From an optimization exercise on the open Yosys and OpenROAD flow, aimed at small area; shortcuts taken in it are not production practice.
Where RTL was checked, it was by simulation tests only, not by an equivalence proof against the original.
Not every run is shown, and edits may drop behaviour that the tests do not exercise.
Only the layout flow was run in runs 6 and 7; the RTL was not checked for function there.
Power is estimated from default activity; no workload was simulated.

==> flow/design.v <==
module fadd(input logic clk,
            input logic [31:0] x1,
            input logic [31:0] x2,
            output logic [31:0] y
    );
    logic big;
    assign big=(x1[30:23]==x2[30:23])? ((x1[22:0]>=x2[22:0])? 1'b1 : 1'b0) : ((x1[30:23]>x2[30:23])? 1'b1 : 1'b0);
    logic calc;
    logic s1;
    logic s2;
    logic [7:0] e1;
    logic [7:0] e2;
    logic [24:0] x1_m;
    logic [24:0] x2_m;
    assign x1_m={2'b01,x1[22:0]};
    assign x2_m={2'b01,x2[22:0]};
    logic [24:0] big_x;
    logic [24:0] small_x;
    logic [24:0] m2;
    always_comb begin
        if(m2[24]==1'b1) begin
                y={s2,e2+8'd1,m2[23:1]};
        end else if(m2[23]==1'b1) begin
                y={s2,e2,m2[22:0]};
        end else if(m2[22]==1'b1) begin
                y=(e2>8'd1)? {s2,e2-8'd1,m2[21:0],1'd0} : 32'd0;
        end else if(m2[21]==1'b1) begin
                y=(e2>8'd2)? {s2,e2-8'd2,m2[20:0],2'd0} : 32'd0;
        end else if(m2[20]==1'b1) begin
                y=(e2>8'd3)? {s2,e2-8'd3,m2[19:0],3'd0} : 32'd0;
        end else if(m2[19]==1'b1) begin
                y=(e2>8'd4)? {s2,e2-8'd4,m2[18:0],4'd0} : 32'd0;
        end else if(m2[18]==1'b1) begin
                y=(e2>8'd5)? {s2,e2-8'd5,m2[17:0],5'd0} : 32'd0;
        end else if(m2[17]==1'b1) begin
                y=(e2>8'd6)? {s2,e2-8'd6,m2[16:0],6'd0} : 32'd0;
        end else if(m2[16]==1'b1) begin
                y=(e2>8'd7)? {s2,e2-8'd7,m2[15:0],7'd0} : 32'd0;
        end else if(m2[15]==1'b1) begin
                y=(e2>8'd8)? {s2,e2-8'd8,m2[14:0],8'd0} : 32'd0;
        end else if(m2[14]==1'b1) begin
                y=(e2>8'd9)? {s2,e2-8'd9,m2[13:0],9'd0} : 32'd0;
        end else if(m2[13]==1'b1) begin
                y=(e2>8'd10)? {s2,e2-8'd10,m2[12:0],10'd0} : 32'd0;
        end else if(m2[12]==1'b1) begin
                y=(e2>8'd11)? {s2,e2-8'd11,m2[11:0],11'd0} : 32'd0;
        end else if(m2[11]==1'b1) begin
                y=(e2>8'd12)? {s2,e2-8'd12,m2[10:0],12'd0} : 32'd0;
        end else if(m2[10]==1'b1) begin
                y=(e2>8'd13)? {s2,e2-8'd13,m2[9:0],13'd0} : 32'd0;
        end else if(m2[9]==1'b1) begin
                y=(e2>8'd14)? {s2,e2-8'd14,m2[8:0],14'd0} : 32'd0;
        end else if(m2[8]==1'b1) begin
                y=(e2>8'd15)? {s2,e2-8'd15,m2[7:0],15'd0} : 32'd0;
        end else if(m2[7]==1'b1) begin
                y=(e2>8'd16)? {s2,e2-8'd16,m2[6:0],16'd0} : 32'd0;
        end else if(m2[6]==1'b1) begin
                y=(e2>8'd17)? {s2,e2-8'd17,m2[5:0],17'd0} : 32'd0;
        end else if(m2[5]==1'b1) begin
                y=(e2>8'd18)? {s2,e2-8'd18,m2[4:0],18'd0} : 32'd0;
        end else if(m2[4]==1'b1) begin
                y=(e2>8'd19)? {s2,e2-8'd19,m2[3:0],19'd0} : 32'd0;
        end else if(m2[3]==1'b1) begin
                y=(e2>8'd20)? {s2,e2-8'd20,m2[2:0],20'd0} : 32'd0;
        end else if(m2[2]==1'b1) begin
                y=(e2>8'd21)? {s2,e2-8'd21,m2[1:0],21'd0} : 32'd0;
        end else if(m2[1]==1'b1) begin
                y=(e2>8'd22)? {s2,e2-8'd22,m2[0],22'd0} : 32'd0;
        end else if(m2[0]==1'b1) begin
                y=(e2>8'd23)? {s2,e2-8'd23,23'd0} : 32'd0;
        end else begin
                y=32'd0;
        end    
    end
    always@(posedge clk) begin
        s1<=(big)? x1[31] : x2[31];
        e1<=(big)? x1[30:23] : x2[30:23];
        calc<=x1[31]^x2[31];
        big_x<=(big)? ((x1[30:23]==8'd0)? 24'd0 : x1_m) : ((x2[30:23]==8'd0)? 24'd0 : x2_m);
        small_x<=(big)? ((x2[30:23]==8'd0)? 24'd0 : x2_m>>(x1[30:23]-x2[30:23])) : ((x1[30:23]==8'd0)? 24'd0 : x1_m>>(x2[30:23]-x1[30:23]));
        s2<=s1;
        e2<=e1;
        m2<=(calc)? (big_x-small_x) : (big_x+small_x);
    end
endmodule
module fsub(input logic clk,
            input logic [31:0] x1,
            input logic [31:0] x2,
            output logic [31:0] y);
    logic [31:0] x2_sub;
    assign x2_sub={~x2[31],x2[30:0]};
    fadd uut(.clk(clk),.x1(x1),.x2(x2_sub),.y(y));
endmodule
module fmul(input logic clk,
            input logic [31:0] x1,
           input logic [31:0] x2,
            output logic [31:0] y
    );
   logic s1;
   logic [7:0] e1;
   logic [22:0] m1;
   logic s2;
   logic [7:0] e2;
   logic [22:0] m2;
   assign {s1,e1,m1}=x1;
   assign {s2,e2,m2}=x2;
   logic [8:0] e1a;
   logic [8:0] e2a;
   logic zero1;
   logic zero2;
   assign e1a={1'b0,e1};
   assign e2a={1'b0,e2};
   logic s3;
   logic s3_2;
   logic [8:0] e3a;
   logic [8:0] e3a_2;
   logic [12:0] m1h;
   logic [10:0] m1l;
   logic [12:0] m2h;
   logic [10:0] m2l;
   assign m1h={1'b1,m1[22:11]};
   assign m1l=m1[10:0];
   assign m2h={1'b1,m2[22:11]};
   assign m2l=m2[10:0];
   logic [25:0] hh;
   logic [23:0] hl;
   logic [23:0] lh;
   logic [25:0] sum;
   logic [8:0] e3b;
   logic [7:0] e3;
   assign e3=(~e3a_2[8])? 8'd0 : ((sum[25])? e3b[7:0] : e3a_2[7:0]);
   logic [22:0] m3;
   assign m3=(sum[25])? sum[24:2] : sum[23:1];
   assign y=(zero2==1'b1)? 32'd0 : ((e3==8'd0)? {s3_2,8'd1,23'd0} : {s3_2,e3,m3});
   always@(posedge clk) begin
      hh<=m1h*m2h;
      hl<=m1h*m2l;
      lh<=m1l*m2h;
      e3a<=e1a+e2a+9'd129;
      s3<=s1^s2;
      zero1<=(e1==8'd0 | e2==8'd0)? 1'b1 : 1'b0;
      sum<=hh+(hl>>11)+(lh>>11)+26'd2;
      e3b<=e3a+9'b1;
      e3a_2<=e3a;
      s3_2<=s3;
      zero2<=zero1;
    end
endmodule
module ftoi(input logic clk,
            input logic [31:0] x,
            output logic [31:0] y);
    logic s1;
    logic s2;
    assign s1=x[31];
    logic [7:0] e1;
    assign e1=x[30:23];
    logic [31:0] m1;
    logic [31:0] y1;
    assign m1={9'd1,x[22:0]};
    always@(posedge clk) begin
        s2<=s1;
        if(e1>=8'd150 & e1<=8'd158) begin
            y1<=(m1<<(e1-8'd150));
        end else if(e1==8'd149) begin
            y1<=(m1[0])? ((m1>>1)+32'd1) : (m1>>1);
        end else if(e1==8'd148) begin
            y1<=(m1[1])? ((m1>>2)+32'd1) : (m1>>2);
        end else if(e1==8'd147) begin
            y1<=(m1[2])? ((m1>>3)+32'd1) : (m1>>3);
        end else if(e1==8'd146) begin
            y1<=(m1[3])? ((m1>>4)+32'd1) : (m1>>4);
        end else if(e1==8'd145) begin
            y1<=(m1[4])? ((m1>>5)+32'd1) : (m1>>5);
        end else if(e1==8'd144) begin
            y1<=(m1[5])? ((m1>>6)+32'd1) : (m1>>6);
        end else if(e1==8'd143) begin
            y1<=(m1[6])? ((m1>>7)+32'd1) : (m1>>7);
        end else if(e1==8'd142) begin
            y1<=(m1[7])? ((m1>>8)+32'd1) : (m1>>8);
        end else if(e1==8'd141) begin
            y1<=(m1[8])? ((m1>>9)+32'd1) : (m1>>9);
        end else if(e1==8'd140) begin
            y1<=(m1[9])? ((m1>>10)+32'd1) : (m1>>10);
        end else if(e1==8'd139) begin
            y1<=(m1[10])? ((m1>>11)+32'd1) : (m1>>11);
        end else if(e1==8'd138) begin
            y1<=(m1[11])? ((m1>>12)+32'd1) : (m1>>12);
        end else if(e1==8'd137) begin
            y1<=(m1[12])? ((m1>>13)+32'd1) : (m1>>13);
        end else if(e1==8'd136) begin
            y1<=(m1[13])? ((m1>>14)+32'd1) : (m1>>14);
        end else if(e1==8'd135) begin
            y1<=(m1[14])? ((m1>>15)+32'd1) : (m1>>15);
        end else if(e1==8'd134) begin
            y1<=(m1[15])? ((m1>>16)+32'd1) : (m1>>16);
        end else if(e1==8'd133) begin
            y1<=(m1[16])? ((m1>>17)+32'd1) : (m1>>17);
        end else if(e1==8'd132) begin
            y1<=(m1[17])? ((m1>>18)+32'd1) : (m1>>18);
        end else if(e1==8'd131) begin
            y1<=(m1[18])? ((m1>>19)+32'd1) : (m1>>19);
        end else if(e1==8'd130) begin
            y1<=(m1[19])? ((m1>>20)+32'd1) : (m1>>20);
        end else if(e1==8'd129) begin
            y1<=(m1[20])? ((m1>>21)+32'd1) : (m1>>21);
        end else if(e1==8'd128) begin
            y1<=(m1[21])? ((m1>>22)+32'd1) : (m1>>22);
        end else if(e1==8'd127) begin
            y1<=(m1[22])? ((m1>>23)+32'd1) : (m1>>23);
        end else if(e1==8'd126) begin
            y1<=32'd1;
        end else begin
            y1<=32'd0;
        end
        y<=(s2)? (~y1+32'd1) : y1;
    end
endmodule
module itof(input logic clk,
            input logic [31:0] x,
            output logic [31:0] y);
    logic s1;
    logic s2;
    logic [31:0] abs_x;
    logic [31:0] tmp;
    logic [7:0] e1;
    logic [7:0] e2;
    logic [22:0] m1;
    logic [22:0] m2;
    logic up;
    assign e2=(up==1'b0)? e1 : (&m1==1'b0)? e1 : e1+1;
    assign m2=(up==1'b0)? m1 : (&m1==1'b0)? m1+1 : 23'd0;
    assign tmp={s1,e2,m2};
    always_comb begin
        if(abs_x[31]==1'b1) begin
            e1=8'd0;
            m1=23'd0;
            up=1'd0;
        end else if(abs_x[30]==1'b1) begin
            e1=8'd157;
            m1=abs_x[29:7];
            up=abs_x[6];
        end else if(abs_x[29]==1'b1) begin
            e1=8'd156;
            m1=abs_x[28:6];
            up=abs_x[5];
        end else if(abs_x[28]==1'b1) begin
            e1=8'd155;
            m1=abs_x[27:5];
            up=abs_x[4];
        end else if(abs_x[27]==1'b1) begin
            e1=8'd154;
            m1=abs_x[26:4];
            up=abs_x[3];
        end else if(abs_x[26]==1'b1) begin
            e1=8'd153;
            m1=abs_x[25:3];
            up=abs_x[2];
        end else if(abs_x[25]==1'b1) begin
            e1=8'd152;
            m1=abs_x[24:2];
            up=abs_x[1];
        end else if(abs_x[24]==1'b1) begin
            e1=8'd151;
            m1=abs_x[23:1];
            up=abs_x[0];
        end else if(abs_x[23]==1'b1) begin
            e1=8'd150;
            m1=abs_x[22:0];
            up=1'b0;
        end else if(abs_x[22]==1'b1) begin
            e1=8'd149;
            m1=(abs_x[21:0]<<1);
            up=1'b0;
        end else if(abs_x[21]==1'b1) begin
            e1=8'd148;
            m1=(abs_x[20:0]<<2);
            up=1'b0;
        end else if(abs_x[20]==1'b1) begin
            e1=8'd147;
            m1=(abs_x[19:0]<<3);
            up=1'b0;
        end else if(abs_x[19]==1'b1) begin
            e1=8'd146;
            m1=(abs_x[18:0]<<4);
            up=1'b0;
        end else if(abs_x[18]==1'b1) begin
            e1=8'd145;
            m1=(abs_x[17:0]<<5);
            up=1'b0;
        end else if(abs_x[17]==1'b1) begin
            e1=8'd144;
            m1=(abs_x[16:0]<<6);
            up=1'b0;
        end else if(abs_x[16]==1'b1) begin
            e1=8'd143;
            m1=(abs_x[15:0]<<7);
            up=1'b0;
        end else if(abs_x[15]==1'b1) begin
            e1=8'd142;
            m1=(abs_x[14:0]<<8);
            up=1'b0;
        end else if(abs_x[14]==1'b1) begin
            e1=8'd141;
            m1=(abs_x[13:0]<<9);
            up=1'b0;
        end else if(abs_x[13]==1'b1) begin
            e1=8'd140;
            m1=(abs_x[12:0]<<10);
            up=1'b0;
        end else if(abs_x[12]==1'b1) begin
            e1=8'd139;
            m1=(abs_x[11:0]<<11);
            up=1'b0;
        end else if(abs_x[11]==1'b1) begin
            e1=8'd138;
            m1=(abs_x[10:0]<<12);
            up=1'b0;
        end else if(abs_x[10]==1'b1) begin
            e1=8'd137;
            m1=(abs_x[9:0]<<13);
            up=1'b0;
        end else if(abs_x[9]==1'b1) begin
            e1=8'd136;
            m1=(abs_x[8:0]<<14);
            up=1'b0;
        end else if(abs_x[8]==1'b1) begin
            e1=8'd135;
            m1=(abs_x[7:0]<<15);
            up=1'b0;
        end else if(abs_x[7]==1'b1) begin
            e1=8'd134;
            m1=(abs_x[6:0]<<16);
            up=1'b0;
        end else if(abs_x[6]==1'b1) begin
            e1=8'd133;
            m1=(abs_x[5:0]<<17);
            up=1'b0;
        end else if(abs_x[5]==1'b1) begin
            e1=8'd132;
            m1=(abs_x[4:0]<<18);
            up=1'b0;
        end else if(abs_x[4]==1'b1) begin
            e1=8'd131;
            m1=(abs_x[3:0]<<19);
            up=1'b0;
        end else if(abs_x[3]==1'b1) begin
            e1=8'd130;
            m1=(abs_x[2:0]<<20);
            up=1'b0;
        end else if(abs_x[2]==1'b1) begin
            e1=8'd129;
            m1=(abs_x[1:0]<<21);
            up=1'b0;
        end else if(abs_x[1]==1'b1) begin
            e1=8'd128;
            m1=(abs_x[0]<<22);
            up=1'b0;
        end else if(abs_x[0]==1'b1) begin
            e1=8'd127;
            m1=23'd0;
            up=1'b0;
        end else begin
            e1=8'd0;
            m1=23'd0;
            up=1'b0;
        end
    end
    always@(posedge clk) begin
        if(x[31]==1'b1) begin
            s1<=1'b1;
            abs_x<=~x+1;
        end else begin
            s1<=1'b0;
            abs_x<=x;
        end
        y<=tmp;
    end
endmodule
module floor(input logic clk,
            input logic [31:0] x,
            output logic [31:0] y);
    logic s2;
    logic s3;
    logic [7:0] e1;
    logic [7:0] e2;
    logic [22:0] m1;
    logic [23:0] m2;
    logic [24:0] m3;
    logic [23:0] over;
    logic all_zero;
    logic [31:0] tmp;
    assign e1=x[30:23];
    assign m1=x[22:0];
    assign m3=(all_zero)? m2 : m2+over;
    assign tmp=(e2<=8'd126)? ((s2==1'b0)? 32'd0 : 32'hbf800000) : ((m3[24]==1'b1)? {s2,e2+8'd1,m3[23:1]} : {s2,e2,m3[22:0]});
    always@(posedge clk) begin
        s2<=x[31];
        e2<=e1;
        if(e1==8'd127) begin
            m2<={1'b1,m1&23'b00000000000000000000000};
            over<=(x[31]<<23);
            all_zero<=~|m1[22:0];
        end else if(e1==8'd128) begin
            m2<={1'b1,m1&23'b10000000000000000000000};
            over<=(x[31]<<22);
            all_zero<=~|m1[21:0];
        end else if(e1==8'd129) begin
            m2<={1'b1,m1&23'b11000000000000000000000};
            over<=(x[31]<<21);
            all_zero<=~|m1[20:0];
        end else if(e1==8'd130) begin
            m2<={1'b1,m1&23'b11100000000000000000000};
            over<=(x[31]<<20);
            all_zero<=~|m1[19:0];
        end else if(e1==8'd131) begin
            m2<={1'b1,m1&23'b11110000000000000000000};
            over<=(x[31]<<19);
            all_zero<=~|m1[18:0];
        end else if(e1==8'd132) begin
            m2<={1'b1,m1&23'b11111000000000000000000};
            over<=(x[31]<<18);
            all_zero<=~|m1[17:0];
        end else if(e1==8'd133) begin
            m2<={1'b1,m1&23'b11111100000000000000000};
            over<=(x[31]<<17);
            all_zero<=~|m1[16:0];
        end else if(e1==8'd134) begin
            m2<={1'b1,m1&23'b11111110000000000000000};
            over<=(x[31]<<16);
            all_zero<=~|m1[15:0];
        end else if(e1==8'd135) begin
            m2<={1'b1,m1&23'b11111111000000000000000};
            over<=(x[31]<<15);
            all_zero<=~|m1[14:0];
        end else if(e1==8'd136) begin
            m2<={1'b1,m1&23'b11111111100000000000000};
            over<=(x[31]<<14);
            all_zero<=~|m1[13:0];
        end else if(e1==8'd137) begin
            m2<={1'b1,m1&23'b11111111110000000000000};
            over<=(x[31]<<13);
            all_zero<=~|m1[12:0];
        end else if(e1==8'd138) begin
            m2<={1'b1,m1&23'b11111111111000000000000};
            over<=(x[31]<<12);
            all_zero<=~|m1[11:0];
        end else if(e1==8'd139) begin
            m2<={1'b1,m1&23'b11111111111100000000000};
            over<=(x[31]<<11);
            all_zero<=~|m1[10:0];
        end else if(e1==8'd140) begin
            m2<={1'b1,m1&23'b11111111111110000000000};
            over<=(x[31]<<10);
            all_zero<=~|m1[9:0];
        end else if(e1==8'd141) begin
            m2<={1'b1,m1&23'b11111111111111000000000};
            over<=(x[31]<<9);
            all_zero<=~|m1[8:0];
        end else if(e1==8'd142) begin
            m2<={1'b1,m1&23'b11111111111111100000000};
            over<=(x[31]<<8);
            all_zero<=~|m1[7:0];
        end else if(e1==8'd143) begin
            m2<={1'b1,m1&23'b11111111111111110000000};
            over<=(x[31]<<7);
            all_zero<=~|m1[6:0];
        end else if(e1==8'd144) begin
            m2<={1'b1,m1&23'b11111111111111111000000};
            over<=(x[31]<<6);
            all_zero<=~|m1[5:0];
        end else if(e1==8'd145) begin
            m2<={1'b1,m1&23'b11111111111111111100000};
            over<=(x[31]<<5);
            all_zero<=~|m1[4:0];
        end else if(e1==8'd146) begin
            m2<={1'b1,m1&23'b11111111111111111110000};
            over<=(x[31]<<4);
            all_zero<=~|m1[3:0];
        end else if(e1==8'd147) begin
            m2<={1'b1,m1&23'b11111111111111111111000};
            over<=(x[31]<<3);
            all_zero<=~|m1[2:0];
        end else if(e1==8'd148) begin
            m2<={1'b1,m1&23'b11111111111111111111100};
            over<=(x[31]<<2);
            all_zero<=~|m1[1:0];
        end else if(e1==8'd149) begin
            m2<={1'b1,m1&23'b11111111111111111111110};
            over<=(x[31]<<1);
            all_zero<=~m1[0];
        end else if(e1>8'd149) begin
            m2<=m1;
            over<=24'd0;
            all_zero<=1'b0;
        end 
   else begin
            m2<=24'd0;
            over<=24'd0;
            all_zero<=1'b0;
        end
        y<=tmp;
    end
endmodule
module fpu(input logic clk,
           input logic [2:0] op,
           input logic [31:0] x1,
           input logic [31:0] x2,
           output logic [31:0] y);
    logic [31:0] y_add;
    logic [31:0] y_sub;
    logic [31:0] y_mul;
    logic [31:0] y_ftoi;
    logic [31:0] y_itof;
    logic [31:0] y_floor;
    logic [2:0] op1;
    logic [2:0] op2;
    fadd  u_fadd (.clk(clk),.x1(x1),.x2(x2),.y(y_add));
    fsub  u_fsub (.clk(clk),.x1(x1),.x2(x2),.y(y_sub));
    fmul  u_fmul (.clk(clk),.x1(x1),.x2(x2),.y(y_mul));
    ftoi  u_ftoi (.clk(clk),.x(x1),.y(y_ftoi));
    itof  u_itof (.clk(clk),.x(x1),.y(y_itof));
    floor u_floor(.clk(clk),.x(x1),.y(y_floor));
    always@(posedge clk) begin
        op1<=op;
        op2<=op1;
    end
    always_comb begin
        case(op2)
            3'd0: y=y_add;
            3'd1: y=y_sub;
            3'd2: y=y_mul;
            3'd3: y=y_ftoi;
            3'd4: y=y_itof;
            3'd5: y=y_floor;
            default: y=32'd0;
        endcase
    end
endmodule
==> flow/run.sh <==
#!/bin/bash
# synth_recipe.tcl (not shown) runs the flow's synth.tcl, then flattens the netlist and writes it again
# the make line also repeats each setting of config.mk as NAME=value (left out here)
make -C /OpenROAD-flow-scripts/flow DESIGN_CONFIG=/design/flow/config.mk WORK_HOME=/design/flow/orfs CLKGATE_MAP_FILE= SYNTH_SCRIPT=/design/flow/synth_recipe.tcl finish
==> flow/config.mk <==
export PLATFORM = sky130hd
export DESIGN_NAME = fpu
export DESIGN_NICKNAME = fpu
export VERILOG_FILES = /design/flow/design.v
export SDC_FILE = /design/flow/constraint.sdc
export NUM_CORES = 4
export LEC_CHECK = 0
export CAP_MARGIN = 20
export CORE_MARGIN = 2
export CORE_UTILIZATION = 40
export SLEW_MARGIN = 20
==> flow/constraint.sdc <==
create_clock -name core_clock -period 10.0 [get_ports {clk}]
set_input_delay 2.0000 -clock core_clock [delete_from_list [all_inputs] [get_ports {clk}]]
set_output_delay 2.0000 -clock core_clock [all_outputs]
set_load 0.01 [all_outputs]
==> impl_results.md, run 1 <==
- Status: no timing/DRC/antenna violations
- Clock skew: between 0.03 and 0.04 ns
- CP Capture Type: primary output
- Adder-cell share of the synthesized area: 0.191
- # setup viols final: 0
- Max VDD drop: between 300 and 400 uV
- Worst hold start: op1[1]
- # IOs: 100
- DR DRC count: 0
- Fin cells: 10400
- All-layer global routing usage: 0.439
- Die width: between 300 and 400 um
- Switching power: between 9 and 10 mW
- Hold path cells: 0
- Longest Clk Path Bufs: 3
- Critical path origin: u_fsub.uut.e2[5]
- Multiplexer share of the synthesized area: 0.0358
- Starting Density: 0.404
- Async SR Flop Fraction: 0
- DRT iter0 DRCs: ~12000
- Aggregate global routing overflow: 0
- Max stage delay on crit path: ~0.71 ns
- Reg clk slew, reported paths: 0.07 ns
- Leak Pwr: 27.1 nW
- PwrDens: 249 nW/um2
- Synth Area in Compound Gates: 0.276
- Total wire length: around 360000 um
- Vias in the first global route: about 67000
- Xor-xnor portion of the synthesized cell area: 0.0702
- Min Tclk post-route: 9.47 ns
- Cts hold-fix bufs: 0
- Post-synthesis sequential area ratio: 0.143
- Hold endpoint: op2[1]
- Pre-antenna DRT Iters: 12
- Die Span Y: approximately 400 um
- Final setup TNS: 0 ns
- Critical Path, Cell by Cell: clkinv_1 -> buf_4 -> ha_1 -> buf_4 -> a21boi_0 -> o21ai_0 -> buf_4 -> and2_1 -> buf_4 -> a221o_1 -> a221oi_1 -> nor4_1 -> o31ai_1 -> o211ai_1 -> a211o_1 -> clkdlybuf4s50_1
- Yosys warns: 6
- Placed wire-length estimate: around 270000 um
- Mapped Cells: around 8500
- Final GP Congestion: ~1.1
- Comb pwr share: 0.727
- Clock power frac: 0.115
- Synth Flop Type: dfxtp_1
- Worst reg2reg startpoint: u_itof.abs_x[22]
- Largest family of logic cells by synthesized area: compound AO/OA/AOI/OAI gates
- Worst Path Class, Setup: register to primary output
- Commonest cells after routing, fill and taps aside: nand2_1 (968), nor2_1 (797), a21oi_1 (644)
- Critical Path Fanout Max: 20
- Worst path slowest cell: a21boi_0
- Pre-CTS setup slack: 1.09 ns
- Maxcap violations: 0
- Placed insts: about 10000
- Max Slew Vio Count: 0
- CTS tree: done
- R2r setup slk: 5.04 ns
- Vias after detailed routing: between 70000 and 80000
- Number of synthesized flops with an enable pin: 0
- Synth unique cells: roughly 110
- Sw frac: 0.567
- Arrival time worst endpoint: between 7 and 8 ns
- Fillcell total: between 15000 and 20000
- Unrepaired setup endpoints after global routing: false
- Power Total: 16.8 mW
- Reg2reg end: u_itof.y[24]
- Cell row count: about 140
- Die ar.: about 160000 um2
- Cts repair resizes: 0
- Critical path destination: y[20]
- Worst Tran Pin Value: approximately 1.3 ns
- Crit share post-route: 0.947
- Internal Pwr Total: between 7 and 8 mW
- Most common cell after layout, fill and taps aside: nand2_1
- Worst R2R Path Depth: 10
- Final #Nets: 9099
- Max transition margin: 0.140
- Post-Synthesis Cell Area: slightly above 60000 um2
- Post-DRT Antenna Nets: 0
- Initial antenna violation count: 32
- Fmax: approximately 0.11 GHz
- Worst skew pair latency: between 0.6 and 0.7 ns
- Worst Path Required: 8.00 ns
- Final hold viol count: 0
- Worst path most repeated cell: buf_4
- CP Launch Type: register
- # port buffers: 99
- Drt via density: roughly 7
- Worst hold path type: register to register
- Post-DR wirelength/cell: around 35 um
- Post-Synth Simple-Gate Area: 0.203
- Register bit total from synthesis: 447
- Setup Fix Bufs, Post-CTS: 0
- Core area: about 150000 um2
- Sequential share of power: 0.159
- First-pass GRT wire length: approximately 510000 um
- Largest net degree at the start of global routing: between 50 and 60
- Fraction of layout cells with a size suffix above 1: 0.0768
- Mean Syn Cell Area: 7.30 um2
## run 1: worst max-delay path, delay by kind of cell (launching register included)
family                     cells  cell delay, ns
AOI/OAI and AO/OA              7            3.48
buffers and inverters          6            1.83
adders and majority gates      1            0.65
DFF                            1            0.50
and+or+nand+nor                2            0.30
## run 1: flip-flops by register name, indices dropped and copies added (netlist names), 24 cells and up
signal,count
u_fadd.m2,24
u_floor.m2,24
u_floor.y,32
u_fmul.hh,26
u_fmul.sum,25
u_fsub.uut.big_x,24
u_fsub.uut.m2,25
u_fsub.uut.small_x,24
u_ftoi.y,32
u_ftoi.y1,32
u_itof.abs_x,32
u_itof.y,31
## run 1: through the flow
step | area [um2] | hold WS [ns] | util
after floorplan | 62400 | 0.310 | -
after detailed placement | 65500 | 0.313 | 0.424
after global routing | 67300 | 0.329 | 0.436
after CTS | 67200 | 0.328 | 0.435
after global placement | 65500 | 0.311 | 0.424
final | 67300 | 0.326 | 0.436
## run 1: power by group through the flow
stage	logic (mW)	registers, mW	clock network, mW
2_1_floorplan	7.23	2.43	0
3_3_place_gp	11.5	2.67	0
3_5_place_dp	11.5	2.67	0
4_1_cts	11.6	2.64	1.95
5_1_grt	12.7	2.68	2.02
6_report	12.2	2.66	1.93
## run 1: area by class of cell
| cell class | instances | area [um2] | area share |
|---|---|---|---|
| antenna | 12 | 30.0 | 0.000446 |
| clock buffer | 67 | 1460 | 0.0217 |
| clock inverter | 26 | 277 | 0.00411 |
| inverter | 545 | 2050 | 0.0304 |
| multi-input combinational | 6796 | 48500 | 0.721 |
| sequential | 447 | 8970 | 0.133 |
| tap | 2044 | 2560 | 0.0380 |
| timing repair buffer | 437 | 3440 | 0.0511 |
## run 1: Yosys cell counts (all sizes together), types with 201 or more instances
cell type | n | share of area
a21oi | 646 | 0.052
buf | 201 | 0.014
clkbuf | 558 | 0.034
dfxtp | 447 | 0.14
fa | 334 | 0.11
ha | 418 | 0.084
inv | 520 | 0.031
nand2 | 969 | 0.058
nand3 | 204 | 0.016
nor2 | 806 | 0.049
nor3 | 208 | 0.017
o21ai | 536 | 0.043
xnor2 | 447 | 0.063
## run 1: per-layer routing
| metal | track usage | wire [um] | share of wire |
|---|---|---|---|
| met5 | 0.00636 | 305 | 0.00084 |
| met1 | 0.578 | 142000 | 0.39 |
| met2 | 0.622 | 143000 | 0.40 |
| met3 | 0.150 | 50400 | 0.14 |
| met4 | 0.243 | 25500 | 0.071 |
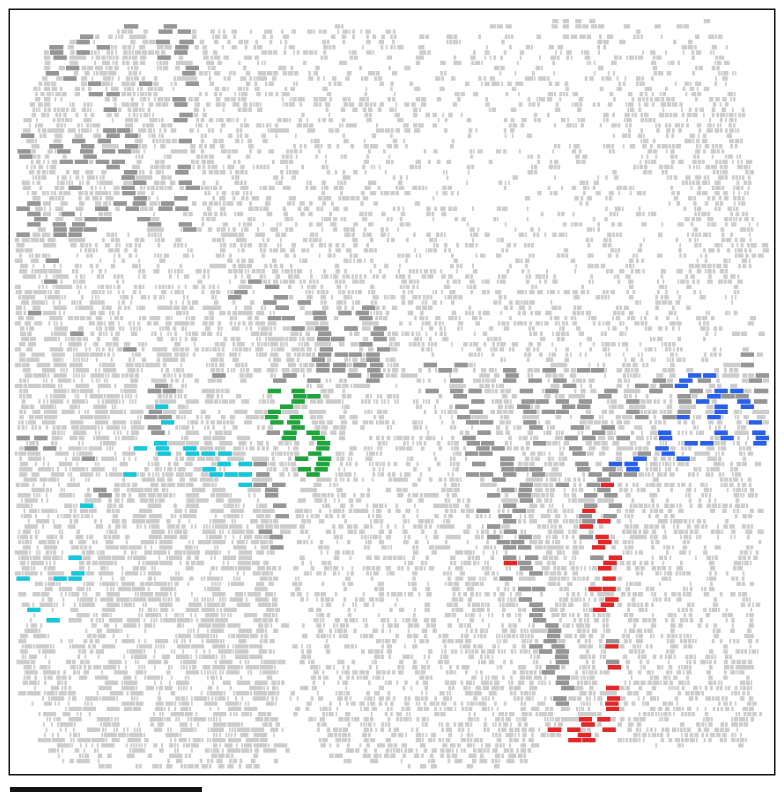
run_1/registers.png
The bar under the picture is 100 um long. Other sequential cells in the stronger grey, the rest of the logic in the fainter grey.
`u_itof.y` -> blue  # flops 31, where right middle
`u_itof.abs_x` -> red  # flops 32, where bottom right
`u_fmul.sum` -> green  # flops 25
`u_fmul.hh` -> cyan  # flops 26, where left middle
not coloured = 333
FF+latch area: 8970 um2
final core occ: 0.436
Seq. pwr: 2.66 mW

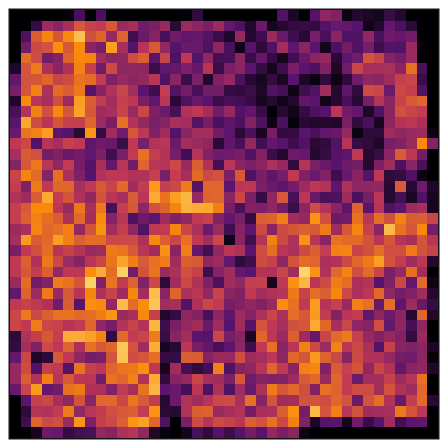
run_1/density.png
The die is cut into 40 by 40 equal tiles; black is low, pale yellow is high, 0 to 100% covered.
nearly empty tiles = 4.9%
mean over tiles = 41%
fullest tile = 91%

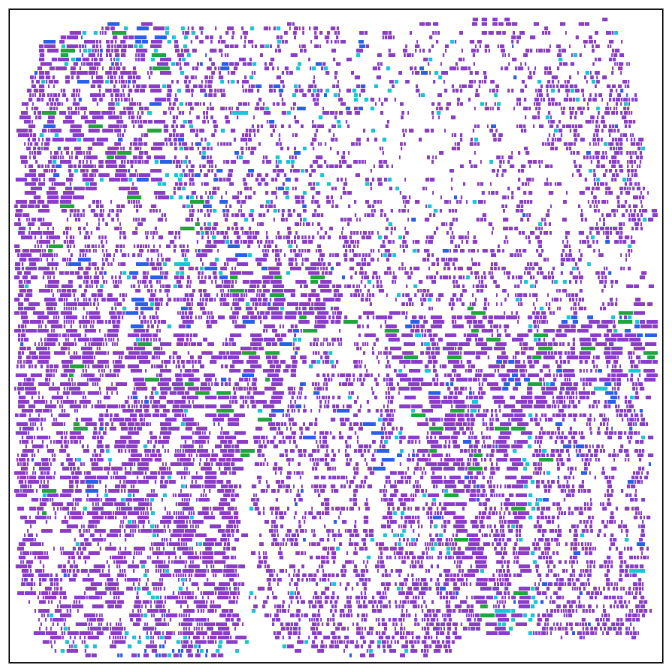
run_1/drive_strength.png
drive 3 to 4 -> cyan  # cells 357, share 4.3%, most used buf_4
drive 6 and up -> green  # cells 75, share 0.90%, most used clkbuf_16
drive 1 or less -> purple  # cells 7679, share 92%, most used nand2_1
drive 2 -> blue  # cells 207, share 2.5%, most used or2_2
Non-clk bufs: 437
post-route setup slack: 0.525 ns
Area growth, synth to finish: 7.89%
final instance area: 67300 um2

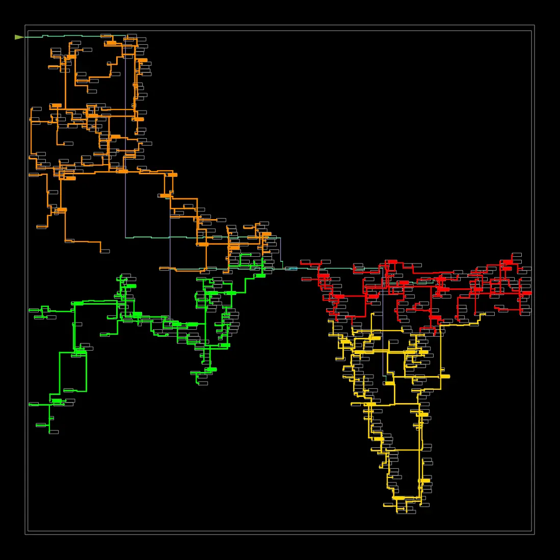
run_1/cts_layout.png
seq_cells: 447
Clock Tree Root: clkbuf_16
CTS H-tree depth: 2
TritonCTS Buffers: 52
clock sinks: 447

run_1/gate_families.png
The bar under the picture is 100 um long.
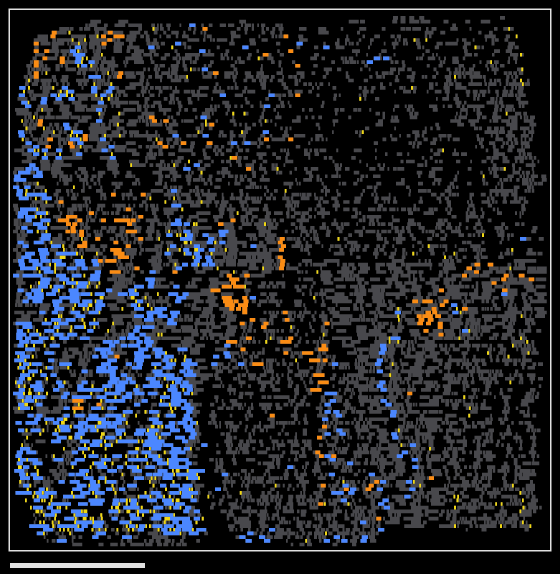

--- run 2: outline of the changes from run 1 ---
flow/design.v: 538 -> 2302 lines; modules unchanged: 0
  fmul_tree: new, 2114 lines
  fa3: new, 5 lines
  ha2: new, 4 lines
  fpu: edited, 35 -> 179 lines
  removed: fadd, fsub, fmul, ftoi, itof, floor
==> module fa3 as of run 2 <==
module fa3(input logic a, input logic b, input logic c,
           output logic s, output logic co);
    assign s = a ^ b ^ c;
    assign co = (a & b) | (a & c) | (b & c);
endmodule
==> module ha2 as of run 2 <==
module ha2(input logic a, input logic b, output logic s, output logic co);
    assign s = a ^ b;
    assign co = a & b;
endmodule
==> module fpu as of run 2 <==
module fpu(input logic clk,
           input logic [2:0] op,
           input logic [31:0] x1,
           input logic [31:0] x2,
           output logic [31:0] y);
    logic is_add, is_mul, is_ftoi, is_itof, is_floor;
    assign is_add   = (op == 3'd0) | (op == 3'd1);
    assign is_mul   = (op == 3'd2);
    assign is_ftoi  = (op == 3'd3);
    assign is_itof  = (op == 3'd4);
    assign is_floor = (op == 3'd5);
    logic s1, s2;
    logic [7:0] e1, e2;
    logic [22:0] f1, f2;
    assign s1 = x1[31];
    assign s2 = x2[31] ^ (op == 3'd1);
    assign e1 = x1[30:23];
    assign e2 = x2[30:23];
    assign f1 = x1[22:0];
    assign f2 = x2[22:0];
    logic [8:0] d1, d2;
    logic [7:0] p2;
    logic big;
    assign d1 = {1'b0, e1} - {1'b0, e2};
    assign big = (e1 == e2) ? (f1 >= f2) : ~d1[8];
    assign p2 = is_add ? e2 : (is_ftoi ? 8'd158 : 8'd151);
    assign d2 = {1'b0, p2} - {1'b0, e1};
    logic [7:0] eb, es;
    logic [22:0] fb, fs;
    assign eb = big ? e1 : e2;
    assign es = big ? e2 : e1;
    assign fb = big ? f1 : f2;
    assign fs = big ? f2 : f1;
    logic fl_int;
    assign fl_int = d2[8] | (d2 == 9'd0);
    logic sticky;
    always_comb begin
        sticky = (e1 < 8'd127);
        for (int j = 0; j < 23; j++)
            if (f1[j] && ({1'b0, e1} + 9'(j) < 9'd150)) sticky = 1'b1;
    end
    logic inc;
    assign inc = s1 & sticky;
    logic itof_min;
    assign itof_min = (x1 == 32'h80000000);
    logic [32:0] sh_in, sh_out;
    logic [7:0] sh_amt;
    logic sh_kill;
    always_comb begin
        if (is_add) begin
            sh_in  = {2'b01, fs, 8'd0};
            sh_amt = big ? d1[7:0] : d2[7:0];
            sh_kill = (es == 8'd0);
        end else if (is_itof) begin
            sh_in  = {x1, 1'b0};
            sh_amt = 8'd0;
            sh_kill = itof_min;
        end else begin
            sh_in  = {1'b1, f1, 9'd0};
            sh_amt = (is_floor & fl_int) ? 8'd1 : d2[7:0];
            sh_kill = is_ftoi & d2[8];
        end
    end
    assign sh_out = sh_kill ? 33'd0 : (sh_in >> sh_amt);
    logic [31:0] u;
    logic [6:0] half;
    assign u = x1 ^ {32{s1}};
    always_comb begin
        half = 7'd0;
        for (int j = 0; j < 7; j++)
            half[j] = u[j + 24] & ~|(u[30:24] >> (j + 1));
    end
    logic [25:0] mx, my;
    logic mc1, mc2;
    fmul_tree u_tree(.a(f1), .b(f2), .X(mx), .Y(my), .c1(mc1), .c2(mc2));
    logic [32:1] a_d;
    logic [32:0] b_d;
    logic inv_d, cin_d, s_d;
    logic [8:0] e_d;
    always_comb begin
        a_d = 32'd0;
        b_d = {sh_out[32:8], 8'd0};
        inv_d = 1'b0;
        cin_d = 1'b0;
        s_d = s1;
        e_d = 9'd0;
        case (1'b1)
            is_add: begin
                a_d[31:8] = ((e1 != 8'd0) | (e2 != 8'd0)) ? {1'b1, fb} : 24'd0;
                inv_d = s1 ^ s2;
                cin_d = s1 ^ s2;
                s_d = big ? s1 : s2;
                e_d = {1'b0, eb};
            end
            is_mul: begin
                a_d[32:7] = mx;
                b_d = {my[25:1], mc2, {7{mc1}}};
                cin_d = mc1;
                s_d = x1[31] ^ x2[31];
                e_d = {1'b0, e1} + {1'b0, e2} + 9'd129;
            end
            is_ftoi: begin
                b_d = sh_out;
                inv_d = s1;
                cin_d = 1'b1;
            end
            is_itof: begin
                a_d[7:1] = itof_min ? 7'd0 : half;
                b_d = sh_out;
                inv_d = s1 & ~itof_min;
                cin_d = s1 & ~itof_min;
                e_d = 9'd157;
            end
            is_floor: begin
                b_d[7:0] = {8{inc}};
                cin_d = inc;
                e_d = fl_int ? {1'b0, e1} : 9'd150;
            end
            default: ;
        endcase
    end
    logic [32:1] ra;
    logic [32:0] rb;
    logic rinv, rcin, rs, rmz, rmu;
    logic [8:0] re;
    logic [2:0] rop;
    always_ff @(posedge clk) begin
        ra <= a_d;
        rb <= b_d;
        rinv <= inv_d;
        rcin <= cin_d;
        rs <= s_d;
        re <= e_d;
        rop <= op;
        rmz <= (e1 == 8'd0) | (e2 == 8'd0);
    end
    logic [32:0] sum;
    assign sum = {ra, 1'b0} + (rb ^ {33{rinv}}) + {32'd0, rcin};
    logic [31:0] rm;
    logic [9:0] re1;
    logic rs2, rmz2, rmu2;
    logic [2:0] rop2;
    always_ff @(posedge clk) begin
        rm <= sum[32:1];
        re1 <= {1'b0, re} + 10'd1;
        rs2 <= rs;
        rmz2 <= rmz;
        rmu2 <= ~re[8];
        rop2 <= rop;
    end
    logic [4:0] lz;
    always_comb begin
        lz = 5'd0;
        for (int i = 0; i < 32; i++)
            if (rm[i]) lz = 5'(31 - i);
    end
    logic [31:0] nrm;
    assign nrm = rm << lz;
    logic zero;
    assign zero = (rm == 32'd0);
    logic [10:0] t;
    assign t = {1'b0, re1} - {6'd0, lz};
    always_comb begin
        case (rop2)
            3'd3: y = rm;
            3'd2: begin
                if (rmz2) y = 32'd0;
                else if (rmu2 | (t[7:0] == 8'd0)) y = {rs2, 8'd1, 23'd0};
                else y = {rs2, t[7:0], nrm[30:8]};
            end
            3'd0, 3'd1, 3'd4, 3'd5: begin
                if (zero) y = {rs2 & (rop2 == 3'd4), 31'd0};
                else if (t[10] | (t == 11'd0)) y = 32'd0;
                else y = {rs2, t[7:0], nrm[30:8]};
            end
            default: y = 32'd0;
        endcase
    end
endmodule
--- a/flow/config.mk
+++ b/flow/config.mk
@@ -10,2 +10,3 @@
 export CORE_UTILIZATION = 40
 export SLEW_MARGIN = 20
+export SYNTH_HIERARCHICAL = 1
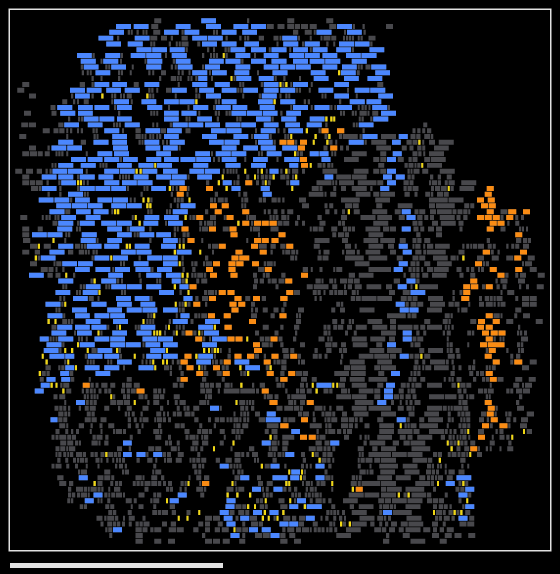
run_2/gate_families.png
The bar under the picture is 100 um long.
multiplexers -> orange  # cells 156
inverters -> yellow  # cells 182, where all over the die
adder and majority cells -> blue  # cells 494
share of cell area taken by multi-input logic gates: 0.761
most common cell after layout, fill and taps aside: nand2_1
fin cells: 3865

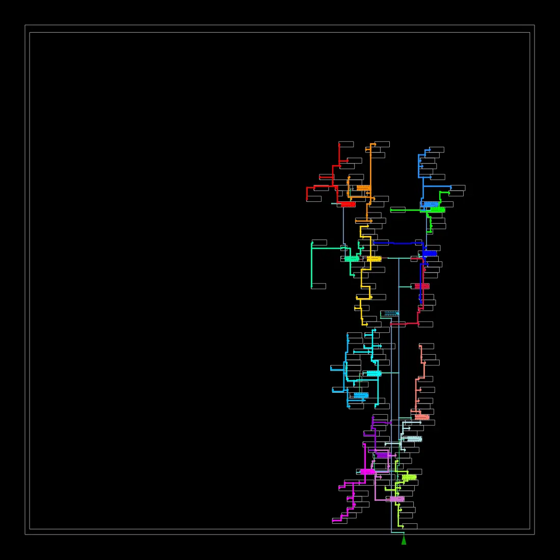
run_2/cts_layout.png
clock sinks: 129
TritonCTS Buffers: 17
seq_cells: 129

==> run 2 against run 1 <==
  * Synthesized cell count decreased by 65%
  * Sequential power fell by 69%
  * Setup slack improved by 1.1 ns
  * Clock-buffer cell count shrank 49
  * Still clean
  * Critical endpoint is now y[12]
  * Total power shrank 63%
  * Sequential share of layout area shrank 3.9 points
  * Die area shrank 59%
  * Flip-flop and latch count shrank 318
  * Largest cell class unchanged
  * Clock skew is 0.027 ns lower
  * Register-to-register slack improved by 0.55 ns
  * Routed wire length fell by 74%
  * Global-route usage is 14 points lower
==> impl_results.md, run 2 <==
- Longest Clk Path Bufs: 2
- Commonest cells after routing, fill and taps aside: nand2_1 (598), fa_1 (389), nor2_1 (187)
- Most flops, register: rb
- Vias in the first global route: around 24000
- Placed insts: around 3800
- Clock Tree Root: clkbuf_16
- CTS H-tree depth: 4
- # setup viols final: 0
- Post-DR wirelength/cell: roughly 25 um
- Final instance area: 27400 um2
- Initial antenna violation count: 1
- Maxcap violations: 0
- Max reg flops: 33
- Cts repair resizes: 0
- Status: no timing/DRC/antenna violations
- Vias after detailed routing: 23700
- Max VDD drop: between 150 and 200 uV
- Die width: 254 um
- Worst Tran Pin Value: between 1 and 1.5 ns
- Fraction of layout cells with a size suffix above 1: 0.0542
- Starting Density: 0.405
- Critical Path, Cell by Cell: nor2b_1 -> nor3_1 -> o21ai_0 -> nor3_1 -> nand3_1 -> nor3b_2 -> ha_1 -> fa_1 -> nor2b_1 -> o21ai_0 -> a21oi_1 -> nor3_1 -> xnor2_1 -> nand4b_1 -> a211oi_1 -> nor3_1 -> a21oi_1 -> buf_4 -> nor2_1 -> nand2_1 -> o221ai_1 -> clkdlybuf4s50_1
- # port buffers: between 90 and 100
- Internal Pwr Total: 2.99 mW
- Worst Path Class, Setup: register to primary output
- Mean Syn Cell Area: around 8.3 um2
- Post-route setup slack: ~1.7 ns
- Reg clk slew, reported paths: roughly 0.050 ns
- Sequential share of power: 0.129
- # IOs: 100
- Post-DRT Antenna Nets: 0
- Die ar.: 64500 um2
- Final setup TNS: 0 ns
- Setup Fix Bufs, Post-CTS: 0
- Placed cell area: between 20000 and 30000 um2
- DRT iter0 DRCs: between 2000 and 3000
- Min Tclk post-route: ~8.3 ns
- Cell row count: 91
- Worst skew pair latency: ~0.42 ns
- Switching power: between 3 and 4 mW
- Final hold viol count: 0
- Drt via density: 6.12
- CTS tree: done
- Worst Path Required: ~8.0 ns
- All-layer global routing usage: 0.297
- Post-Synthesis Cell Area: 25000 um2
- Placed wire-length estimate: just over 70000 um
- Arrival time worst endpoint: about 6.3 ns
- PwrDens: about 230 nW/um2
- Mapped Cells: slightly above 3000
- DR DRC count: 0
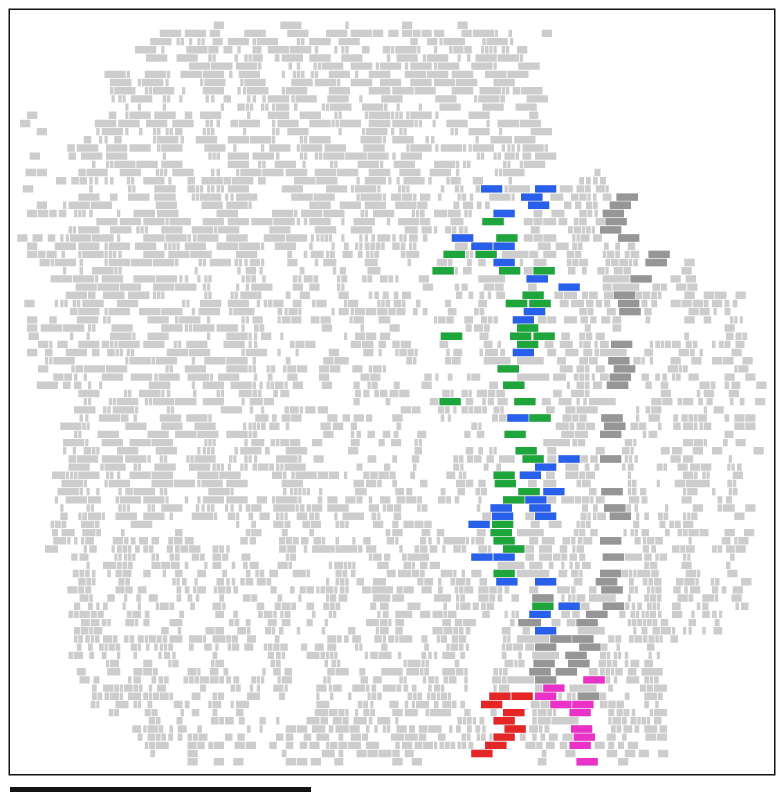
run_2/registers.png
The bar under the picture is 100 um long. Other sequential cells in the stronger grey, the rest of the logic in the fainter grey.
`ra` -> blue  # flops 32
`rb` -> green  # flops 33
`re` -> red  # flops 9
`re1` -> magenta  # flops 10, where bottom right
not coloured = 45

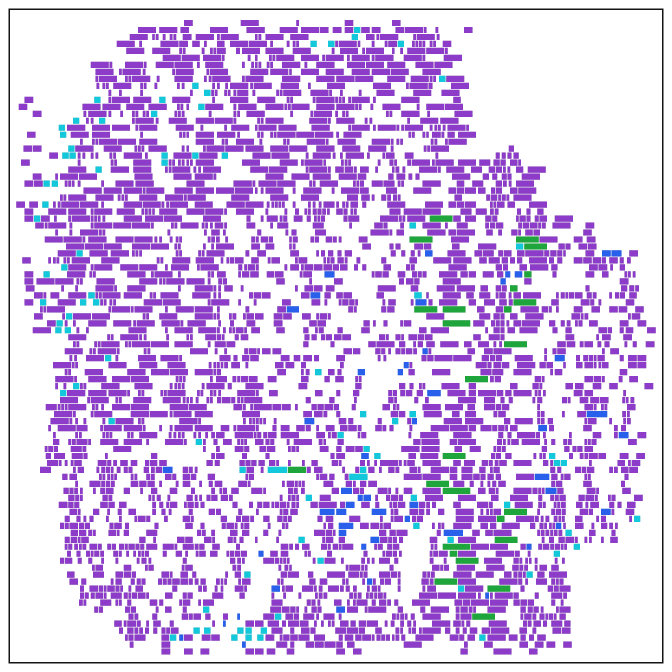
run_2/drive_strength.png
drive 3 to 4 -> cyan  # cells 87, share 2.9%, most used buf_4
drive 6 and up -> green  # cells 26, share 0.86%, most used clkbuf_16
drive 2 -> blue  # cells 51, share 1.7%, most used or2_2
drive 1 or less -> purple  # cells 2863, share 95%, most used nand2_1

==> run 2: area by class of cell <==
cell class,instances,area (um2)
diodes,1,2.50
clock buffers,18,429
clock inverters,14,179
fillers,6230,34400
inverters,182,683
multi-input cells,2504,20800
flip-flops and latches,129,2580
well taps,837,1050
repair buffers,180,1600
==> run 2: power groups by stage <==
stage / combinational (mW) / clock [mW] / sequential (mW)
finish: 4.85 / 0.629 / 0.814
global route: 5.30 / 0.665 / 0.826
CTS: 4.76 / 0.640 / 0.810
detailed placement: 4.75 / 0 / 0.821
global placement: 4.71 / 0 / 0.819
floorplan: 3.16 / 0 / 0.726
==> run 2: final timing paths <==
| check | start | to | slack (ns) | depth (start not counted) |
|---|---|---|---|---|
| worst min-delay path | rop[0] | rop2[0] | 0.33 | 0 |
| worst min register to register | rop[0] | rop2[0] | 0.33 | 0 |
| worst max-delay path | rm[31] | y[12] | 1.67 | 22 |
| worst max register to register | rinv | rm[30] | 5.59 | 14 |
==> run 2: metal layers <==
metal  routed length [um]  global-route usage  vias up  part of all wire
met4                 3760               0.120        0             0.039
met1                39300               0.390    11800              0.41
met5                    0                   0        -                 0
met2                44400               0.486     1394              0.46
li1                     -                   -    10300                 -
met3                 8360              0.0504      220             0.087
==> run 2: worst max-delay path: cells and delay by family (launching register included) <==
kind	cells	cell delay, ns
DFF	1	0.46
and+or+nand+nor	11	2.72
adders and majority gates	2	0.65
buffers and inverters	2	0.79
AOI/OAI and AO/OA	6	1.14
xor gates and xnor gates	1	0.14
run_2/density.png
The die is cut into 25 by 25 equal tiles; black is low, pale yellow is high, 0 to 100% covered.
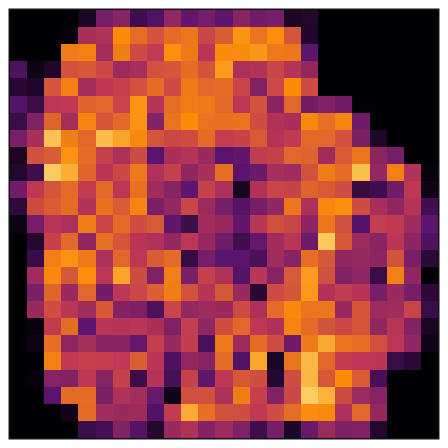

--- run 3 (diff from run 2) ---
--- a/flow/design.v
+++ b/flow/design.v
@@ -2126,6 +2126,10 @@
            input logic [31:0] x1,
            input logic [31:0] x2,
            output logic [31:0] y);
+    localparam logic [1:0] C_OTHER = 2'd0;   
+    localparam logic [1:0] C_ITOF  = 2'd1;
+    localparam logic [1:0] C_MUL   = 2'd2;
+    localparam logic [1:0] C_FTOI  = 2'd3;
     logic is_add, is_mul, is_ftoi, is_itof, is_floor;
     assign is_add   = (op == 3'd0) | (op == 3'd1);
     assign is_mul   = (op == 3'd2);
@@ -2148,19 +2152,20 @@
     assign big = (e1 == e2) ? (f1 >= f2) : ~d1[8];
     assign p2 = is_add ? e2 : (is_ftoi ? 8'd158 : 8'd151);
     assign d2 = {1'b0, p2} - {1'b0, e1};
-    logic [7:0] eb, es;
+    logic [7:0] eb;
     logic [22:0] fb, fs;
+    logic es_zero;
     assign eb = big ? e1 : e2;
-    assign es = big ? e2 : e1;
     assign fb = big ? f1 : f2;
     assign fs = big ? f2 : f1;
+    assign es_zero = big ? (e2 == 8'd0) : (e1 == 8'd0);
     logic fl_int;
     assign fl_int = d2[8] | (d2 == 9'd0);
     logic sticky;
     always_comb begin
         sticky = (e1 < 8'd127);
         for (int j = 0; j < 23; j++)
-            if (f1[j] && ({1'b0, e1} + 9'(j) < 9'd150)) sticky = 1'b1;
+            if (f1[j] && (e1 < 8'(150 - j))) sticky = 1'b1;
     end
     logic inc;
     assign inc = s1 & sticky;
@@ -2173,7 +2178,7 @@
         if (is_add) begin
             sh_in  = {2'b01, fs, 8'd0};
             sh_amt = big ? d1[7:0] : d2[7:0];
-            sh_kill = (es == 8'd0);
+            sh_kill = es_zero;
         end else if (is_itof) begin
             sh_in  = {x1, 1'b0};
             sh_amt = 8'd0;
@@ -2181,35 +2186,36 @@
         end else begin
             sh_in  = {1'b1, f1, 9'd0};
             sh_amt = (is_floor & fl_int) ? 8'd1 : d2[7:0];
-            sh_kill = is_ftoi & d2[8];
+            sh_kill = (is_ftoi & d2[8]) | ~(is_ftoi | is_floor | is_mul);
         end
     end
     assign sh_out = sh_kill ? 33'd0 : (sh_in >> sh_amt);
-    logic [31:0] u;
-    logic [6:0] half;
-    assign u = x1 ^ {32{s1}};
-    always_comb begin
-        half = 7'd0;
-        for (int j = 0; j < 7; j++)
-            half[j] = u[j + 24] & ~|(u[30:24] >> (j + 1));
-    end
     logic [25:0] mx, my;
     logic mc1, mc2;
     fmul_tree u_tree(.a(f1), .b(f2), .X(mx), .Y(my), .c1(mc1), .c2(mc2));
-    logic [32:1] a_d;
+    logic [8:0] me;
+    logic [8:0] mec;
+    assign mec[0] = 1'b1;
+    for (genvar i = 0; i < 8; i++) begin : g_me
+        fa3 u_fa(.a(e1[i]), .b(e2[i]), .c(mec[i]), .s(me[i]), .co(mec[i + 1]));
+    end
+    assign me[8] = mec[8];
+    logic [32:7] a_d;
     logic [32:0] b_d;
     logic inv_d, cin_d, s_d;
     logic [8:0] e_d;
+    logic [1:0] cls_d;
     always_comb begin
-        a_d = 32'd0;
+        a_d = 26'd0;
         b_d = {sh_out[32:8], 8'd0};
         inv_d = 1'b0;
         cin_d = 1'b0;
         s_d = s1;
         e_d = 9'd0;
+        cls_d = C_OTHER;
         case (1'b1)
             is_add: begin
-                a_d[31:8] = ((e1 != 8'd0) | (e2 != 8'd0)) ? {1'b1, fb} : 24'd0;
+                a_d[31:8] = (e1 != 8'd0) | (e2 != 8'd0) ? {1'b1, fb} : 24'd0;
                 inv_d = s1 ^ s2;
                 cin_d = s1 ^ s2;
                 s_d = big ? s1 : s2;
@@ -2220,19 +2226,21 @@
                 b_d = {my[25:1], mc2, {7{mc1}}};
                 cin_d = mc1;
                 s_d = x1[31] ^ x2[31];
-                e_d = {1'b0, e1} + {1'b0, e2} + 9'd129;
+                e_d = {me[8] ^ me[7], ~me[7], me[6:0]};
+                cls_d = C_MUL;
             end
             is_ftoi: begin
                 b_d = sh_out;
                 inv_d = s1;
                 cin_d = 1'b1;
+                cls_d = C_FTOI;
             end
             is_itof: begin
-                a_d[7:1] = itof_min ? 7'd0 : half;
                 b_d = sh_out;
                 inv_d = s1 & ~itof_min;
                 cin_d = s1 & ~itof_min;
                 e_d = 9'd157;
+                cls_d = C_ITOF;
             end
             is_floor: begin
                 b_d[7:0] = {8{inc}};
@@ -2242,11 +2250,11 @@
             default: ;
         endcase
     end
-    logic [32:1] ra;
+    logic [32:7] ra;
     logic [32:0] rb;
-    logic rinv, rcin, rs, rmz, rmu;
+    logic rinv, rcin, rs, rmz;
     logic [8:0] re;
-    logic [2:0] rop;
+    logic [1:0] rcls;
     always_ff @(posedge clk) begin
         ra <= a_d;
         rb <= b_d;
@@ -2254,49 +2262,84 @@
         rcin <= cin_d;
         rs <= s_d;
         re <= e_d;
-        rop <= op;
+        rcls <= cls_d;
         rmz <= (e1 == 8'd0) | (e2 == 8'd0);
     end
+    logic [32:0] bx;
+    assign bx = rb ^ {33{rinv}};
+    logic [6:0] half;
+    always_comb begin
+        for (int j = 0; j < 7; j++)
+            half[j] = (rcls == C_ITOF) & bx[j + 25] & ~|(bx[31:25] >> (j + 1));
+    end
+    logic [32:0] ax;
+    assign ax = {ra[32:8], ra[7] | half[6], half[5:0], 1'b0};
     logic [32:0] sum;
-    assign sum = {ra, 1'b0} + (rb ^ {33{rinv}}) + {32'd0, rcin};
+    add33 u_add(.a(ax), .b(bx), .cin(rcin), .s(sum));
     logic [31:0] rm;
-    logic [9:0] re1;
+    logic [8:0] re1;
     logic rs2, rmz2, rmu2;
-    logic [2:0] rop2;
+    logic [1:0] rcls2;
     always_ff @(posedge clk) begin
         rm <= sum[32:1];
-        re1 <= {1'b0, re} + 10'd1;
+        re1 <= re + 9'd1;
         rs2 <= rs;
         rmz2 <= rmz;
         rmu2 <= ~re[8];
-        rop2 <= rop;
+        rcls2 <= rcls;
     end
+    logic [31:0] n16, n8, n4, n2, n1;
     logic [4:0] lz;
-    always_comb begin
-        lz = 5'd0;
-        for (int i = 0; i < 32; i++)
-            if (rm[i]) lz = 5'(31 - i);
-    end
-    logic [31:0] nrm;
-    assign nrm = rm << lz;
+    assign lz[4] = ~|rm[31:16];
+    assign n16 = lz[4] ? {rm[15:0], 16'd0} : rm;
+    assign lz[3] = ~|n16[31:24];
+    assign n8 = lz[3] ? {n16[23:0], 8'd0} : n16;
+    assign lz[2] = ~|n8[31:28];
+    assign n4 = lz[2] ? {n8[27:0], 4'd0} : n8;
+    assign lz[1] = ~|n4[31:30];
+    assign n2 = lz[1] ? {n4[29:0], 2'd0} : n4;
+    assign lz[0] = ~n2[31];
+    assign n1 = lz[0] ? {n2[30:0], 1'd0} : n2;
     logic zero;
-    assign zero = (rm == 32'd0);
-    logic [10:0] t;
-    assign t = {1'b0, re1} - {6'd0, lz};
-    always_comb begin
-        case (rop2)
-            3'd3: y = rm;
-            3'd2: begin
+    assign zero = ~n1[31];
+    logic [9:0] t;
+    assign t = {1'b0, re1} - {5'd0, lz};
+    always_comb begin
+        case (rcls2)
+            C_FTOI: y = rm;
+            C_MUL: begin
                 if (rmz2) y = 32'd0;
                 else if (rmu2 | (t[7:0] == 8'd0)) y = {rs2, 8'd1, 23'd0};
-                else y = {rs2, t[7:0], nrm[30:8]};
+                else y = {rs2, t[7:0], n1[30:8]};
             end
-            3'd0, 3'd1, 3'd4, 3'd5: begin
-                if (zero) y = {rs2 & (rop2 == 3'd4), 31'd0};
-                else if (t[10] | (t == 11'd0)) y = 32'd0;
-                else y = {rs2, t[7:0], nrm[30:8]};
+            default: begin
+                if (zero) y = {rs2 & (rcls2 == C_ITOF), 31'd0};
+                else if (t[9] | (t == 10'd0)) y = 32'd0;
+                else y = {rs2, t[7:0], n1[30:8]};
             end
-            default: y = 32'd0;
         endcase
     end
 endmodule
+module add33(input logic [32:0] a,
+             input logic [32:0] b,
+             input logic cin,
+             output logic [32:0] s);
+    logic [17:0] cl;
+    assign cl[0] = cin;
+    for (genvar i = 0; i < 17; i++) begin : g_lo
+        fa3 u_fa(.a(a[i]), .b(b[i]), .c(cl[i]), .s(s[i]), .co(cl[i + 1]));
+    end
+    logic [15:0] h;
+    logic [16:0] ch;
+    logic [15:0] pa;
+    assign h[0] = a[17] ^ b[17];
+    assign ch[1] = a[17] & b[17];
+    for (genvar i = 1; i < 16; i++) begin : g_hi
+        fa3 u_fa(.a(a[17 + i]), .b(b[17 + i]), .c(ch[i]), .s(h[i]), .co(ch[i + 1]));
+    end
+    assign pa[0] = 1'b1;
+    for (genvar i = 1; i < 16; i++) begin : g_pa
+        assign pa[i] = pa[i - 1] & h[i - 1];
+    end
+    assign s[32:17] = h ^ (pa & {16{cl[17]}});
+endmodule
--- a/flow/config.mk
+++ b/flow/config.mk
@@ -8,5 +8,6 @@
 export CAP_MARGIN = 20
 export CORE_MARGIN = 2
 export CORE_UTILIZATION = 40
+export CTS_BUF_LIST = sky130_fd_sc_hd__clkbuf_4
 export SLEW_MARGIN = 20
 export SYNTH_HIERARCHICAL = 1
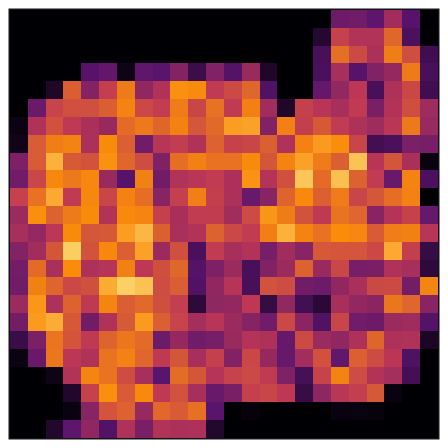
run_3/density.png
The die is cut into 24 by 24 equal tiles; black is low, pale yellow is high, 0 to 100% covered.
fullest tile = 90%
nearly empty tiles = 18%
mean over tiles = 41%
densest ninth of the die = left middle
emptiest ninth of the die = top left

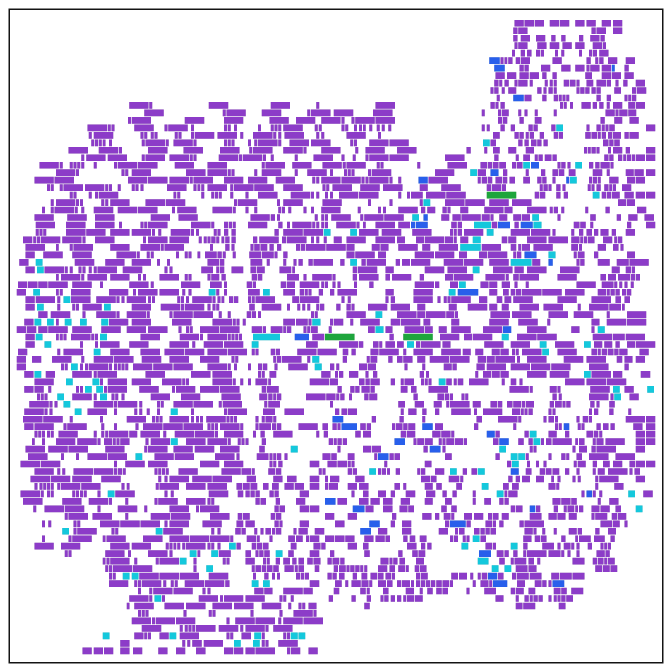
run_3/drive_strength.png
drive 6 and up -> green  # cells 3, share 0.12%, most used bufinv_16
drive 2 -> blue  # cells 39, share 1.5%, most used mux2_2
drive 1 or less -> purple  # cells 2399, share 94%, most used nand2_1
drive 3 to 4 -> cyan  # cells 112, share 4.4%, most used buf_4

==> run 3 against run 2 <==
  * Combinational power is about 10% lower
  * Setup slack lost 0.63 ns
  * Area after synthesis fell by 13%
  * Synthesized cell count is 17% lower
  * Clock skew grew 0.017 ns
  * Worst hold slack improved by 0.016 ns
  * Clock power decreased by 43%
  * Flip-flop and latch count decreased by 9
  * Non-clock buffer count increased by 2
  * Cell count is 16% lower
  * Critical path depth increased by 4
  * Highest routed layer unchanged
==> impl_results.md, run 3 <==
- Drt via density: ~6
- # port buffers: between 90 and 100
- Clock Tree Root: clkbuf_4
- Leak Pwr: between 9 and 10 nW
- Fin Hold WS: ~0.34 ns
- Worst skew pair latency: around 0.54 ns
- CP Launch Type: register
- Total wire length: between 80000 and 90000 um
- DR DRC count: 0
- Core area: between 50000 and 60000 um2
- Crit share post-route: 0.896
- Most common cell after layout, fill and taps aside: nand2_1
- Mapped Cells: between 2000 and 3000
- CP Capture Type: primary output
- First-pass GRT wire length: around 130000 um
- Critical Path Fanout Max: 26
- Worst hold start: rs
- Status: no timing/DRC/antenna violations
- Fraction of layout cells with a size suffix above 1: 0.0603
- Area growth, synth to finish: 9.33%
- Placed wire-length estimate: ~62000 um
- Worst reg2reg startpoint: rinv
- Vias in the first global route: about 21000
- Aggregate global routing overflow: 0
- PwrDens: 231 nW/um2
- Min Tclk post-route: 8.96 ns
- CTS tree: done
- Unrepaired setup endpoints after global routing: false
- TritonCTS Buffers: 17
- Largest net degree at the start of global routing: 56
- Worst path slowest cell: and2_1
- Dominant delay contributor by cell family on the critical path: simple AND/OR/NAND/NOR gates
- Arrival time worst endpoint: slightly below 7 ns
- Maxcap violations: 0
- Max reg flops: 33
- Worst Path Required: 8.00 ns
- Reg clk slew, reported paths: 0.10 ns
- CP bufs+invs: 7
- CTS H-tree depth: 4
- Worst path most repeated cell: inv_1
- Initial antenna violation count: 1
- Post-route setup slack: 1.04 ns
- Pre-antenna DRT Iters: 8
- All-layer global routing usage: 0.294
- Max stage delay on crit path: between 0.6 and 0.7 ns
- Final instance area: 23800 um2
- Die width: about 240 um
- Cts hold-fix bufs: 0
- Clock skew: between 0.02 and 0.025 ns
- R2r setup slk: between 1 and 1.5 ns
- Hold endpoint: rs2
- Worst Tran Pin Value: roughly 1.1 ns
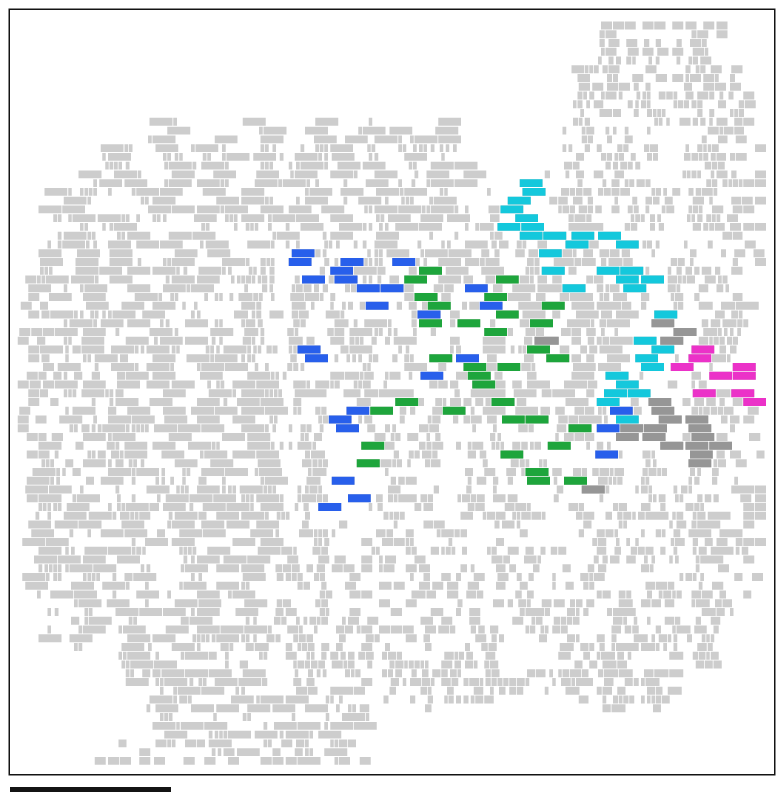
run_3/registers.png
The bar under the picture is 50 um long. Other sequential cells in the stronger grey, the rest of the logic in the fainter grey.
`re1` -> magenta  # flops 9, where right middle
`ra` -> blue  # flops 26, where middle
`rm` -> cyan  # flops 32
`rb` -> green  # flops 33
not coloured = 20

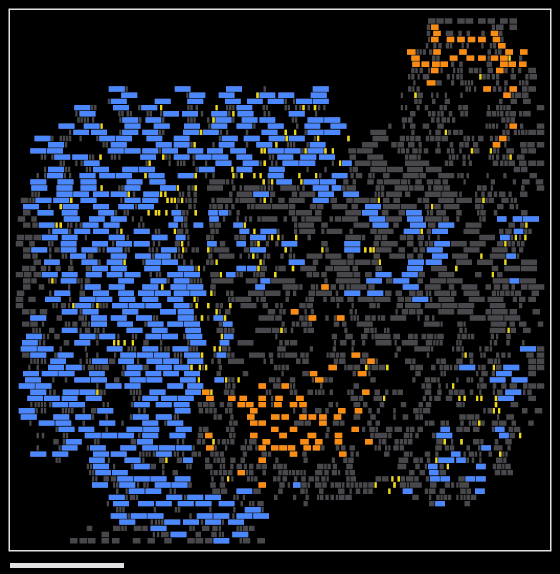
run_3/gate_families.png
The bar under the picture is 50 um long.
inverters -> yellow  # cells 162
adder and majority cells -> blue  # cells 476, where all over the die
multiplexers -> orange  # cells 101
fin cells: 3250
share of cell area taken by multi-input logic gates: 0.757

## run 3: metrics by stage
step                std cells  total power, mW
floorplan                2509             3.50
global placement         3217             5.01
detailed placement       3217             5.08
CTS                      3249             5.45
global route             3250             6.00
finish                   3250             5.51
## run 3: layout make-up
cell class | instances | area, um2 | area share
Clock buffer | 19 | 143 | 0.00599
Timing Repair Buffer | 182 | 1610 | 0.0678
Antenna cell | 1 | 2.50 | 0.000105
Multi-Input combinational cell | 2057 | 18000 | 0.757
Clock inverter | 13 | 155 | 0.00651
Tap cell | 696 | 871 | 0.0366
Inverter | 162 | 608 | 0.0255
Sequential cell | 120 | 2400 | 0.101
## run 3: routing by layer
layer	GRT usage	vias up	wire (um)
met1	0.400	10100	33700
met5	0	-	0
li1	-	8452	-
met2	0.467	1180	37700
met4	0.101	0	3030
met3	0.0589	213	7970
## run 3: worst max-delay path by stage
| stage | to | slack (ns) | cells past startpoint | from |
|---|---|---|---|---|
| floorplan | rm[25] | 1.75 | 24 | rinv |
| global placement | rm[31] | 1.49 | 24 | rinv |
| detailed placement | ra[9] | 1.35 | 17 | x1[11] |
| CTS | y[1] | 1.14 | 26 | rm[26] |
| global route | y[1] | 0.44 | 25 | rm[27] |
| finish | y[1] | 1.04 | 26 | rm[26] |
## run 3: report_power, final
group	internal, mW	switching, mW
registers	0.610	0.181
logic	1.78	2.58
clock network	0.177	0.182
run_3/cts_layout.png
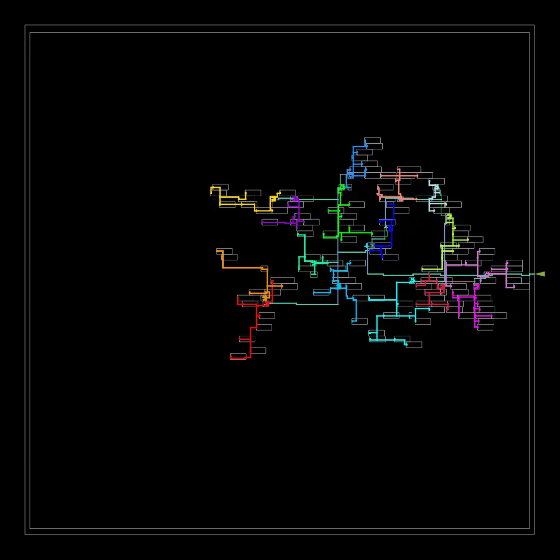

--- run 4 (diff from run 3) ---
--- a/flow/config.mk
+++ b/flow/config.mk
@@ -8,6 +8,5 @@
 export CAP_MARGIN = 20
 export CORE_MARGIN = 2
 export CORE_UTILIZATION = 40
-export CTS_BUF_LIST = sky130_fd_sc_hd__clkbuf_4
 export SLEW_MARGIN = 20
 export SYNTH_HIERARCHICAL = 1
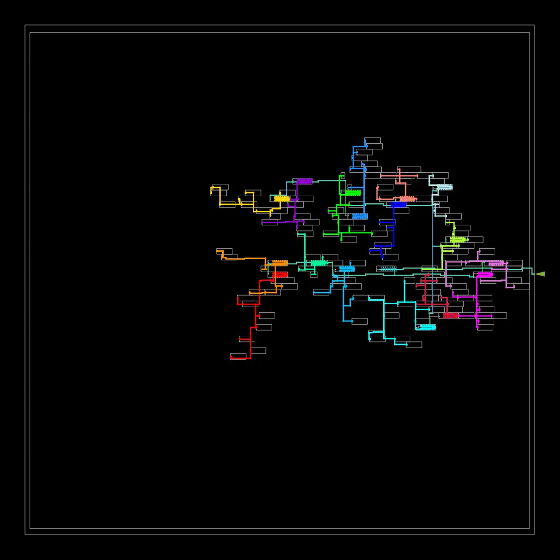
run_4/cts_layout.png
seq_cells: 120
CTS H-tree depth: 4
clock sinks: 120

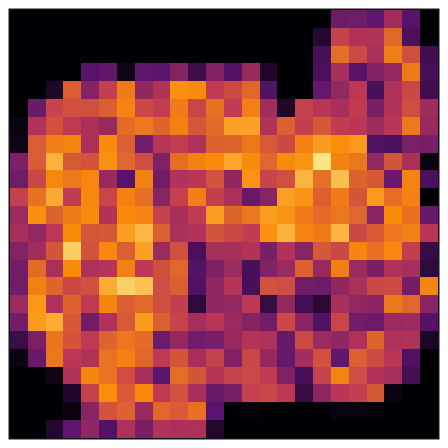
run_4/density.png
The die is cut into 24 by 24 equal tiles; black is low, pale yellow is high, 0 to 100% covered.
emptiest ninth of the die = top left
mean over tiles = 41%
tiles over 75% full = 6.4%
final core occ: 0.448
core area: 53800 um2
Starting Density: 0.405

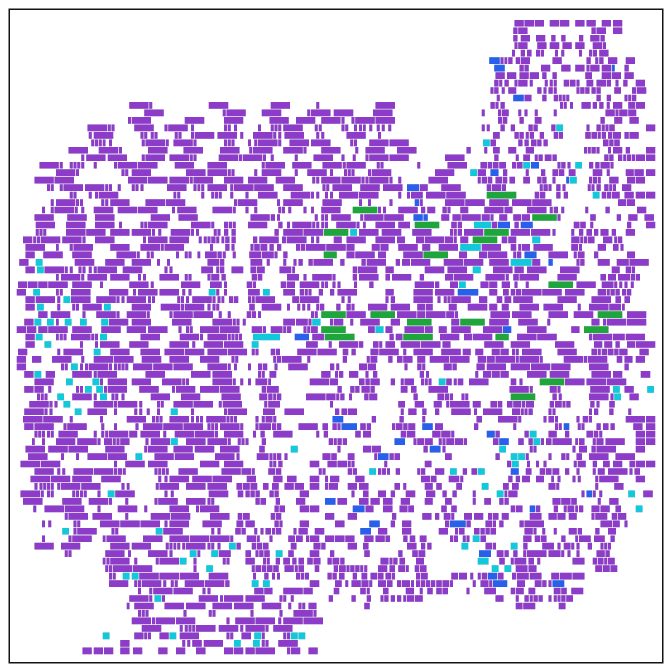
run_4/drive_strength.png
drive 6 and up -> green  # cells 22, share 0.86%, most used clkbuf_16
drive 2 -> blue  # cells 39, share 1.5%, most used mux2_2
drive 1 or less -> purple  # cells 2399, share 94%, most used nand2_1
drive 3 to 4 -> cyan  # cells 93, share 3.6%, most used buf_4

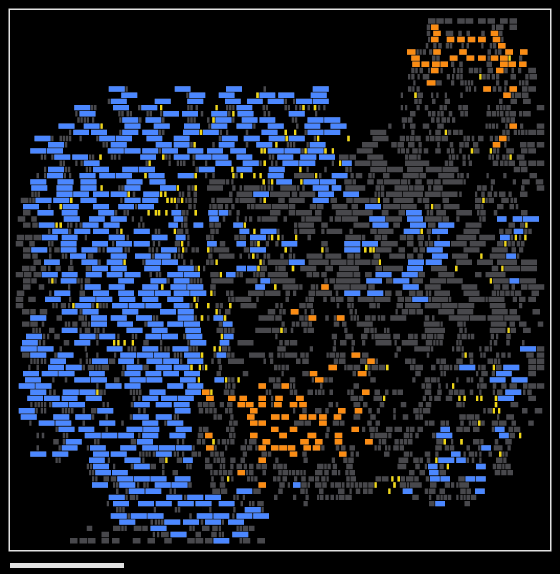
run_4/gate_families.png
The bar under the picture is 50 um long.
adder and majority cells -> blue  # cells 476, where all over the die
inverters -> yellow  # cells 162
multiplexers -> orange  # cells 101
share of cell area taken by multi-input logic gates: 0.747
fin cells: 3249

==> run 4 against run 3 <==
  * Routed wire length grew 0.20%
  * Flip-flop and latch count stayed put
  * Setup slack gained 0.084 ns
  * Register-to-register slack is essentially flat
  * Largest cell class unchanged
  * Critical endpoint unchanged
==> impl_results.md, run 4 <==
- Status: no timing/DRC/antenna violations
- Post-route setup slack: ~1.1 ns
- Max transition margin: 0.273
- Fin Hold WS: 0.327 ns
- Cell row count: between 80 and 90
- Final GP Congestion: between 0.9 and 1
- Max VDD drop: between 150 and 200 uV
- Post-DR wirelength/cell: 25.4 um
- Worst path slowest cell: and2_1
- Vias after detailed routing: 19900
- Post-DRT Antenna Nets: 0
- Worst R2R Path Depth: 24
- Final setup TNS: 0 ns
- All-layer global routing usage: 0.294
- Pre-CTS setup slack: between 1 and 1.5 ns
- Yosys warns: 7
- # port buffers: between 90 and 100
- Die width: approximately 240 um
- Commonest cells after routing, fill and taps aside: nand2_1 (576), fa_1 (427), inv_1 (159)
- Critical Path Fanout Max: 26
- Worst Path Required: 8.00 ns
- Cts repair resizes: 0
- Placed wire-length estimate: 62100 um
- Drt via density: ~6
- Total wire length: just over 80000 um
- Setup Fix Bufs, Post-CTS: 0
- Most common cell after layout, fill and taps aside: nand2_1
- TritonCTS Buffers: 17
- Die Span Y: about 240 um
- Biggest regs: rb x33, rm x32, ra x26
- Fmax: 0.113 GHz
- Aggregate global routing overflow: 0
- Fillcell total: between 5000 and 6000
- First-pass GRT wire length: between 100000 and 150000 um
- Max stage delay on crit path: slightly above 0.7 ns
- Leak Pwr: approximately 9.6 nW
- Crit share post-route: 0.888
- Arrival time worst endpoint: just under 7 ns
- Placed insts: approximately 3200
- PwrDens: roughly 240 nW/um2
- Cts hold-fix bufs: 0
- Fraction of layout cells with a size suffix above 1: 0.0603
- Unrepaired setup endpoints after global routing: false
- Worst reg2reg startpoint: rinv
- CP Launch Type: register
- Clock skew: between 0.009 and 0.01 ns
- Mapped Cells: between 2000 and 3000
- Min Tclk post-route: between 8 and 9 ns
- R2r setup slk: between 1 and 1.5 ns
- CP Capture Type: primary output
- Worst Path Class, Setup: register to primary output
- Longest Clk Path Bufs: 2
- DRT iter0 DRCs: 2235
- Initial antenna violation count: 0
- Clock Tree Root: clkbuf_16
- Reg clk slew, reported paths: approximately 0.050 ns
- # diodes: 0
- Pre-antenna DRT Iters: 7
- Final #Nets: 3083
- # setup viols final: 0
- Worst skew pair latency: between 0.4 and 0.5 ns
- DR DRC count: 0
- Post-Synthesis Cell Area: roughly 22000 um2
- Most flops, register: rb
- CTS tree: done
- Max reg flops: 33
- Critical path origin: rm[26]
- Placed cell area: between 20000 and 25000 um2
- Worst Tran Pin Value: ~1.1 ns
- Worst hold path type: register to register
- Final hold viol count: 0
- Die ar.: roughly 56000 um2
- Power Total: 5.79 mW
- Reg2reg end: rm[25]
- Final instance area: roughly 24000 um2
- Vias in the first global route: ~21000
- Worst path most repeated cell: inv_1
- Mean Syn Cell Area: roughly 8.7 um2
- Critical path destination: y[1]
- Maxcap violations: 0
- Max Slew Vio Count: 0
- Largest net degree at the start of global routing: 56
- Area growth, synth to finish: 10.7%
- # IOs: 100
[run 4: power by group]
part	internal, mW	leakage, nW	total, mW	switching, mW
Sequential	0.612	0.996	0.793	0.181
Combinational	1.79	8.30	4.38	2.59
Clock	0.405	0.297	0.619	0.214
[run 4: worst max-delay path: cells and delay by family, from the launching register on]
kind | cells | cell delay, ns
fa+ha+maj | 2 | 0.58
xor+xnor | 1 | 0.21
flops | 1 | 0.34
buf+inv | 7 | 1.56
simple gates | 7 | 1.98
compound gates | 9 | 1.79
[run 4: how the worst min path moves through the flow]
stage               startpoint    to  slack (ns)  cells after the start
floorplan                  rmz  rmz2        0.31                      0
global placement           rmz  rmz2        0.32                      0
detailed placement          rs   rs2        0.32                      0
CTS                         rs   rs2        0.33                      0
global route                rs   rs2        0.33                      0
finish                      rs   rs2        0.33                      0
[run 4: per-layer routing]
metal	vias to the layer above	part of all wire	track usage
met5	-	0	0
met4	0	0.035	0.0978
met3	221	0.097	0.0571
met2	1236	0.46	0.469
met1	10000	0.41	0.402
li1	8444	-	-
[run 4: layout make-up]
cell class | count | area, um2 | share of cell area
tap | 696 | 871 | 0.0361
timing repair buffer | 182 | 1610 | 0.0669
multi-input combinational | 2057 | 18000 | 0.747
clock buffer | 21 | 460 | 0.0191
inverter | 162 | 608 | 0.0252
clock inverter | 11 | 148 | 0.00612
sequential | 120 | 2400 | 0.0996
run_4/registers.png
The bar under the picture is 50 um long. Other sequential cells in the stronger grey, the rest of the logic in the fainter grey.
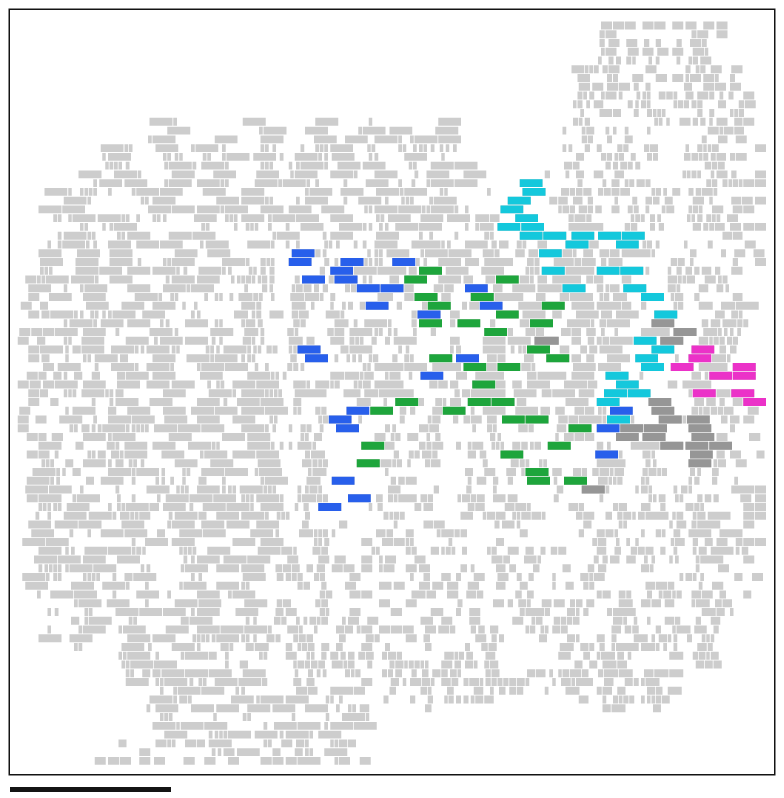

--- run 5 (diff from run 4) ---
==> flow/flow/run.sh (new file) <==
#!/bin/bash
# The standard layout, with the port buffers that placement inserts
# made sky130_fd_sc_hd__buf_1 (the standard flow picks a larger buffer).
set -euo pipefail
export BUFFER_PORTS_ARGS="-buffer_cell sky130_fd_sc_hd__buf_1"
bash standard.sh > standard.log 2>&1
==> flow/standard.sh (new file) <==
#!/bin/bash
# synth_recipe.tcl (not shown) runs the flow's synth.tcl, then flattens the netlist and writes it again
# the make line also repeats each setting of config.mk as NAME=value (left out here)
make -C /OpenROAD-flow-scripts/flow DESIGN_CONFIG=/design/flow/config.mk WORK_HOME=/design/flow/orfs CLKGATE_MAP_FILE= SYNTH_SCRIPT=/design/flow/synth_recipe.tcl "${@:-finish}"
removed: flow/run.sh
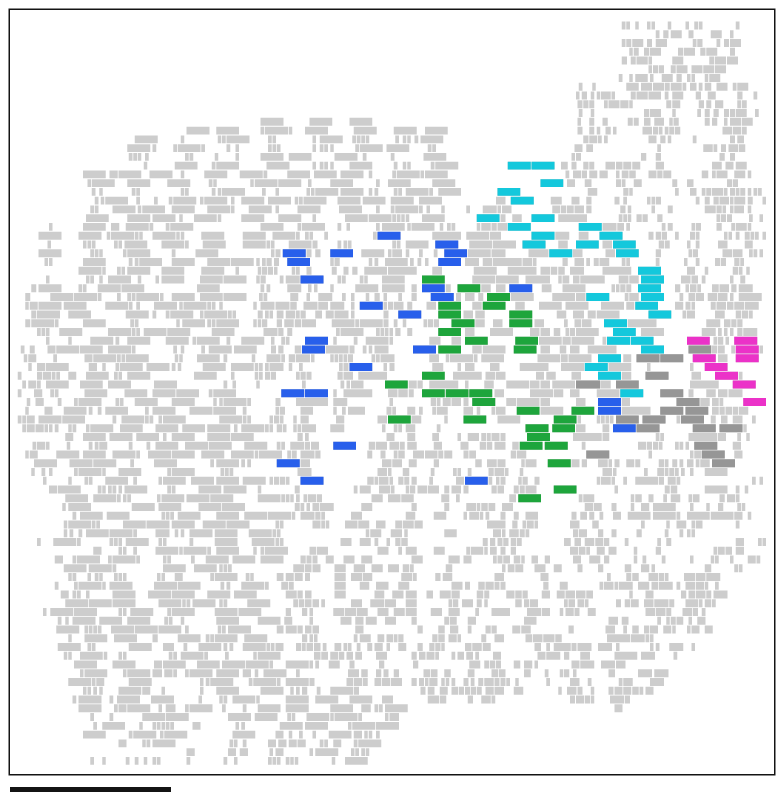
run_5/registers.png
The bar under the picture is 50 um long. Other sequential cells in the stronger grey, the rest of the logic in the fainter grey.
`re1` -> magenta  # flops 9, where right middle
`rb` -> green  # flops 33
`rm` -> cyan  # flops 32
`ra` -> blue  # flops 26, where middle
FF+latch area: 2400 um2
final core occ: 0.435
sequential share of cell area: 0.103
Seq. pwr: 779 uW

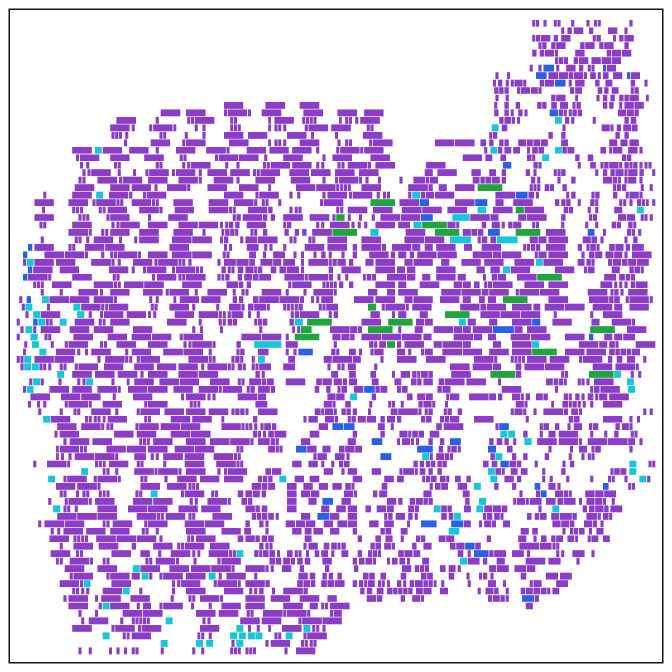
run_5/drive_strength.png
drive 6 and up -> green  # cells 22, share 0.86%, most used clkbuf_16
drive 2 -> blue  # cells 44, share 1.7%, most used mux2_2
drive 1 or less -> purple  # cells 2391, share 94%, most used nand2_1
drive 3 to 4 -> cyan  # cells 89, share 3.5%, most used buf_4

==> run 5 against run 4 <==
  * Still clean on timing, DRC and antenna
  * Maximum frequency decreased by 0.15%
  * Area after synthesis stayed put
  * First-iteration DRC count down 16%
  * Largest power group unchanged
==> impl_results.md, run 5 <==
- Status: no timing/DRC/antenna violations
- Aggregate global routing overflow: 0
- Worst skew pair latency: 0.42 ns
- Worst Tran Pin Value: ~1.1 ns
- Largest net degree at the start of global routing: between 50 and 60
- Yosys warns: 7
- Vias after detailed routing: 19800
- Max reg flops: 33
- Commonest cells after routing, fill and taps aside: nand2_1 (576), fa_1 (427), inv_1 (159)
- Setup Fix Bufs, Post-CTS: 0
- Most common cell after layout, fill and taps aside: nand2_1
- Most flops, register: rb
- Max transition margin: 0.300
- # port buffers: 99
- Cts repair resizes: 0
- Reg clk slew, reported paths: approximately 0.060 ns
- Final setup TNS: 0 ns
- Worst hold path type: register to register
- PwrDens: 234 nW/um2
- Maxcap violations: 0
- Sequential share of power: 0.142
- Worst Path Required: approximately 8.0 ns
- CTS H-tree depth: 4
- Drt via density: ~6.1
- TritonCTS Buffers: 17
- CP Launch Type: register
- DR DRC count: 0
- R2r setup slk: 1.17 ns
- Unrepaired setup endpoints after global routing: false
- Comb pwr share: 0.756
- Post-DR wirelength/cell: between 20 and 25 um
- Initial antenna violation count: 0
- Starting Density: 0.405
- Die ar.: 56400 um2
- Final hold viol count: 0
- All-layer global routing usage: 0.286
- Worst Path Class, Setup: register to primary output
- Biggest regs: rb x33, rm x32, ra x26
- Arrival time worst endpoint: around 6.9 ns
- Critical Path Fanout Max: 26
- Pre-antenna DRT Iters: 8
- Critical path origin: rm[26]
- Die Span Y: ~240 um
- Final GP Congestion: slightly below 1
- # IOs: 100
- Critical path destination: y[1]
- Longest Clk Path Bufs: 2
- Power Total: 5.48 mW
- Clock power frac: 0.102
- Fraction of layout cells with a size suffix above 1: 0.0609
- Post-DRT Antenna Nets: 0
- Crit share post-route: 0.889
- Total wire length: around 80000 um
- Mapped Cells: around 2500
- Worst reg2reg startpoint: rinv
- Placed wire-length estimate: 59500 um
- Vias in the first global route: approximately 21000
- Switching power: between 2 and 3 mW
- CTS tree: done
- Reg2reg end: rm[31]
- DRT iter0 DRCs: around 1900
- Critical Path, Cell by Cell: nor4_1 -> nand4_1 -> o31ai_1 -> nor2_1 -> buf_4 -> inv_1 -> o21a_1 -> inv_2 -> ha_1 -> nor2b_1 -> o21ai_0 -> a21oi_1 -> o21ai_0 -> nand2b_1 -> or3_1 -> a2bb2oi_1 -> o211ai_1 -> and2_1 -> inv_1 -> a32o_1 -> buf_1
- Area growth, synth to finish: 7.42%
- Fmax: 0.112 GHz
- Leak Pwr: 9.27 nW
- Cts hold-fix bufs: 0
- Internal Pwr Total: approximately 2.6 mW
- Core area: ~54000 um2
- # diodes: 0
- Post-Synthesis Cell Area: between 20000 and 25000 um2
- Min Tclk post-route: between 8 and 9 ns
- Clock Tree Root: clkbuf_16
- Die width: 237 um
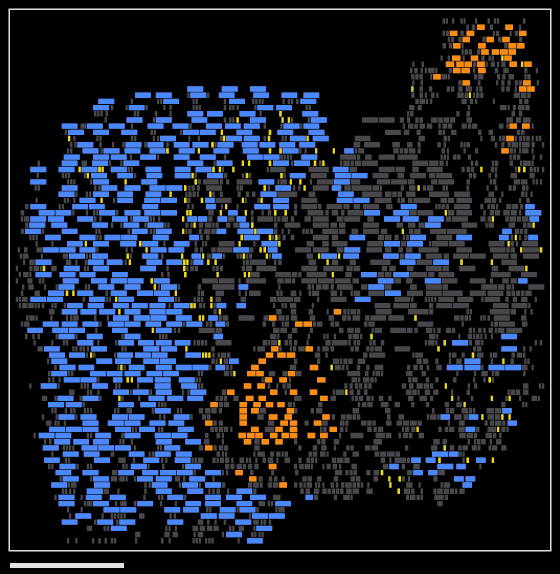
run_5/gate_families.png
The bar under the picture is 50 um long.
inverters -> yellow  # cells 162
multiplexers -> orange  # cells 101
adder and majority cells -> blue  # cells 476
share of cell area taken by multi-input logic gates: 0.770
fin cells: 3242

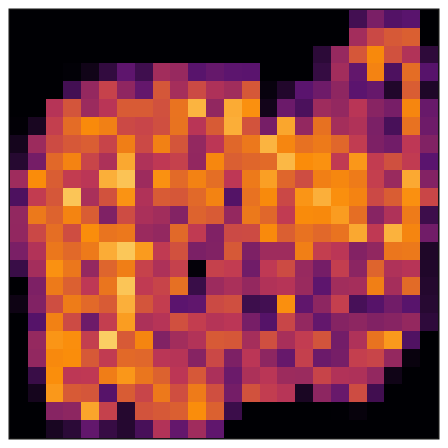
run_5/density.png
The die is cut into 24 by 24 equal tiles; black is low, pale yellow is high, 0 to 100% covered.
fullest tile = 89%
tiles over 75% full = 7.6%
nearly empty tiles = 19%
mean over tiles = 40%

-- run 5: area by class of cell --
cell class | count | area (um2)
Clock buffer | 18 | 429
Multi-Input combinational cell | 2057 | 18000
Inverter | 162 | 608
Tap cell | 696 | 871
Clock inverter | 14 | 118
Fill cell | 5362 | 30400
Sequential cell | 120 | 2400
Timing Repair Buffer | 175 | 950
-- run 5: power by group through the flow --
stage	sequential (mW)	combinational (mW)	clock (mW)
5_1_grt	0.789	4.57	0.591
4_1_cts	0.774	4.10	0.566
3_5_place_dp	0.784	4.08	0
2_1_floorplan	0.698	2.80	0
6_report	0.779	4.14	0.558
3_3_place_gp	0.785	4.02	0
-- run 5: worst min-delay path by stage --
stage | depth (start not counted) | to | slack [ns] | startpoint
final | 0 | rs2 | 0.33 | rs
after global routing | 0 | rmz2 | 0.34 | rmz
after CTS | 0 | rs2 | 0.33 | rs
after detailed placement | 0 | rs2 | 0.32 | rs
after global placement | 0 | rs2 | 0.32 | rs
after floorplan | 0 | rmz2 | 0.31 | rmz
-- run 5: worst max-delay path: cells and delay by family (launching register included) --
kind | cells | cell delay [ns]
AOI/OAI and AO/OA | 8 | 2.34
buffers and inverters | 5 | 1.23
and+or+nand+nor | 7 | 2.16
DFF | 1 | 0.34
adders and majority gates | 1 | 0.37
-- run 5: stage by stage --
stage	std cells	hold WS [ns]	setup WS, ns	instance area (um2)
after floorplan	2509	0.310	1.75	21800
after global placement	3210	0.316	1.38	22900
after detailed placement	3210	0.322	1.19	22900
after CTS	3242	0.334	1.18	23400
after global routing	3242	0.342	0.534	23400
final	3242	0.330	1.11	23400
-- run 5: per-layer routing --
metal  global-route usage  share of wire  vias to the layer above
met5                    0              0                        -
met3               0.0546          0.086                      186
li1                     -              -                     8440
met2                0.466           0.46                     1140
met1                0.387           0.42                    10000
met4               0.0882          0.032                        0
run_5/cts_layout.png
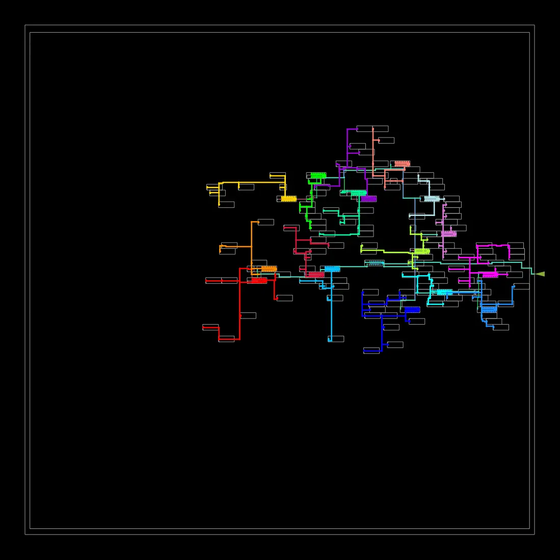

--- run 6 (diff from run 5) ---
--- a/flow/design.v
+++ b/flow/design.v
@@ -2150,7 +2150,7 @@
     logic big;
     assign d1 = {1'b0, e1} - {1'b0, e2};
     assign big = (e1 == e2) ? (f1 >= f2) : ~d1[8];
-    assign p2 = is_add ? e2 : (is_ftoi ? 8'd158 : 8'd151);
+    assign p2 = is_add ? e2 : (is_ftoi ? 8'd157 : 8'd150);
     assign d2 = {1'b0, p2} - {1'b0, e1};
     logic [7:0] eb;
     logic [22:0] fb, fs;
@@ -2161,6 +2161,8 @@
     assign es_zero = big ? (e2 == 8'd0) : (e1 == 8'd0);
     logic fl_int;
     assign fl_int = d2[8] | (d2 == 9'd0);
+    logic ft_158;
+    assign ft_158 = (d2 == 9'h1ff);
     logic sticky;
     always_comb begin
         sticky = (e1 < 8'd127);
@@ -2184,9 +2186,9 @@
             sh_amt = 8'd0;
             sh_kill = itof_min;
         end else begin
-            sh_in  = {1'b1, f1, 9'd0};
-            sh_amt = (is_floor & fl_int) ? 8'd1 : d2[7:0];
-            sh_kill = (is_ftoi & d2[8]) | ~(is_ftoi | is_floor | is_mul);
+            sh_in  = {2'b01, f1, 8'd0};
+            sh_amt = ((is_floor & fl_int) | ft_158) ? 8'd0 : d2[7:0];
+            sh_kill = (is_ftoi & d2[8] & ~ft_158) | ~(is_ftoi | is_floor | is_mul);
         end
     end
     assign sh_out = sh_kill ? 33'd0 : (sh_in >> sh_amt);
@@ -2233,6 +2235,7 @@
                 b_d = sh_out;
                 inv_d = s1;
                 cin_d = 1'b1;
+                e_d = {8'd0, ft_158};
                 cls_d = C_FTOI;
             end
             is_itof: begin
@@ -2306,7 +2309,7 @@
     assign t = {1'b0, re1} - {5'd0, lz};
     always_comb begin
         case (rcls2)
-            C_FTOI: y = rm;
+            C_FTOI: y = re1[1] ? {rm[30:0], 1'b0} : rm;
             C_MUL: begin
                 if (rmz2) y = 32'd0;
                 else if (rmu2 | (t[7:0] == 8'd0)) y = {rs2, 8'd1, 23'd0};
--- a/flow/config.mk
+++ b/flow/config.mk
@@ -8,5 +8,6 @@
 export CAP_MARGIN = 20
 export CORE_MARGIN = 2
 export CORE_UTILIZATION = 40
+export CTS_BUF_LIST = sky130_fd_sc_hd__clkbuf_8
 export SLEW_MARGIN = 20
 export SYNTH_HIERARCHICAL = 1
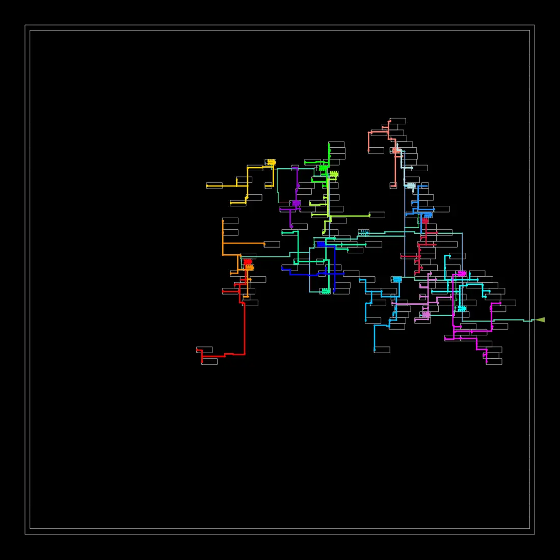
run_6/cts_layout.png
Clock Tree Root: clkbuf_8

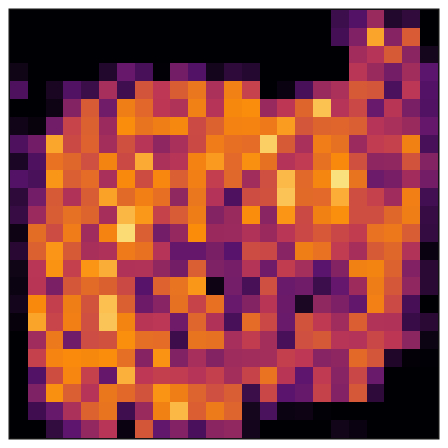
run_6/density.png
The die is cut into 24 by 24 equal tiles; black is low, pale yellow is high, 0 to 100% covered.
nearly empty tiles = 18%
emptiest ninth of the die = top left
mean over tiles = 40%
fullest tile = 94%
tiles over 75% full = 6.4%

==> run 6 against run 5 <==
  * Still clean on timing, DRC and antenna
  * Global-route usage decreased by 0.48 points
  * First-iteration DRC count increased by 12%
  * Routed wire length decreased by 2.5%
  * Cell count decreased by 3.0%
  * Flip-flop and latch count unchanged
  * Clock power decreased by 25%
  * Clock-buffer cell count decreased by 1
  * Synthesized cell count decreased by 4.2%
  * Design area decreased by 1.6%
  * Clock skew increased by 0.0056 ns
  * Via count decreased by 3.6%
  * Critical path type unchanged
  * Largest cell class unchanged
  * Highest routed layer unchanged
==> impl_results.md, run 6 <==
- Most common cell after layout, fill and taps aside: nand2_1
- Area growth, synth to finish: 6.64%
- Min Tclk post-route: between 8 and 9 ns
- Worst hold path type: register to register
- Worst Path Class, Setup: register to primary output
- Post-Synthesis Cell Area: roughly 22000 um2
- Critical Path, Cell by Cell: nor4_1 -> and4_1 -> a21oi_1 -> and4_1 -> a21oi_2 -> buf_4 -> clkinv_1 -> o221ai_1 -> nor2_1 -> inv_1 -> ha_1 -> a21o_1 -> a21o_1 -> a21o_1 -> a21o_1 -> nor3_1 -> xnor2_1 -> nand4_1 -> a21o_1 -> a32oi_2 -> buf_4 -> o22ai_1 -> buf_1
- Clock skew: 0.0150 ns
- Die width: 236 um
- Clock sinks: 120
- Arrival time worst endpoint: a little under 7 ns
- Final #Nets: just under 3000
- DR DRC count: 0
- Worst Path Required: around 8.0 ns
- Total wire length: 78200 um
- CTS tree: done
- CTS H-tree depth: 4
- Post-DRT Antenna Nets: 0
- Max reg flops: 33
- Largest net degree at the start of global routing: 55
- Yosys warns: 7
- Worst path most repeated cell: a21o_1
- Max stage delay on crit path: ~0.62 ns
- Aggregate global routing overflow: 0
- Unrepaired setup endpoints after global routing: false
- Worst skew pair latency: 0.45 ns
- Core area: 53600 um2
- CP Capture Type: primary output
- # diodes: 0
- Die Span Y: 236 um
- Final GP Congestion: ~0.98
- Setup Fix Bufs, Post-CTS: 0
- Maxcap violations: 0
- Vias after detailed routing: roughly 19000
- Leak Pwr: just over 9 nW
- Mapped Cells: between 2000 and 2500
- CP Launch Type: register
- Pre-antenna DRT Iters: 6
- Max VDD drop: approximately 160 uV
- Starting Density: 0.403
- Critical Path Fanout Max: 33
- Fraction of layout cells with a size suffix above 1: 0.0678
- Max Slew Vio Count: 0
- Biggest regs: rb x33, rm x32, ra x26
- Status: no timing/DRC/antenna violations
- Cts hold-fix bufs: 0
- Commonest cells after routing, fill and taps aside: nand2_1 (541), fa_1 (427), inv_1 (157)
- Mean Syn Cell Area: around 9 um2
- PwrDens: 235 nW/um2
- Met3 WL post-DR: 7260 um
- First-pass GRT wire length: approximately 120000 um
- Reg clk slew, reported paths: about 0.08 ns
- TritonCTS Buffers: 17
- Final hold viol count: 0
- DR top layer: met4
- # setup viols final: 0
- Most flops, register: rb
- Initial antenna violation count: 1
- Max transition margin: 0.275
- DRT iter0 DRCs: approximately 2100
- Cts repair resizes: 0
- Worst path slowest cell: and4_1
- Post-DR wirelength/cell: 24.8 um
- Cell row count: 85
- Crit share post-route: 0.881
- Die ar.: about 56000 um2
- Worst Tran Pin Value: 1.09 ns
- Vias in the first global route: approximately 20000
- Fin Hold WS: roughly 0.33 ns
- # port buffers: about 100
- All-layer global routing usage: 0.281
- Drt via density: 6.07
- DR WL met2: between 30000 and 40000 um
- Placed wire-length estimate: 57400 um
- Met1 WL: about 32000 um
- # IOs: 100
- Fmax: around 0.11 GHz
- Longest Clk Path Bufs: 2
- Final setup TNS: 0 ns
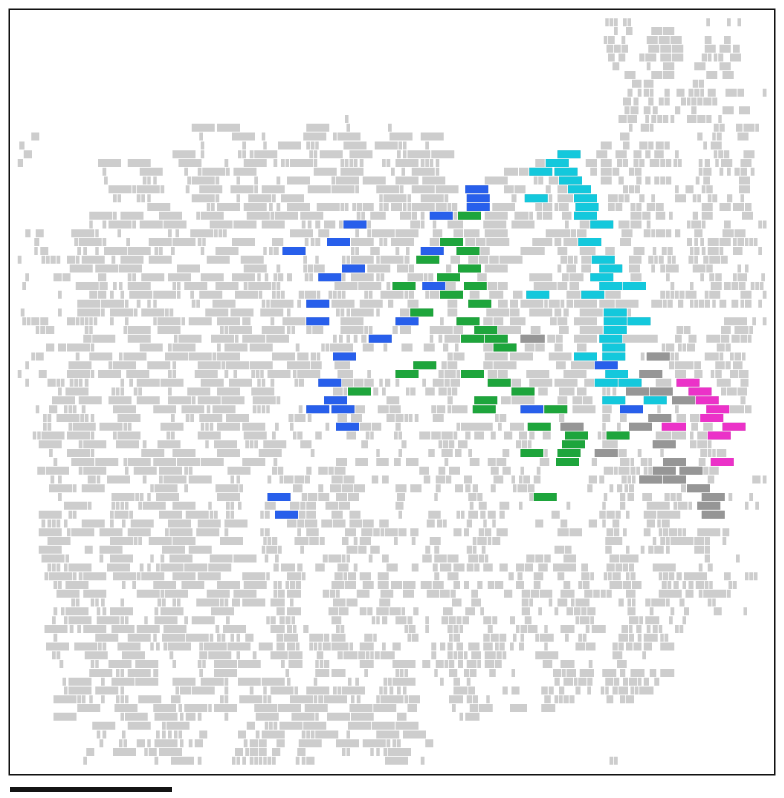
run_6/registers.png
The bar under the picture is 50 um long. Other sequential cells in the stronger grey, the rest of the logic in the fainter grey.
`rb` -> green  # flops 33, where middle
`rm` -> cyan  # flops 32
`re1` -> magenta  # flops 9, where right middle
`ra` -> blue  # flops 26, where middle
sequential share of cell area: 0.104
final core occ: 0.430
FF+latch area: 2400 um2

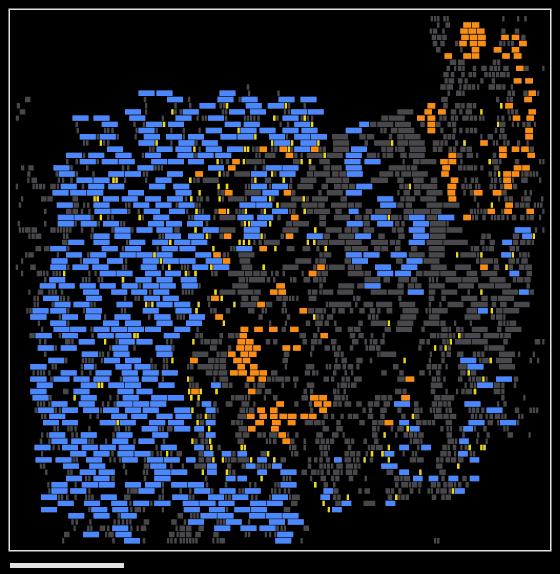
run_6/gate_families.png
The bar under the picture is 50 um long.
adder and majority cells -> blue  # cells 476
inverters -> yellow  # cells 160
multiplexers -> orange  # cells 148

-- run 6: where the power goes --
| group | total [mW] | internal [mW] | switching, mW |
|---|---|---|---|
| combinational | 4.22 | 1.71 | 2.50 |
| sequential | 0.781 | 0.605 | 0.176 |
| clock | 0.418 | 0.201 | 0.217 |
| total | 5.41 | 2.52 | 2.89 |
-- run 6: final timing paths --
kind	startpoint	endpoint	slack [ns]	depth (start not counted)
max	rm[22]	y[20]	1.19	23
min	rmz	rmz2	0.33	0
max reg2reg	rinv	rm[31]	1.31	24
min reg2reg	rmz	rmz2	0.33	0
-- run 6: final cells by class --
class,instances,area [um2]
tap,696,871
sequential,120,2400
multi-input combinational,1966,17900
inverter,160,601
clock buffer,17,234
timing repair buffer,171,920
clock inverter,15,143
fill,5296,30600
-- run 6: through the flow --
step	total power, mW	util	area (um2)	setup slack, ns	cells
3_3_place_gp	4.85	0.423	22700	1.46	3113
3_5_place_dp	4.94	0.423	22700	1.34	3113
6_report	5.41	0.430	23000	1.19	3145
4_1_cts	5.37	0.430	23000	1.23	3145
5_1_grt	5.92	0.430	23000	0.632	3145
2_1_floorplan	3.62	-	21600	1.75	2404
-- run 6: worst max-delay path: cells and delay by family, from the launching register on --
kind,cells,cell delay [ns]
adder cells (fa/ha/maj),1,0.33
buffers and inverters,5,1.61
AND/OR/NAND/NOR,6,1.68
AO/OA/AOI/OAI,10,2.16
XOR/XNOR,1,0.20
flip-flops,1,0.36
-- run 6: layer usage --
layer | vias to the layer above | global-route usage
met1 | 9569 | 0.379
met2 | 1132 | 0.451
met4 | 0 | 0.109
li1 | 8142 | -
met5 | - | 0
met3 | 241 | 0.0486
run_6/drive_strength.png
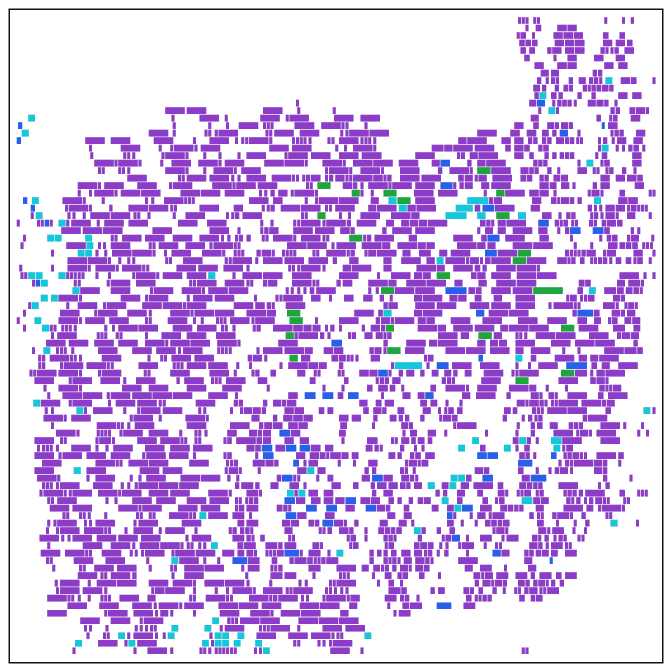

--- run 7 (diff from run 6) ---
==> flow/config.mk (replaced) <==
export PLATFORM = sky130hd
export DESIGN_NAME = fpu
export DESIGN_NICKNAME = fpu
export VERILOG_FILES = /design/flow/design.v
export SDC_FILE = /design/flow/constraint.sdc
export NUM_CORES = 4
export LEC_CHECK = 0
export CAP_MARGIN = 0
export CORE_MARGIN = 2
export CORE_UTILIZATION = 40
export SLEW_MARGIN = 0
export SYNTH_HIERARCHICAL = 1
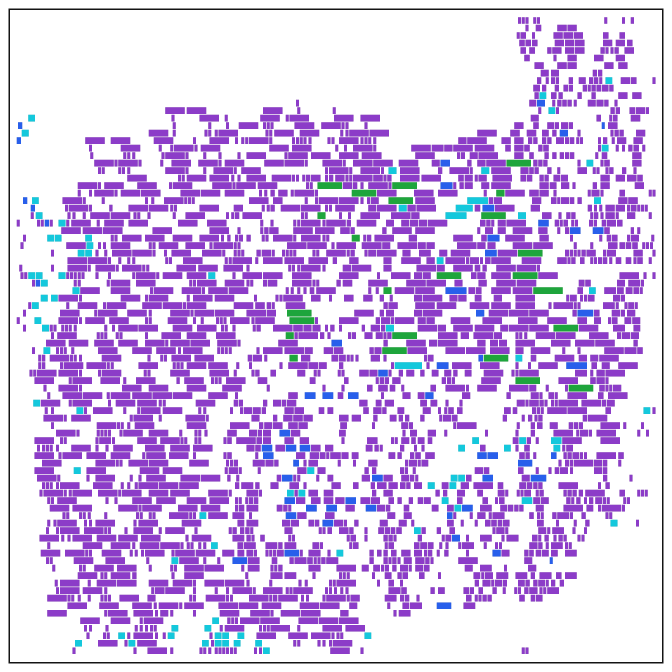
run_7/drive_strength.png
drive 2 -> blue  # cells 58, share 2.4%, most used mux2_2
drive 1 or less -> purple  # cells 2283, share 93%, most used nand2_1
drive 6 and up -> green  # cells 24, share 0.98%, most used clkbuf_16
drive 3 to 4 -> cyan  # cells 84, share 3.4%, most used buf_4
Area growth, synth to finish: 7.53%
post-route setup slack: 1.20 ns
final instance area: 23200 um2
Non-clk bufs: 171

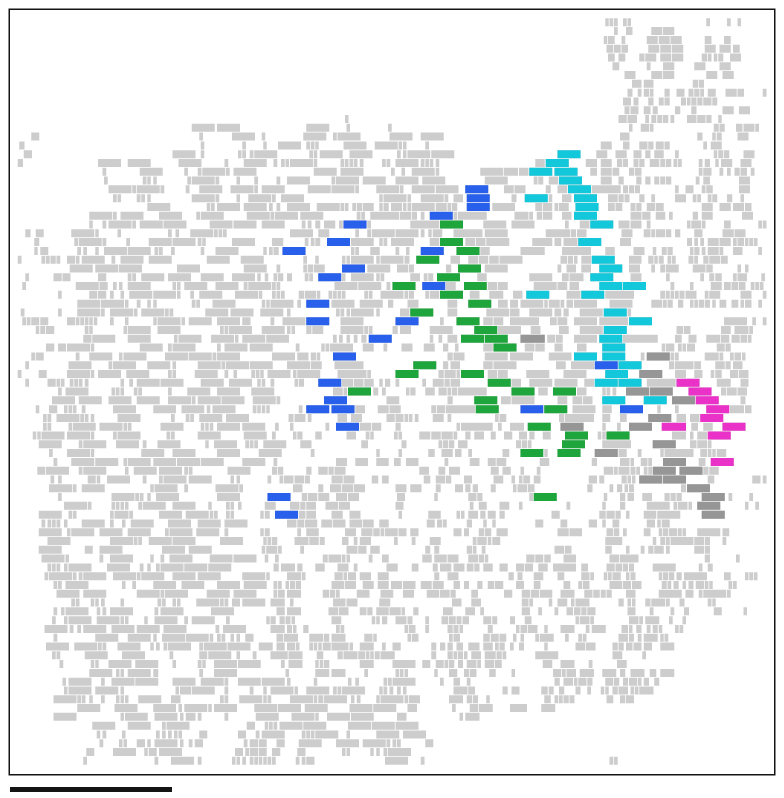
run_7/registers.png
The bar under the picture is 50 um long. Other sequential cells in the stronger grey, the rest of the logic in the fainter grey.
`re1` -> magenta  # flops 9, where right middle
`ra` -> blue  # flops 26, where middle
`rm` -> cyan  # flops 32
`rb` -> green  # flops 33, where middle

==> run 7 against run 6 <==
  * Worst hold slack worse by 0.0047 ns
  * Total power is 3.1% higher
  * Sequential share of layout area is 0.086 points lower
  * Setup slack better by 0.017 ns
  * Still clean
  * Critical path depth stayed put
==> impl_results.md, run 7 <==
- Worst Path Required: roughly 8.0 ns
- Maxcap violations: 0
- # diodes: 0
- Largest net degree at the start of global routing: 55
- Internal Pwr Total: ~2.7 mW
- Worst Path Class, Setup: register to primary output
- Reg2reg end: rm[31]
- Final GP Congestion: between 0.9 and 1
- Starting Density: 0.403
- Fraction of layout cells with a size suffix above 1: 0.0678
- Pre-CTS setup slack: 1.34 ns
- Cts hold-fix bufs: 0
- R2r setup slk: 1.33 ns
- Hold endpoint: rmz2
- Dominant delay contributor by cell family on the critical path: compound AO/OA/AOI/OAI gates
- # port buffers: 99
- Post-Synthesis Cell Area: between 20000 and 25000 um2
- Sw frac: 0.523
- CTS tree: done
- Leak Pwr: just over 9 nW
- Clock power frac: 0.105
- Setup Fix Bufs, Post-CTS: 0
- Most flops, register: rb
- Clock sinks: between 100 and 150
- Min Tclk post-route: about 9 ns
- Mapped Cells: ~2400
- # IOs: 100
- Placed insts: just over 3000
- DRT iter0 DRCs: 2058
- Hold path cells: 0
- Cts repair resizes: 0
- Worst Tran Pin Value: between 1 and 1.5 ns
- Worst reg2reg startpoint: rinv
- Mean Syn Cell Area: 9.00 um2
- Max Slew Vio Count: 0
- # setup viols final: 0
- All-layer global routing usage: 0.281
- Worst path slowest cell: and4_1
- Max stage delay on crit path: 0.61 ns
- Pre-antenna DRT Iters: 6
- CP Capture Type: primary output
- Die width: 236 um
- Final hold viol count: 0
- First-pass GRT wire length: about 120000 um
- Status: no timing/DRC/antenna violations
- Crit share post-route: 0.880
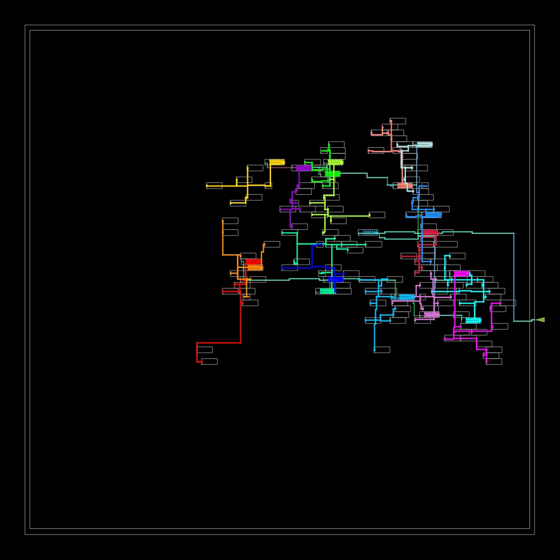
run_7/cts_layout.png
Clock Tree Root: clkbuf_16

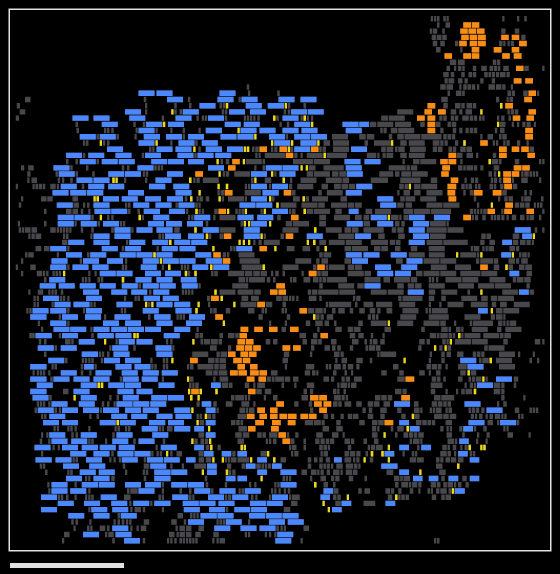
run_7/gate_families.png
The bar under the picture is 50 um long.
adder and majority cells -> blue  # cells 476
multiplexers -> orange  # cells 148
inverters -> yellow  # cells 160
fin cells: 3145
share of cell area taken by multi-input logic gates: 0.769

==> run 7: cell count changes in the layout (fill, tap and decap cells not counted), sizes merged <==
cell    change
clkbuf      +1
inv         -1
==> run 7: through the flow <==
stage | power (mW) | util | area (um2) | hold slack (ns)
floorplan | 3.62 | - | 21600 | 0.310
global placement | 4.85 | 0.423 | 22700 | 0.316
detailed placement | 4.94 | 0.423 | 22700 | 0.312
CTS | 5.54 | 0.433 | 23200 | 0.323
global route | 6.09 | 0.433 | 23200 | 0.333
finish | 5.58 | 0.433 | 23200 | 0.324
==> run 7: how the worst max path moves through the flow <==
stage                     slack (ns)   start  cells past startpoint      to
after floorplan                 1.75    rinv                     24  rm[25]
after global placement          1.46    rinv                     24  rm[31]
after detailed placement        1.34    rinv                     24  rm[31]
after CTS                       1.28  rm[21]                     23    y[6]
after global routing            0.65  rm[31]                     23    y[9]
final                           1.20  rm[30]                     23   y[20]
==> run 7: routing by layer <==
layer  vias to the layer above  wire length (um)  global-route usage
met5                         -                 0                   0
met4                         0              2880               0.102
met3                       213              7070              0.0515
met2                      1172             36000               0.452
met1                      9623             32300               0.381
li1                       8135                 -                   -
==> run 7: power by group through the flow <==
stage,clock (mW),sequential (mW),combinational [mW]
floorplan,0,0.689,2.93
global placement,0,0.785,4.06
detailed placement,0,0.787,4.16
CTS,0.596,0.776,4.17
global route,0.617,0.789,4.69
finish,0.587,0.781,4.22
==> run 7: cell type report <==
class / count / area (um2)
fillers: 5284 / 30400
clock inverters: 14 / 139
multi-input cells: 1966 / 17900
repair buffers: 171 / 920
clock buffers: 18 / 429
flip-flops and latches: 120 / 2400
inverters: 160 / 601
well taps: 696 / 871
==> run 7: worst reg2reg max path, stage by stage, from the launching register on <==
cell and delay [ns]:
dfxtp_2 0.64, xor2_1 0.32, nand3b_1 0.19, or3_1 0.16
nor2_1 0.05, nor4bb_1 0.16, fa_1 0.45, fa_1 0.39
fa_1 0.39, fa_1 0.39, fa_1 0.40, fa_1 0.39
fa_1 0.39, fa_1 0.39, fa_1 0.39, fa_1 0.39
fa_1 0.40, fa_1 0.39, fa_1 0.39, fa_1 0.40
fa_1 0.40, fa_1 0.48, nand4_2 0.32, nor4_1 0.13
xor2_1 0.16

[static timing again, ports no longer ideal]
How much do the figures lean on ideal ports? The routed layouts below were timed once more, with nothing changed but the port constraints. Step 1, drivers: a clkbuf_16 drives clk and a buf_2 each remaining input, both assumed. Step 2, shift: input delay + t, output delay - t, t = (earliest + latest rising clock arrival at the registers) / 2. This alone moves slack from input paths to output paths. Three values: no drivers, after step 1, after step 2; two values: the first two.
run	shift t [ns]	setup slack, ns	worst slew at a driven data input, ns
run 1	0.722	0.525 / 0.439 / 1.011	0.13
run 2	0.454	1.669 / 1.628 / 1.449	0.05
run 3	0.567	1.040 / 1.006 / 1.243	0.05
run 4	0.444	1.124 / 1.089 / 1.222	0.05
run 5	0.449	1.111 / 1.075 / 1.171	0.08
run 6	0.486	1.188 / 1.148 / 1.310	0.06
run 7	0.462	1.204 / 1.160 / 1.330	0.06
After both steps setup and hold are still met in every run listed. The setup slack of run 2, which loses most, moves by -0.041 ns with the drivers and by -0.220 ns with both steps.
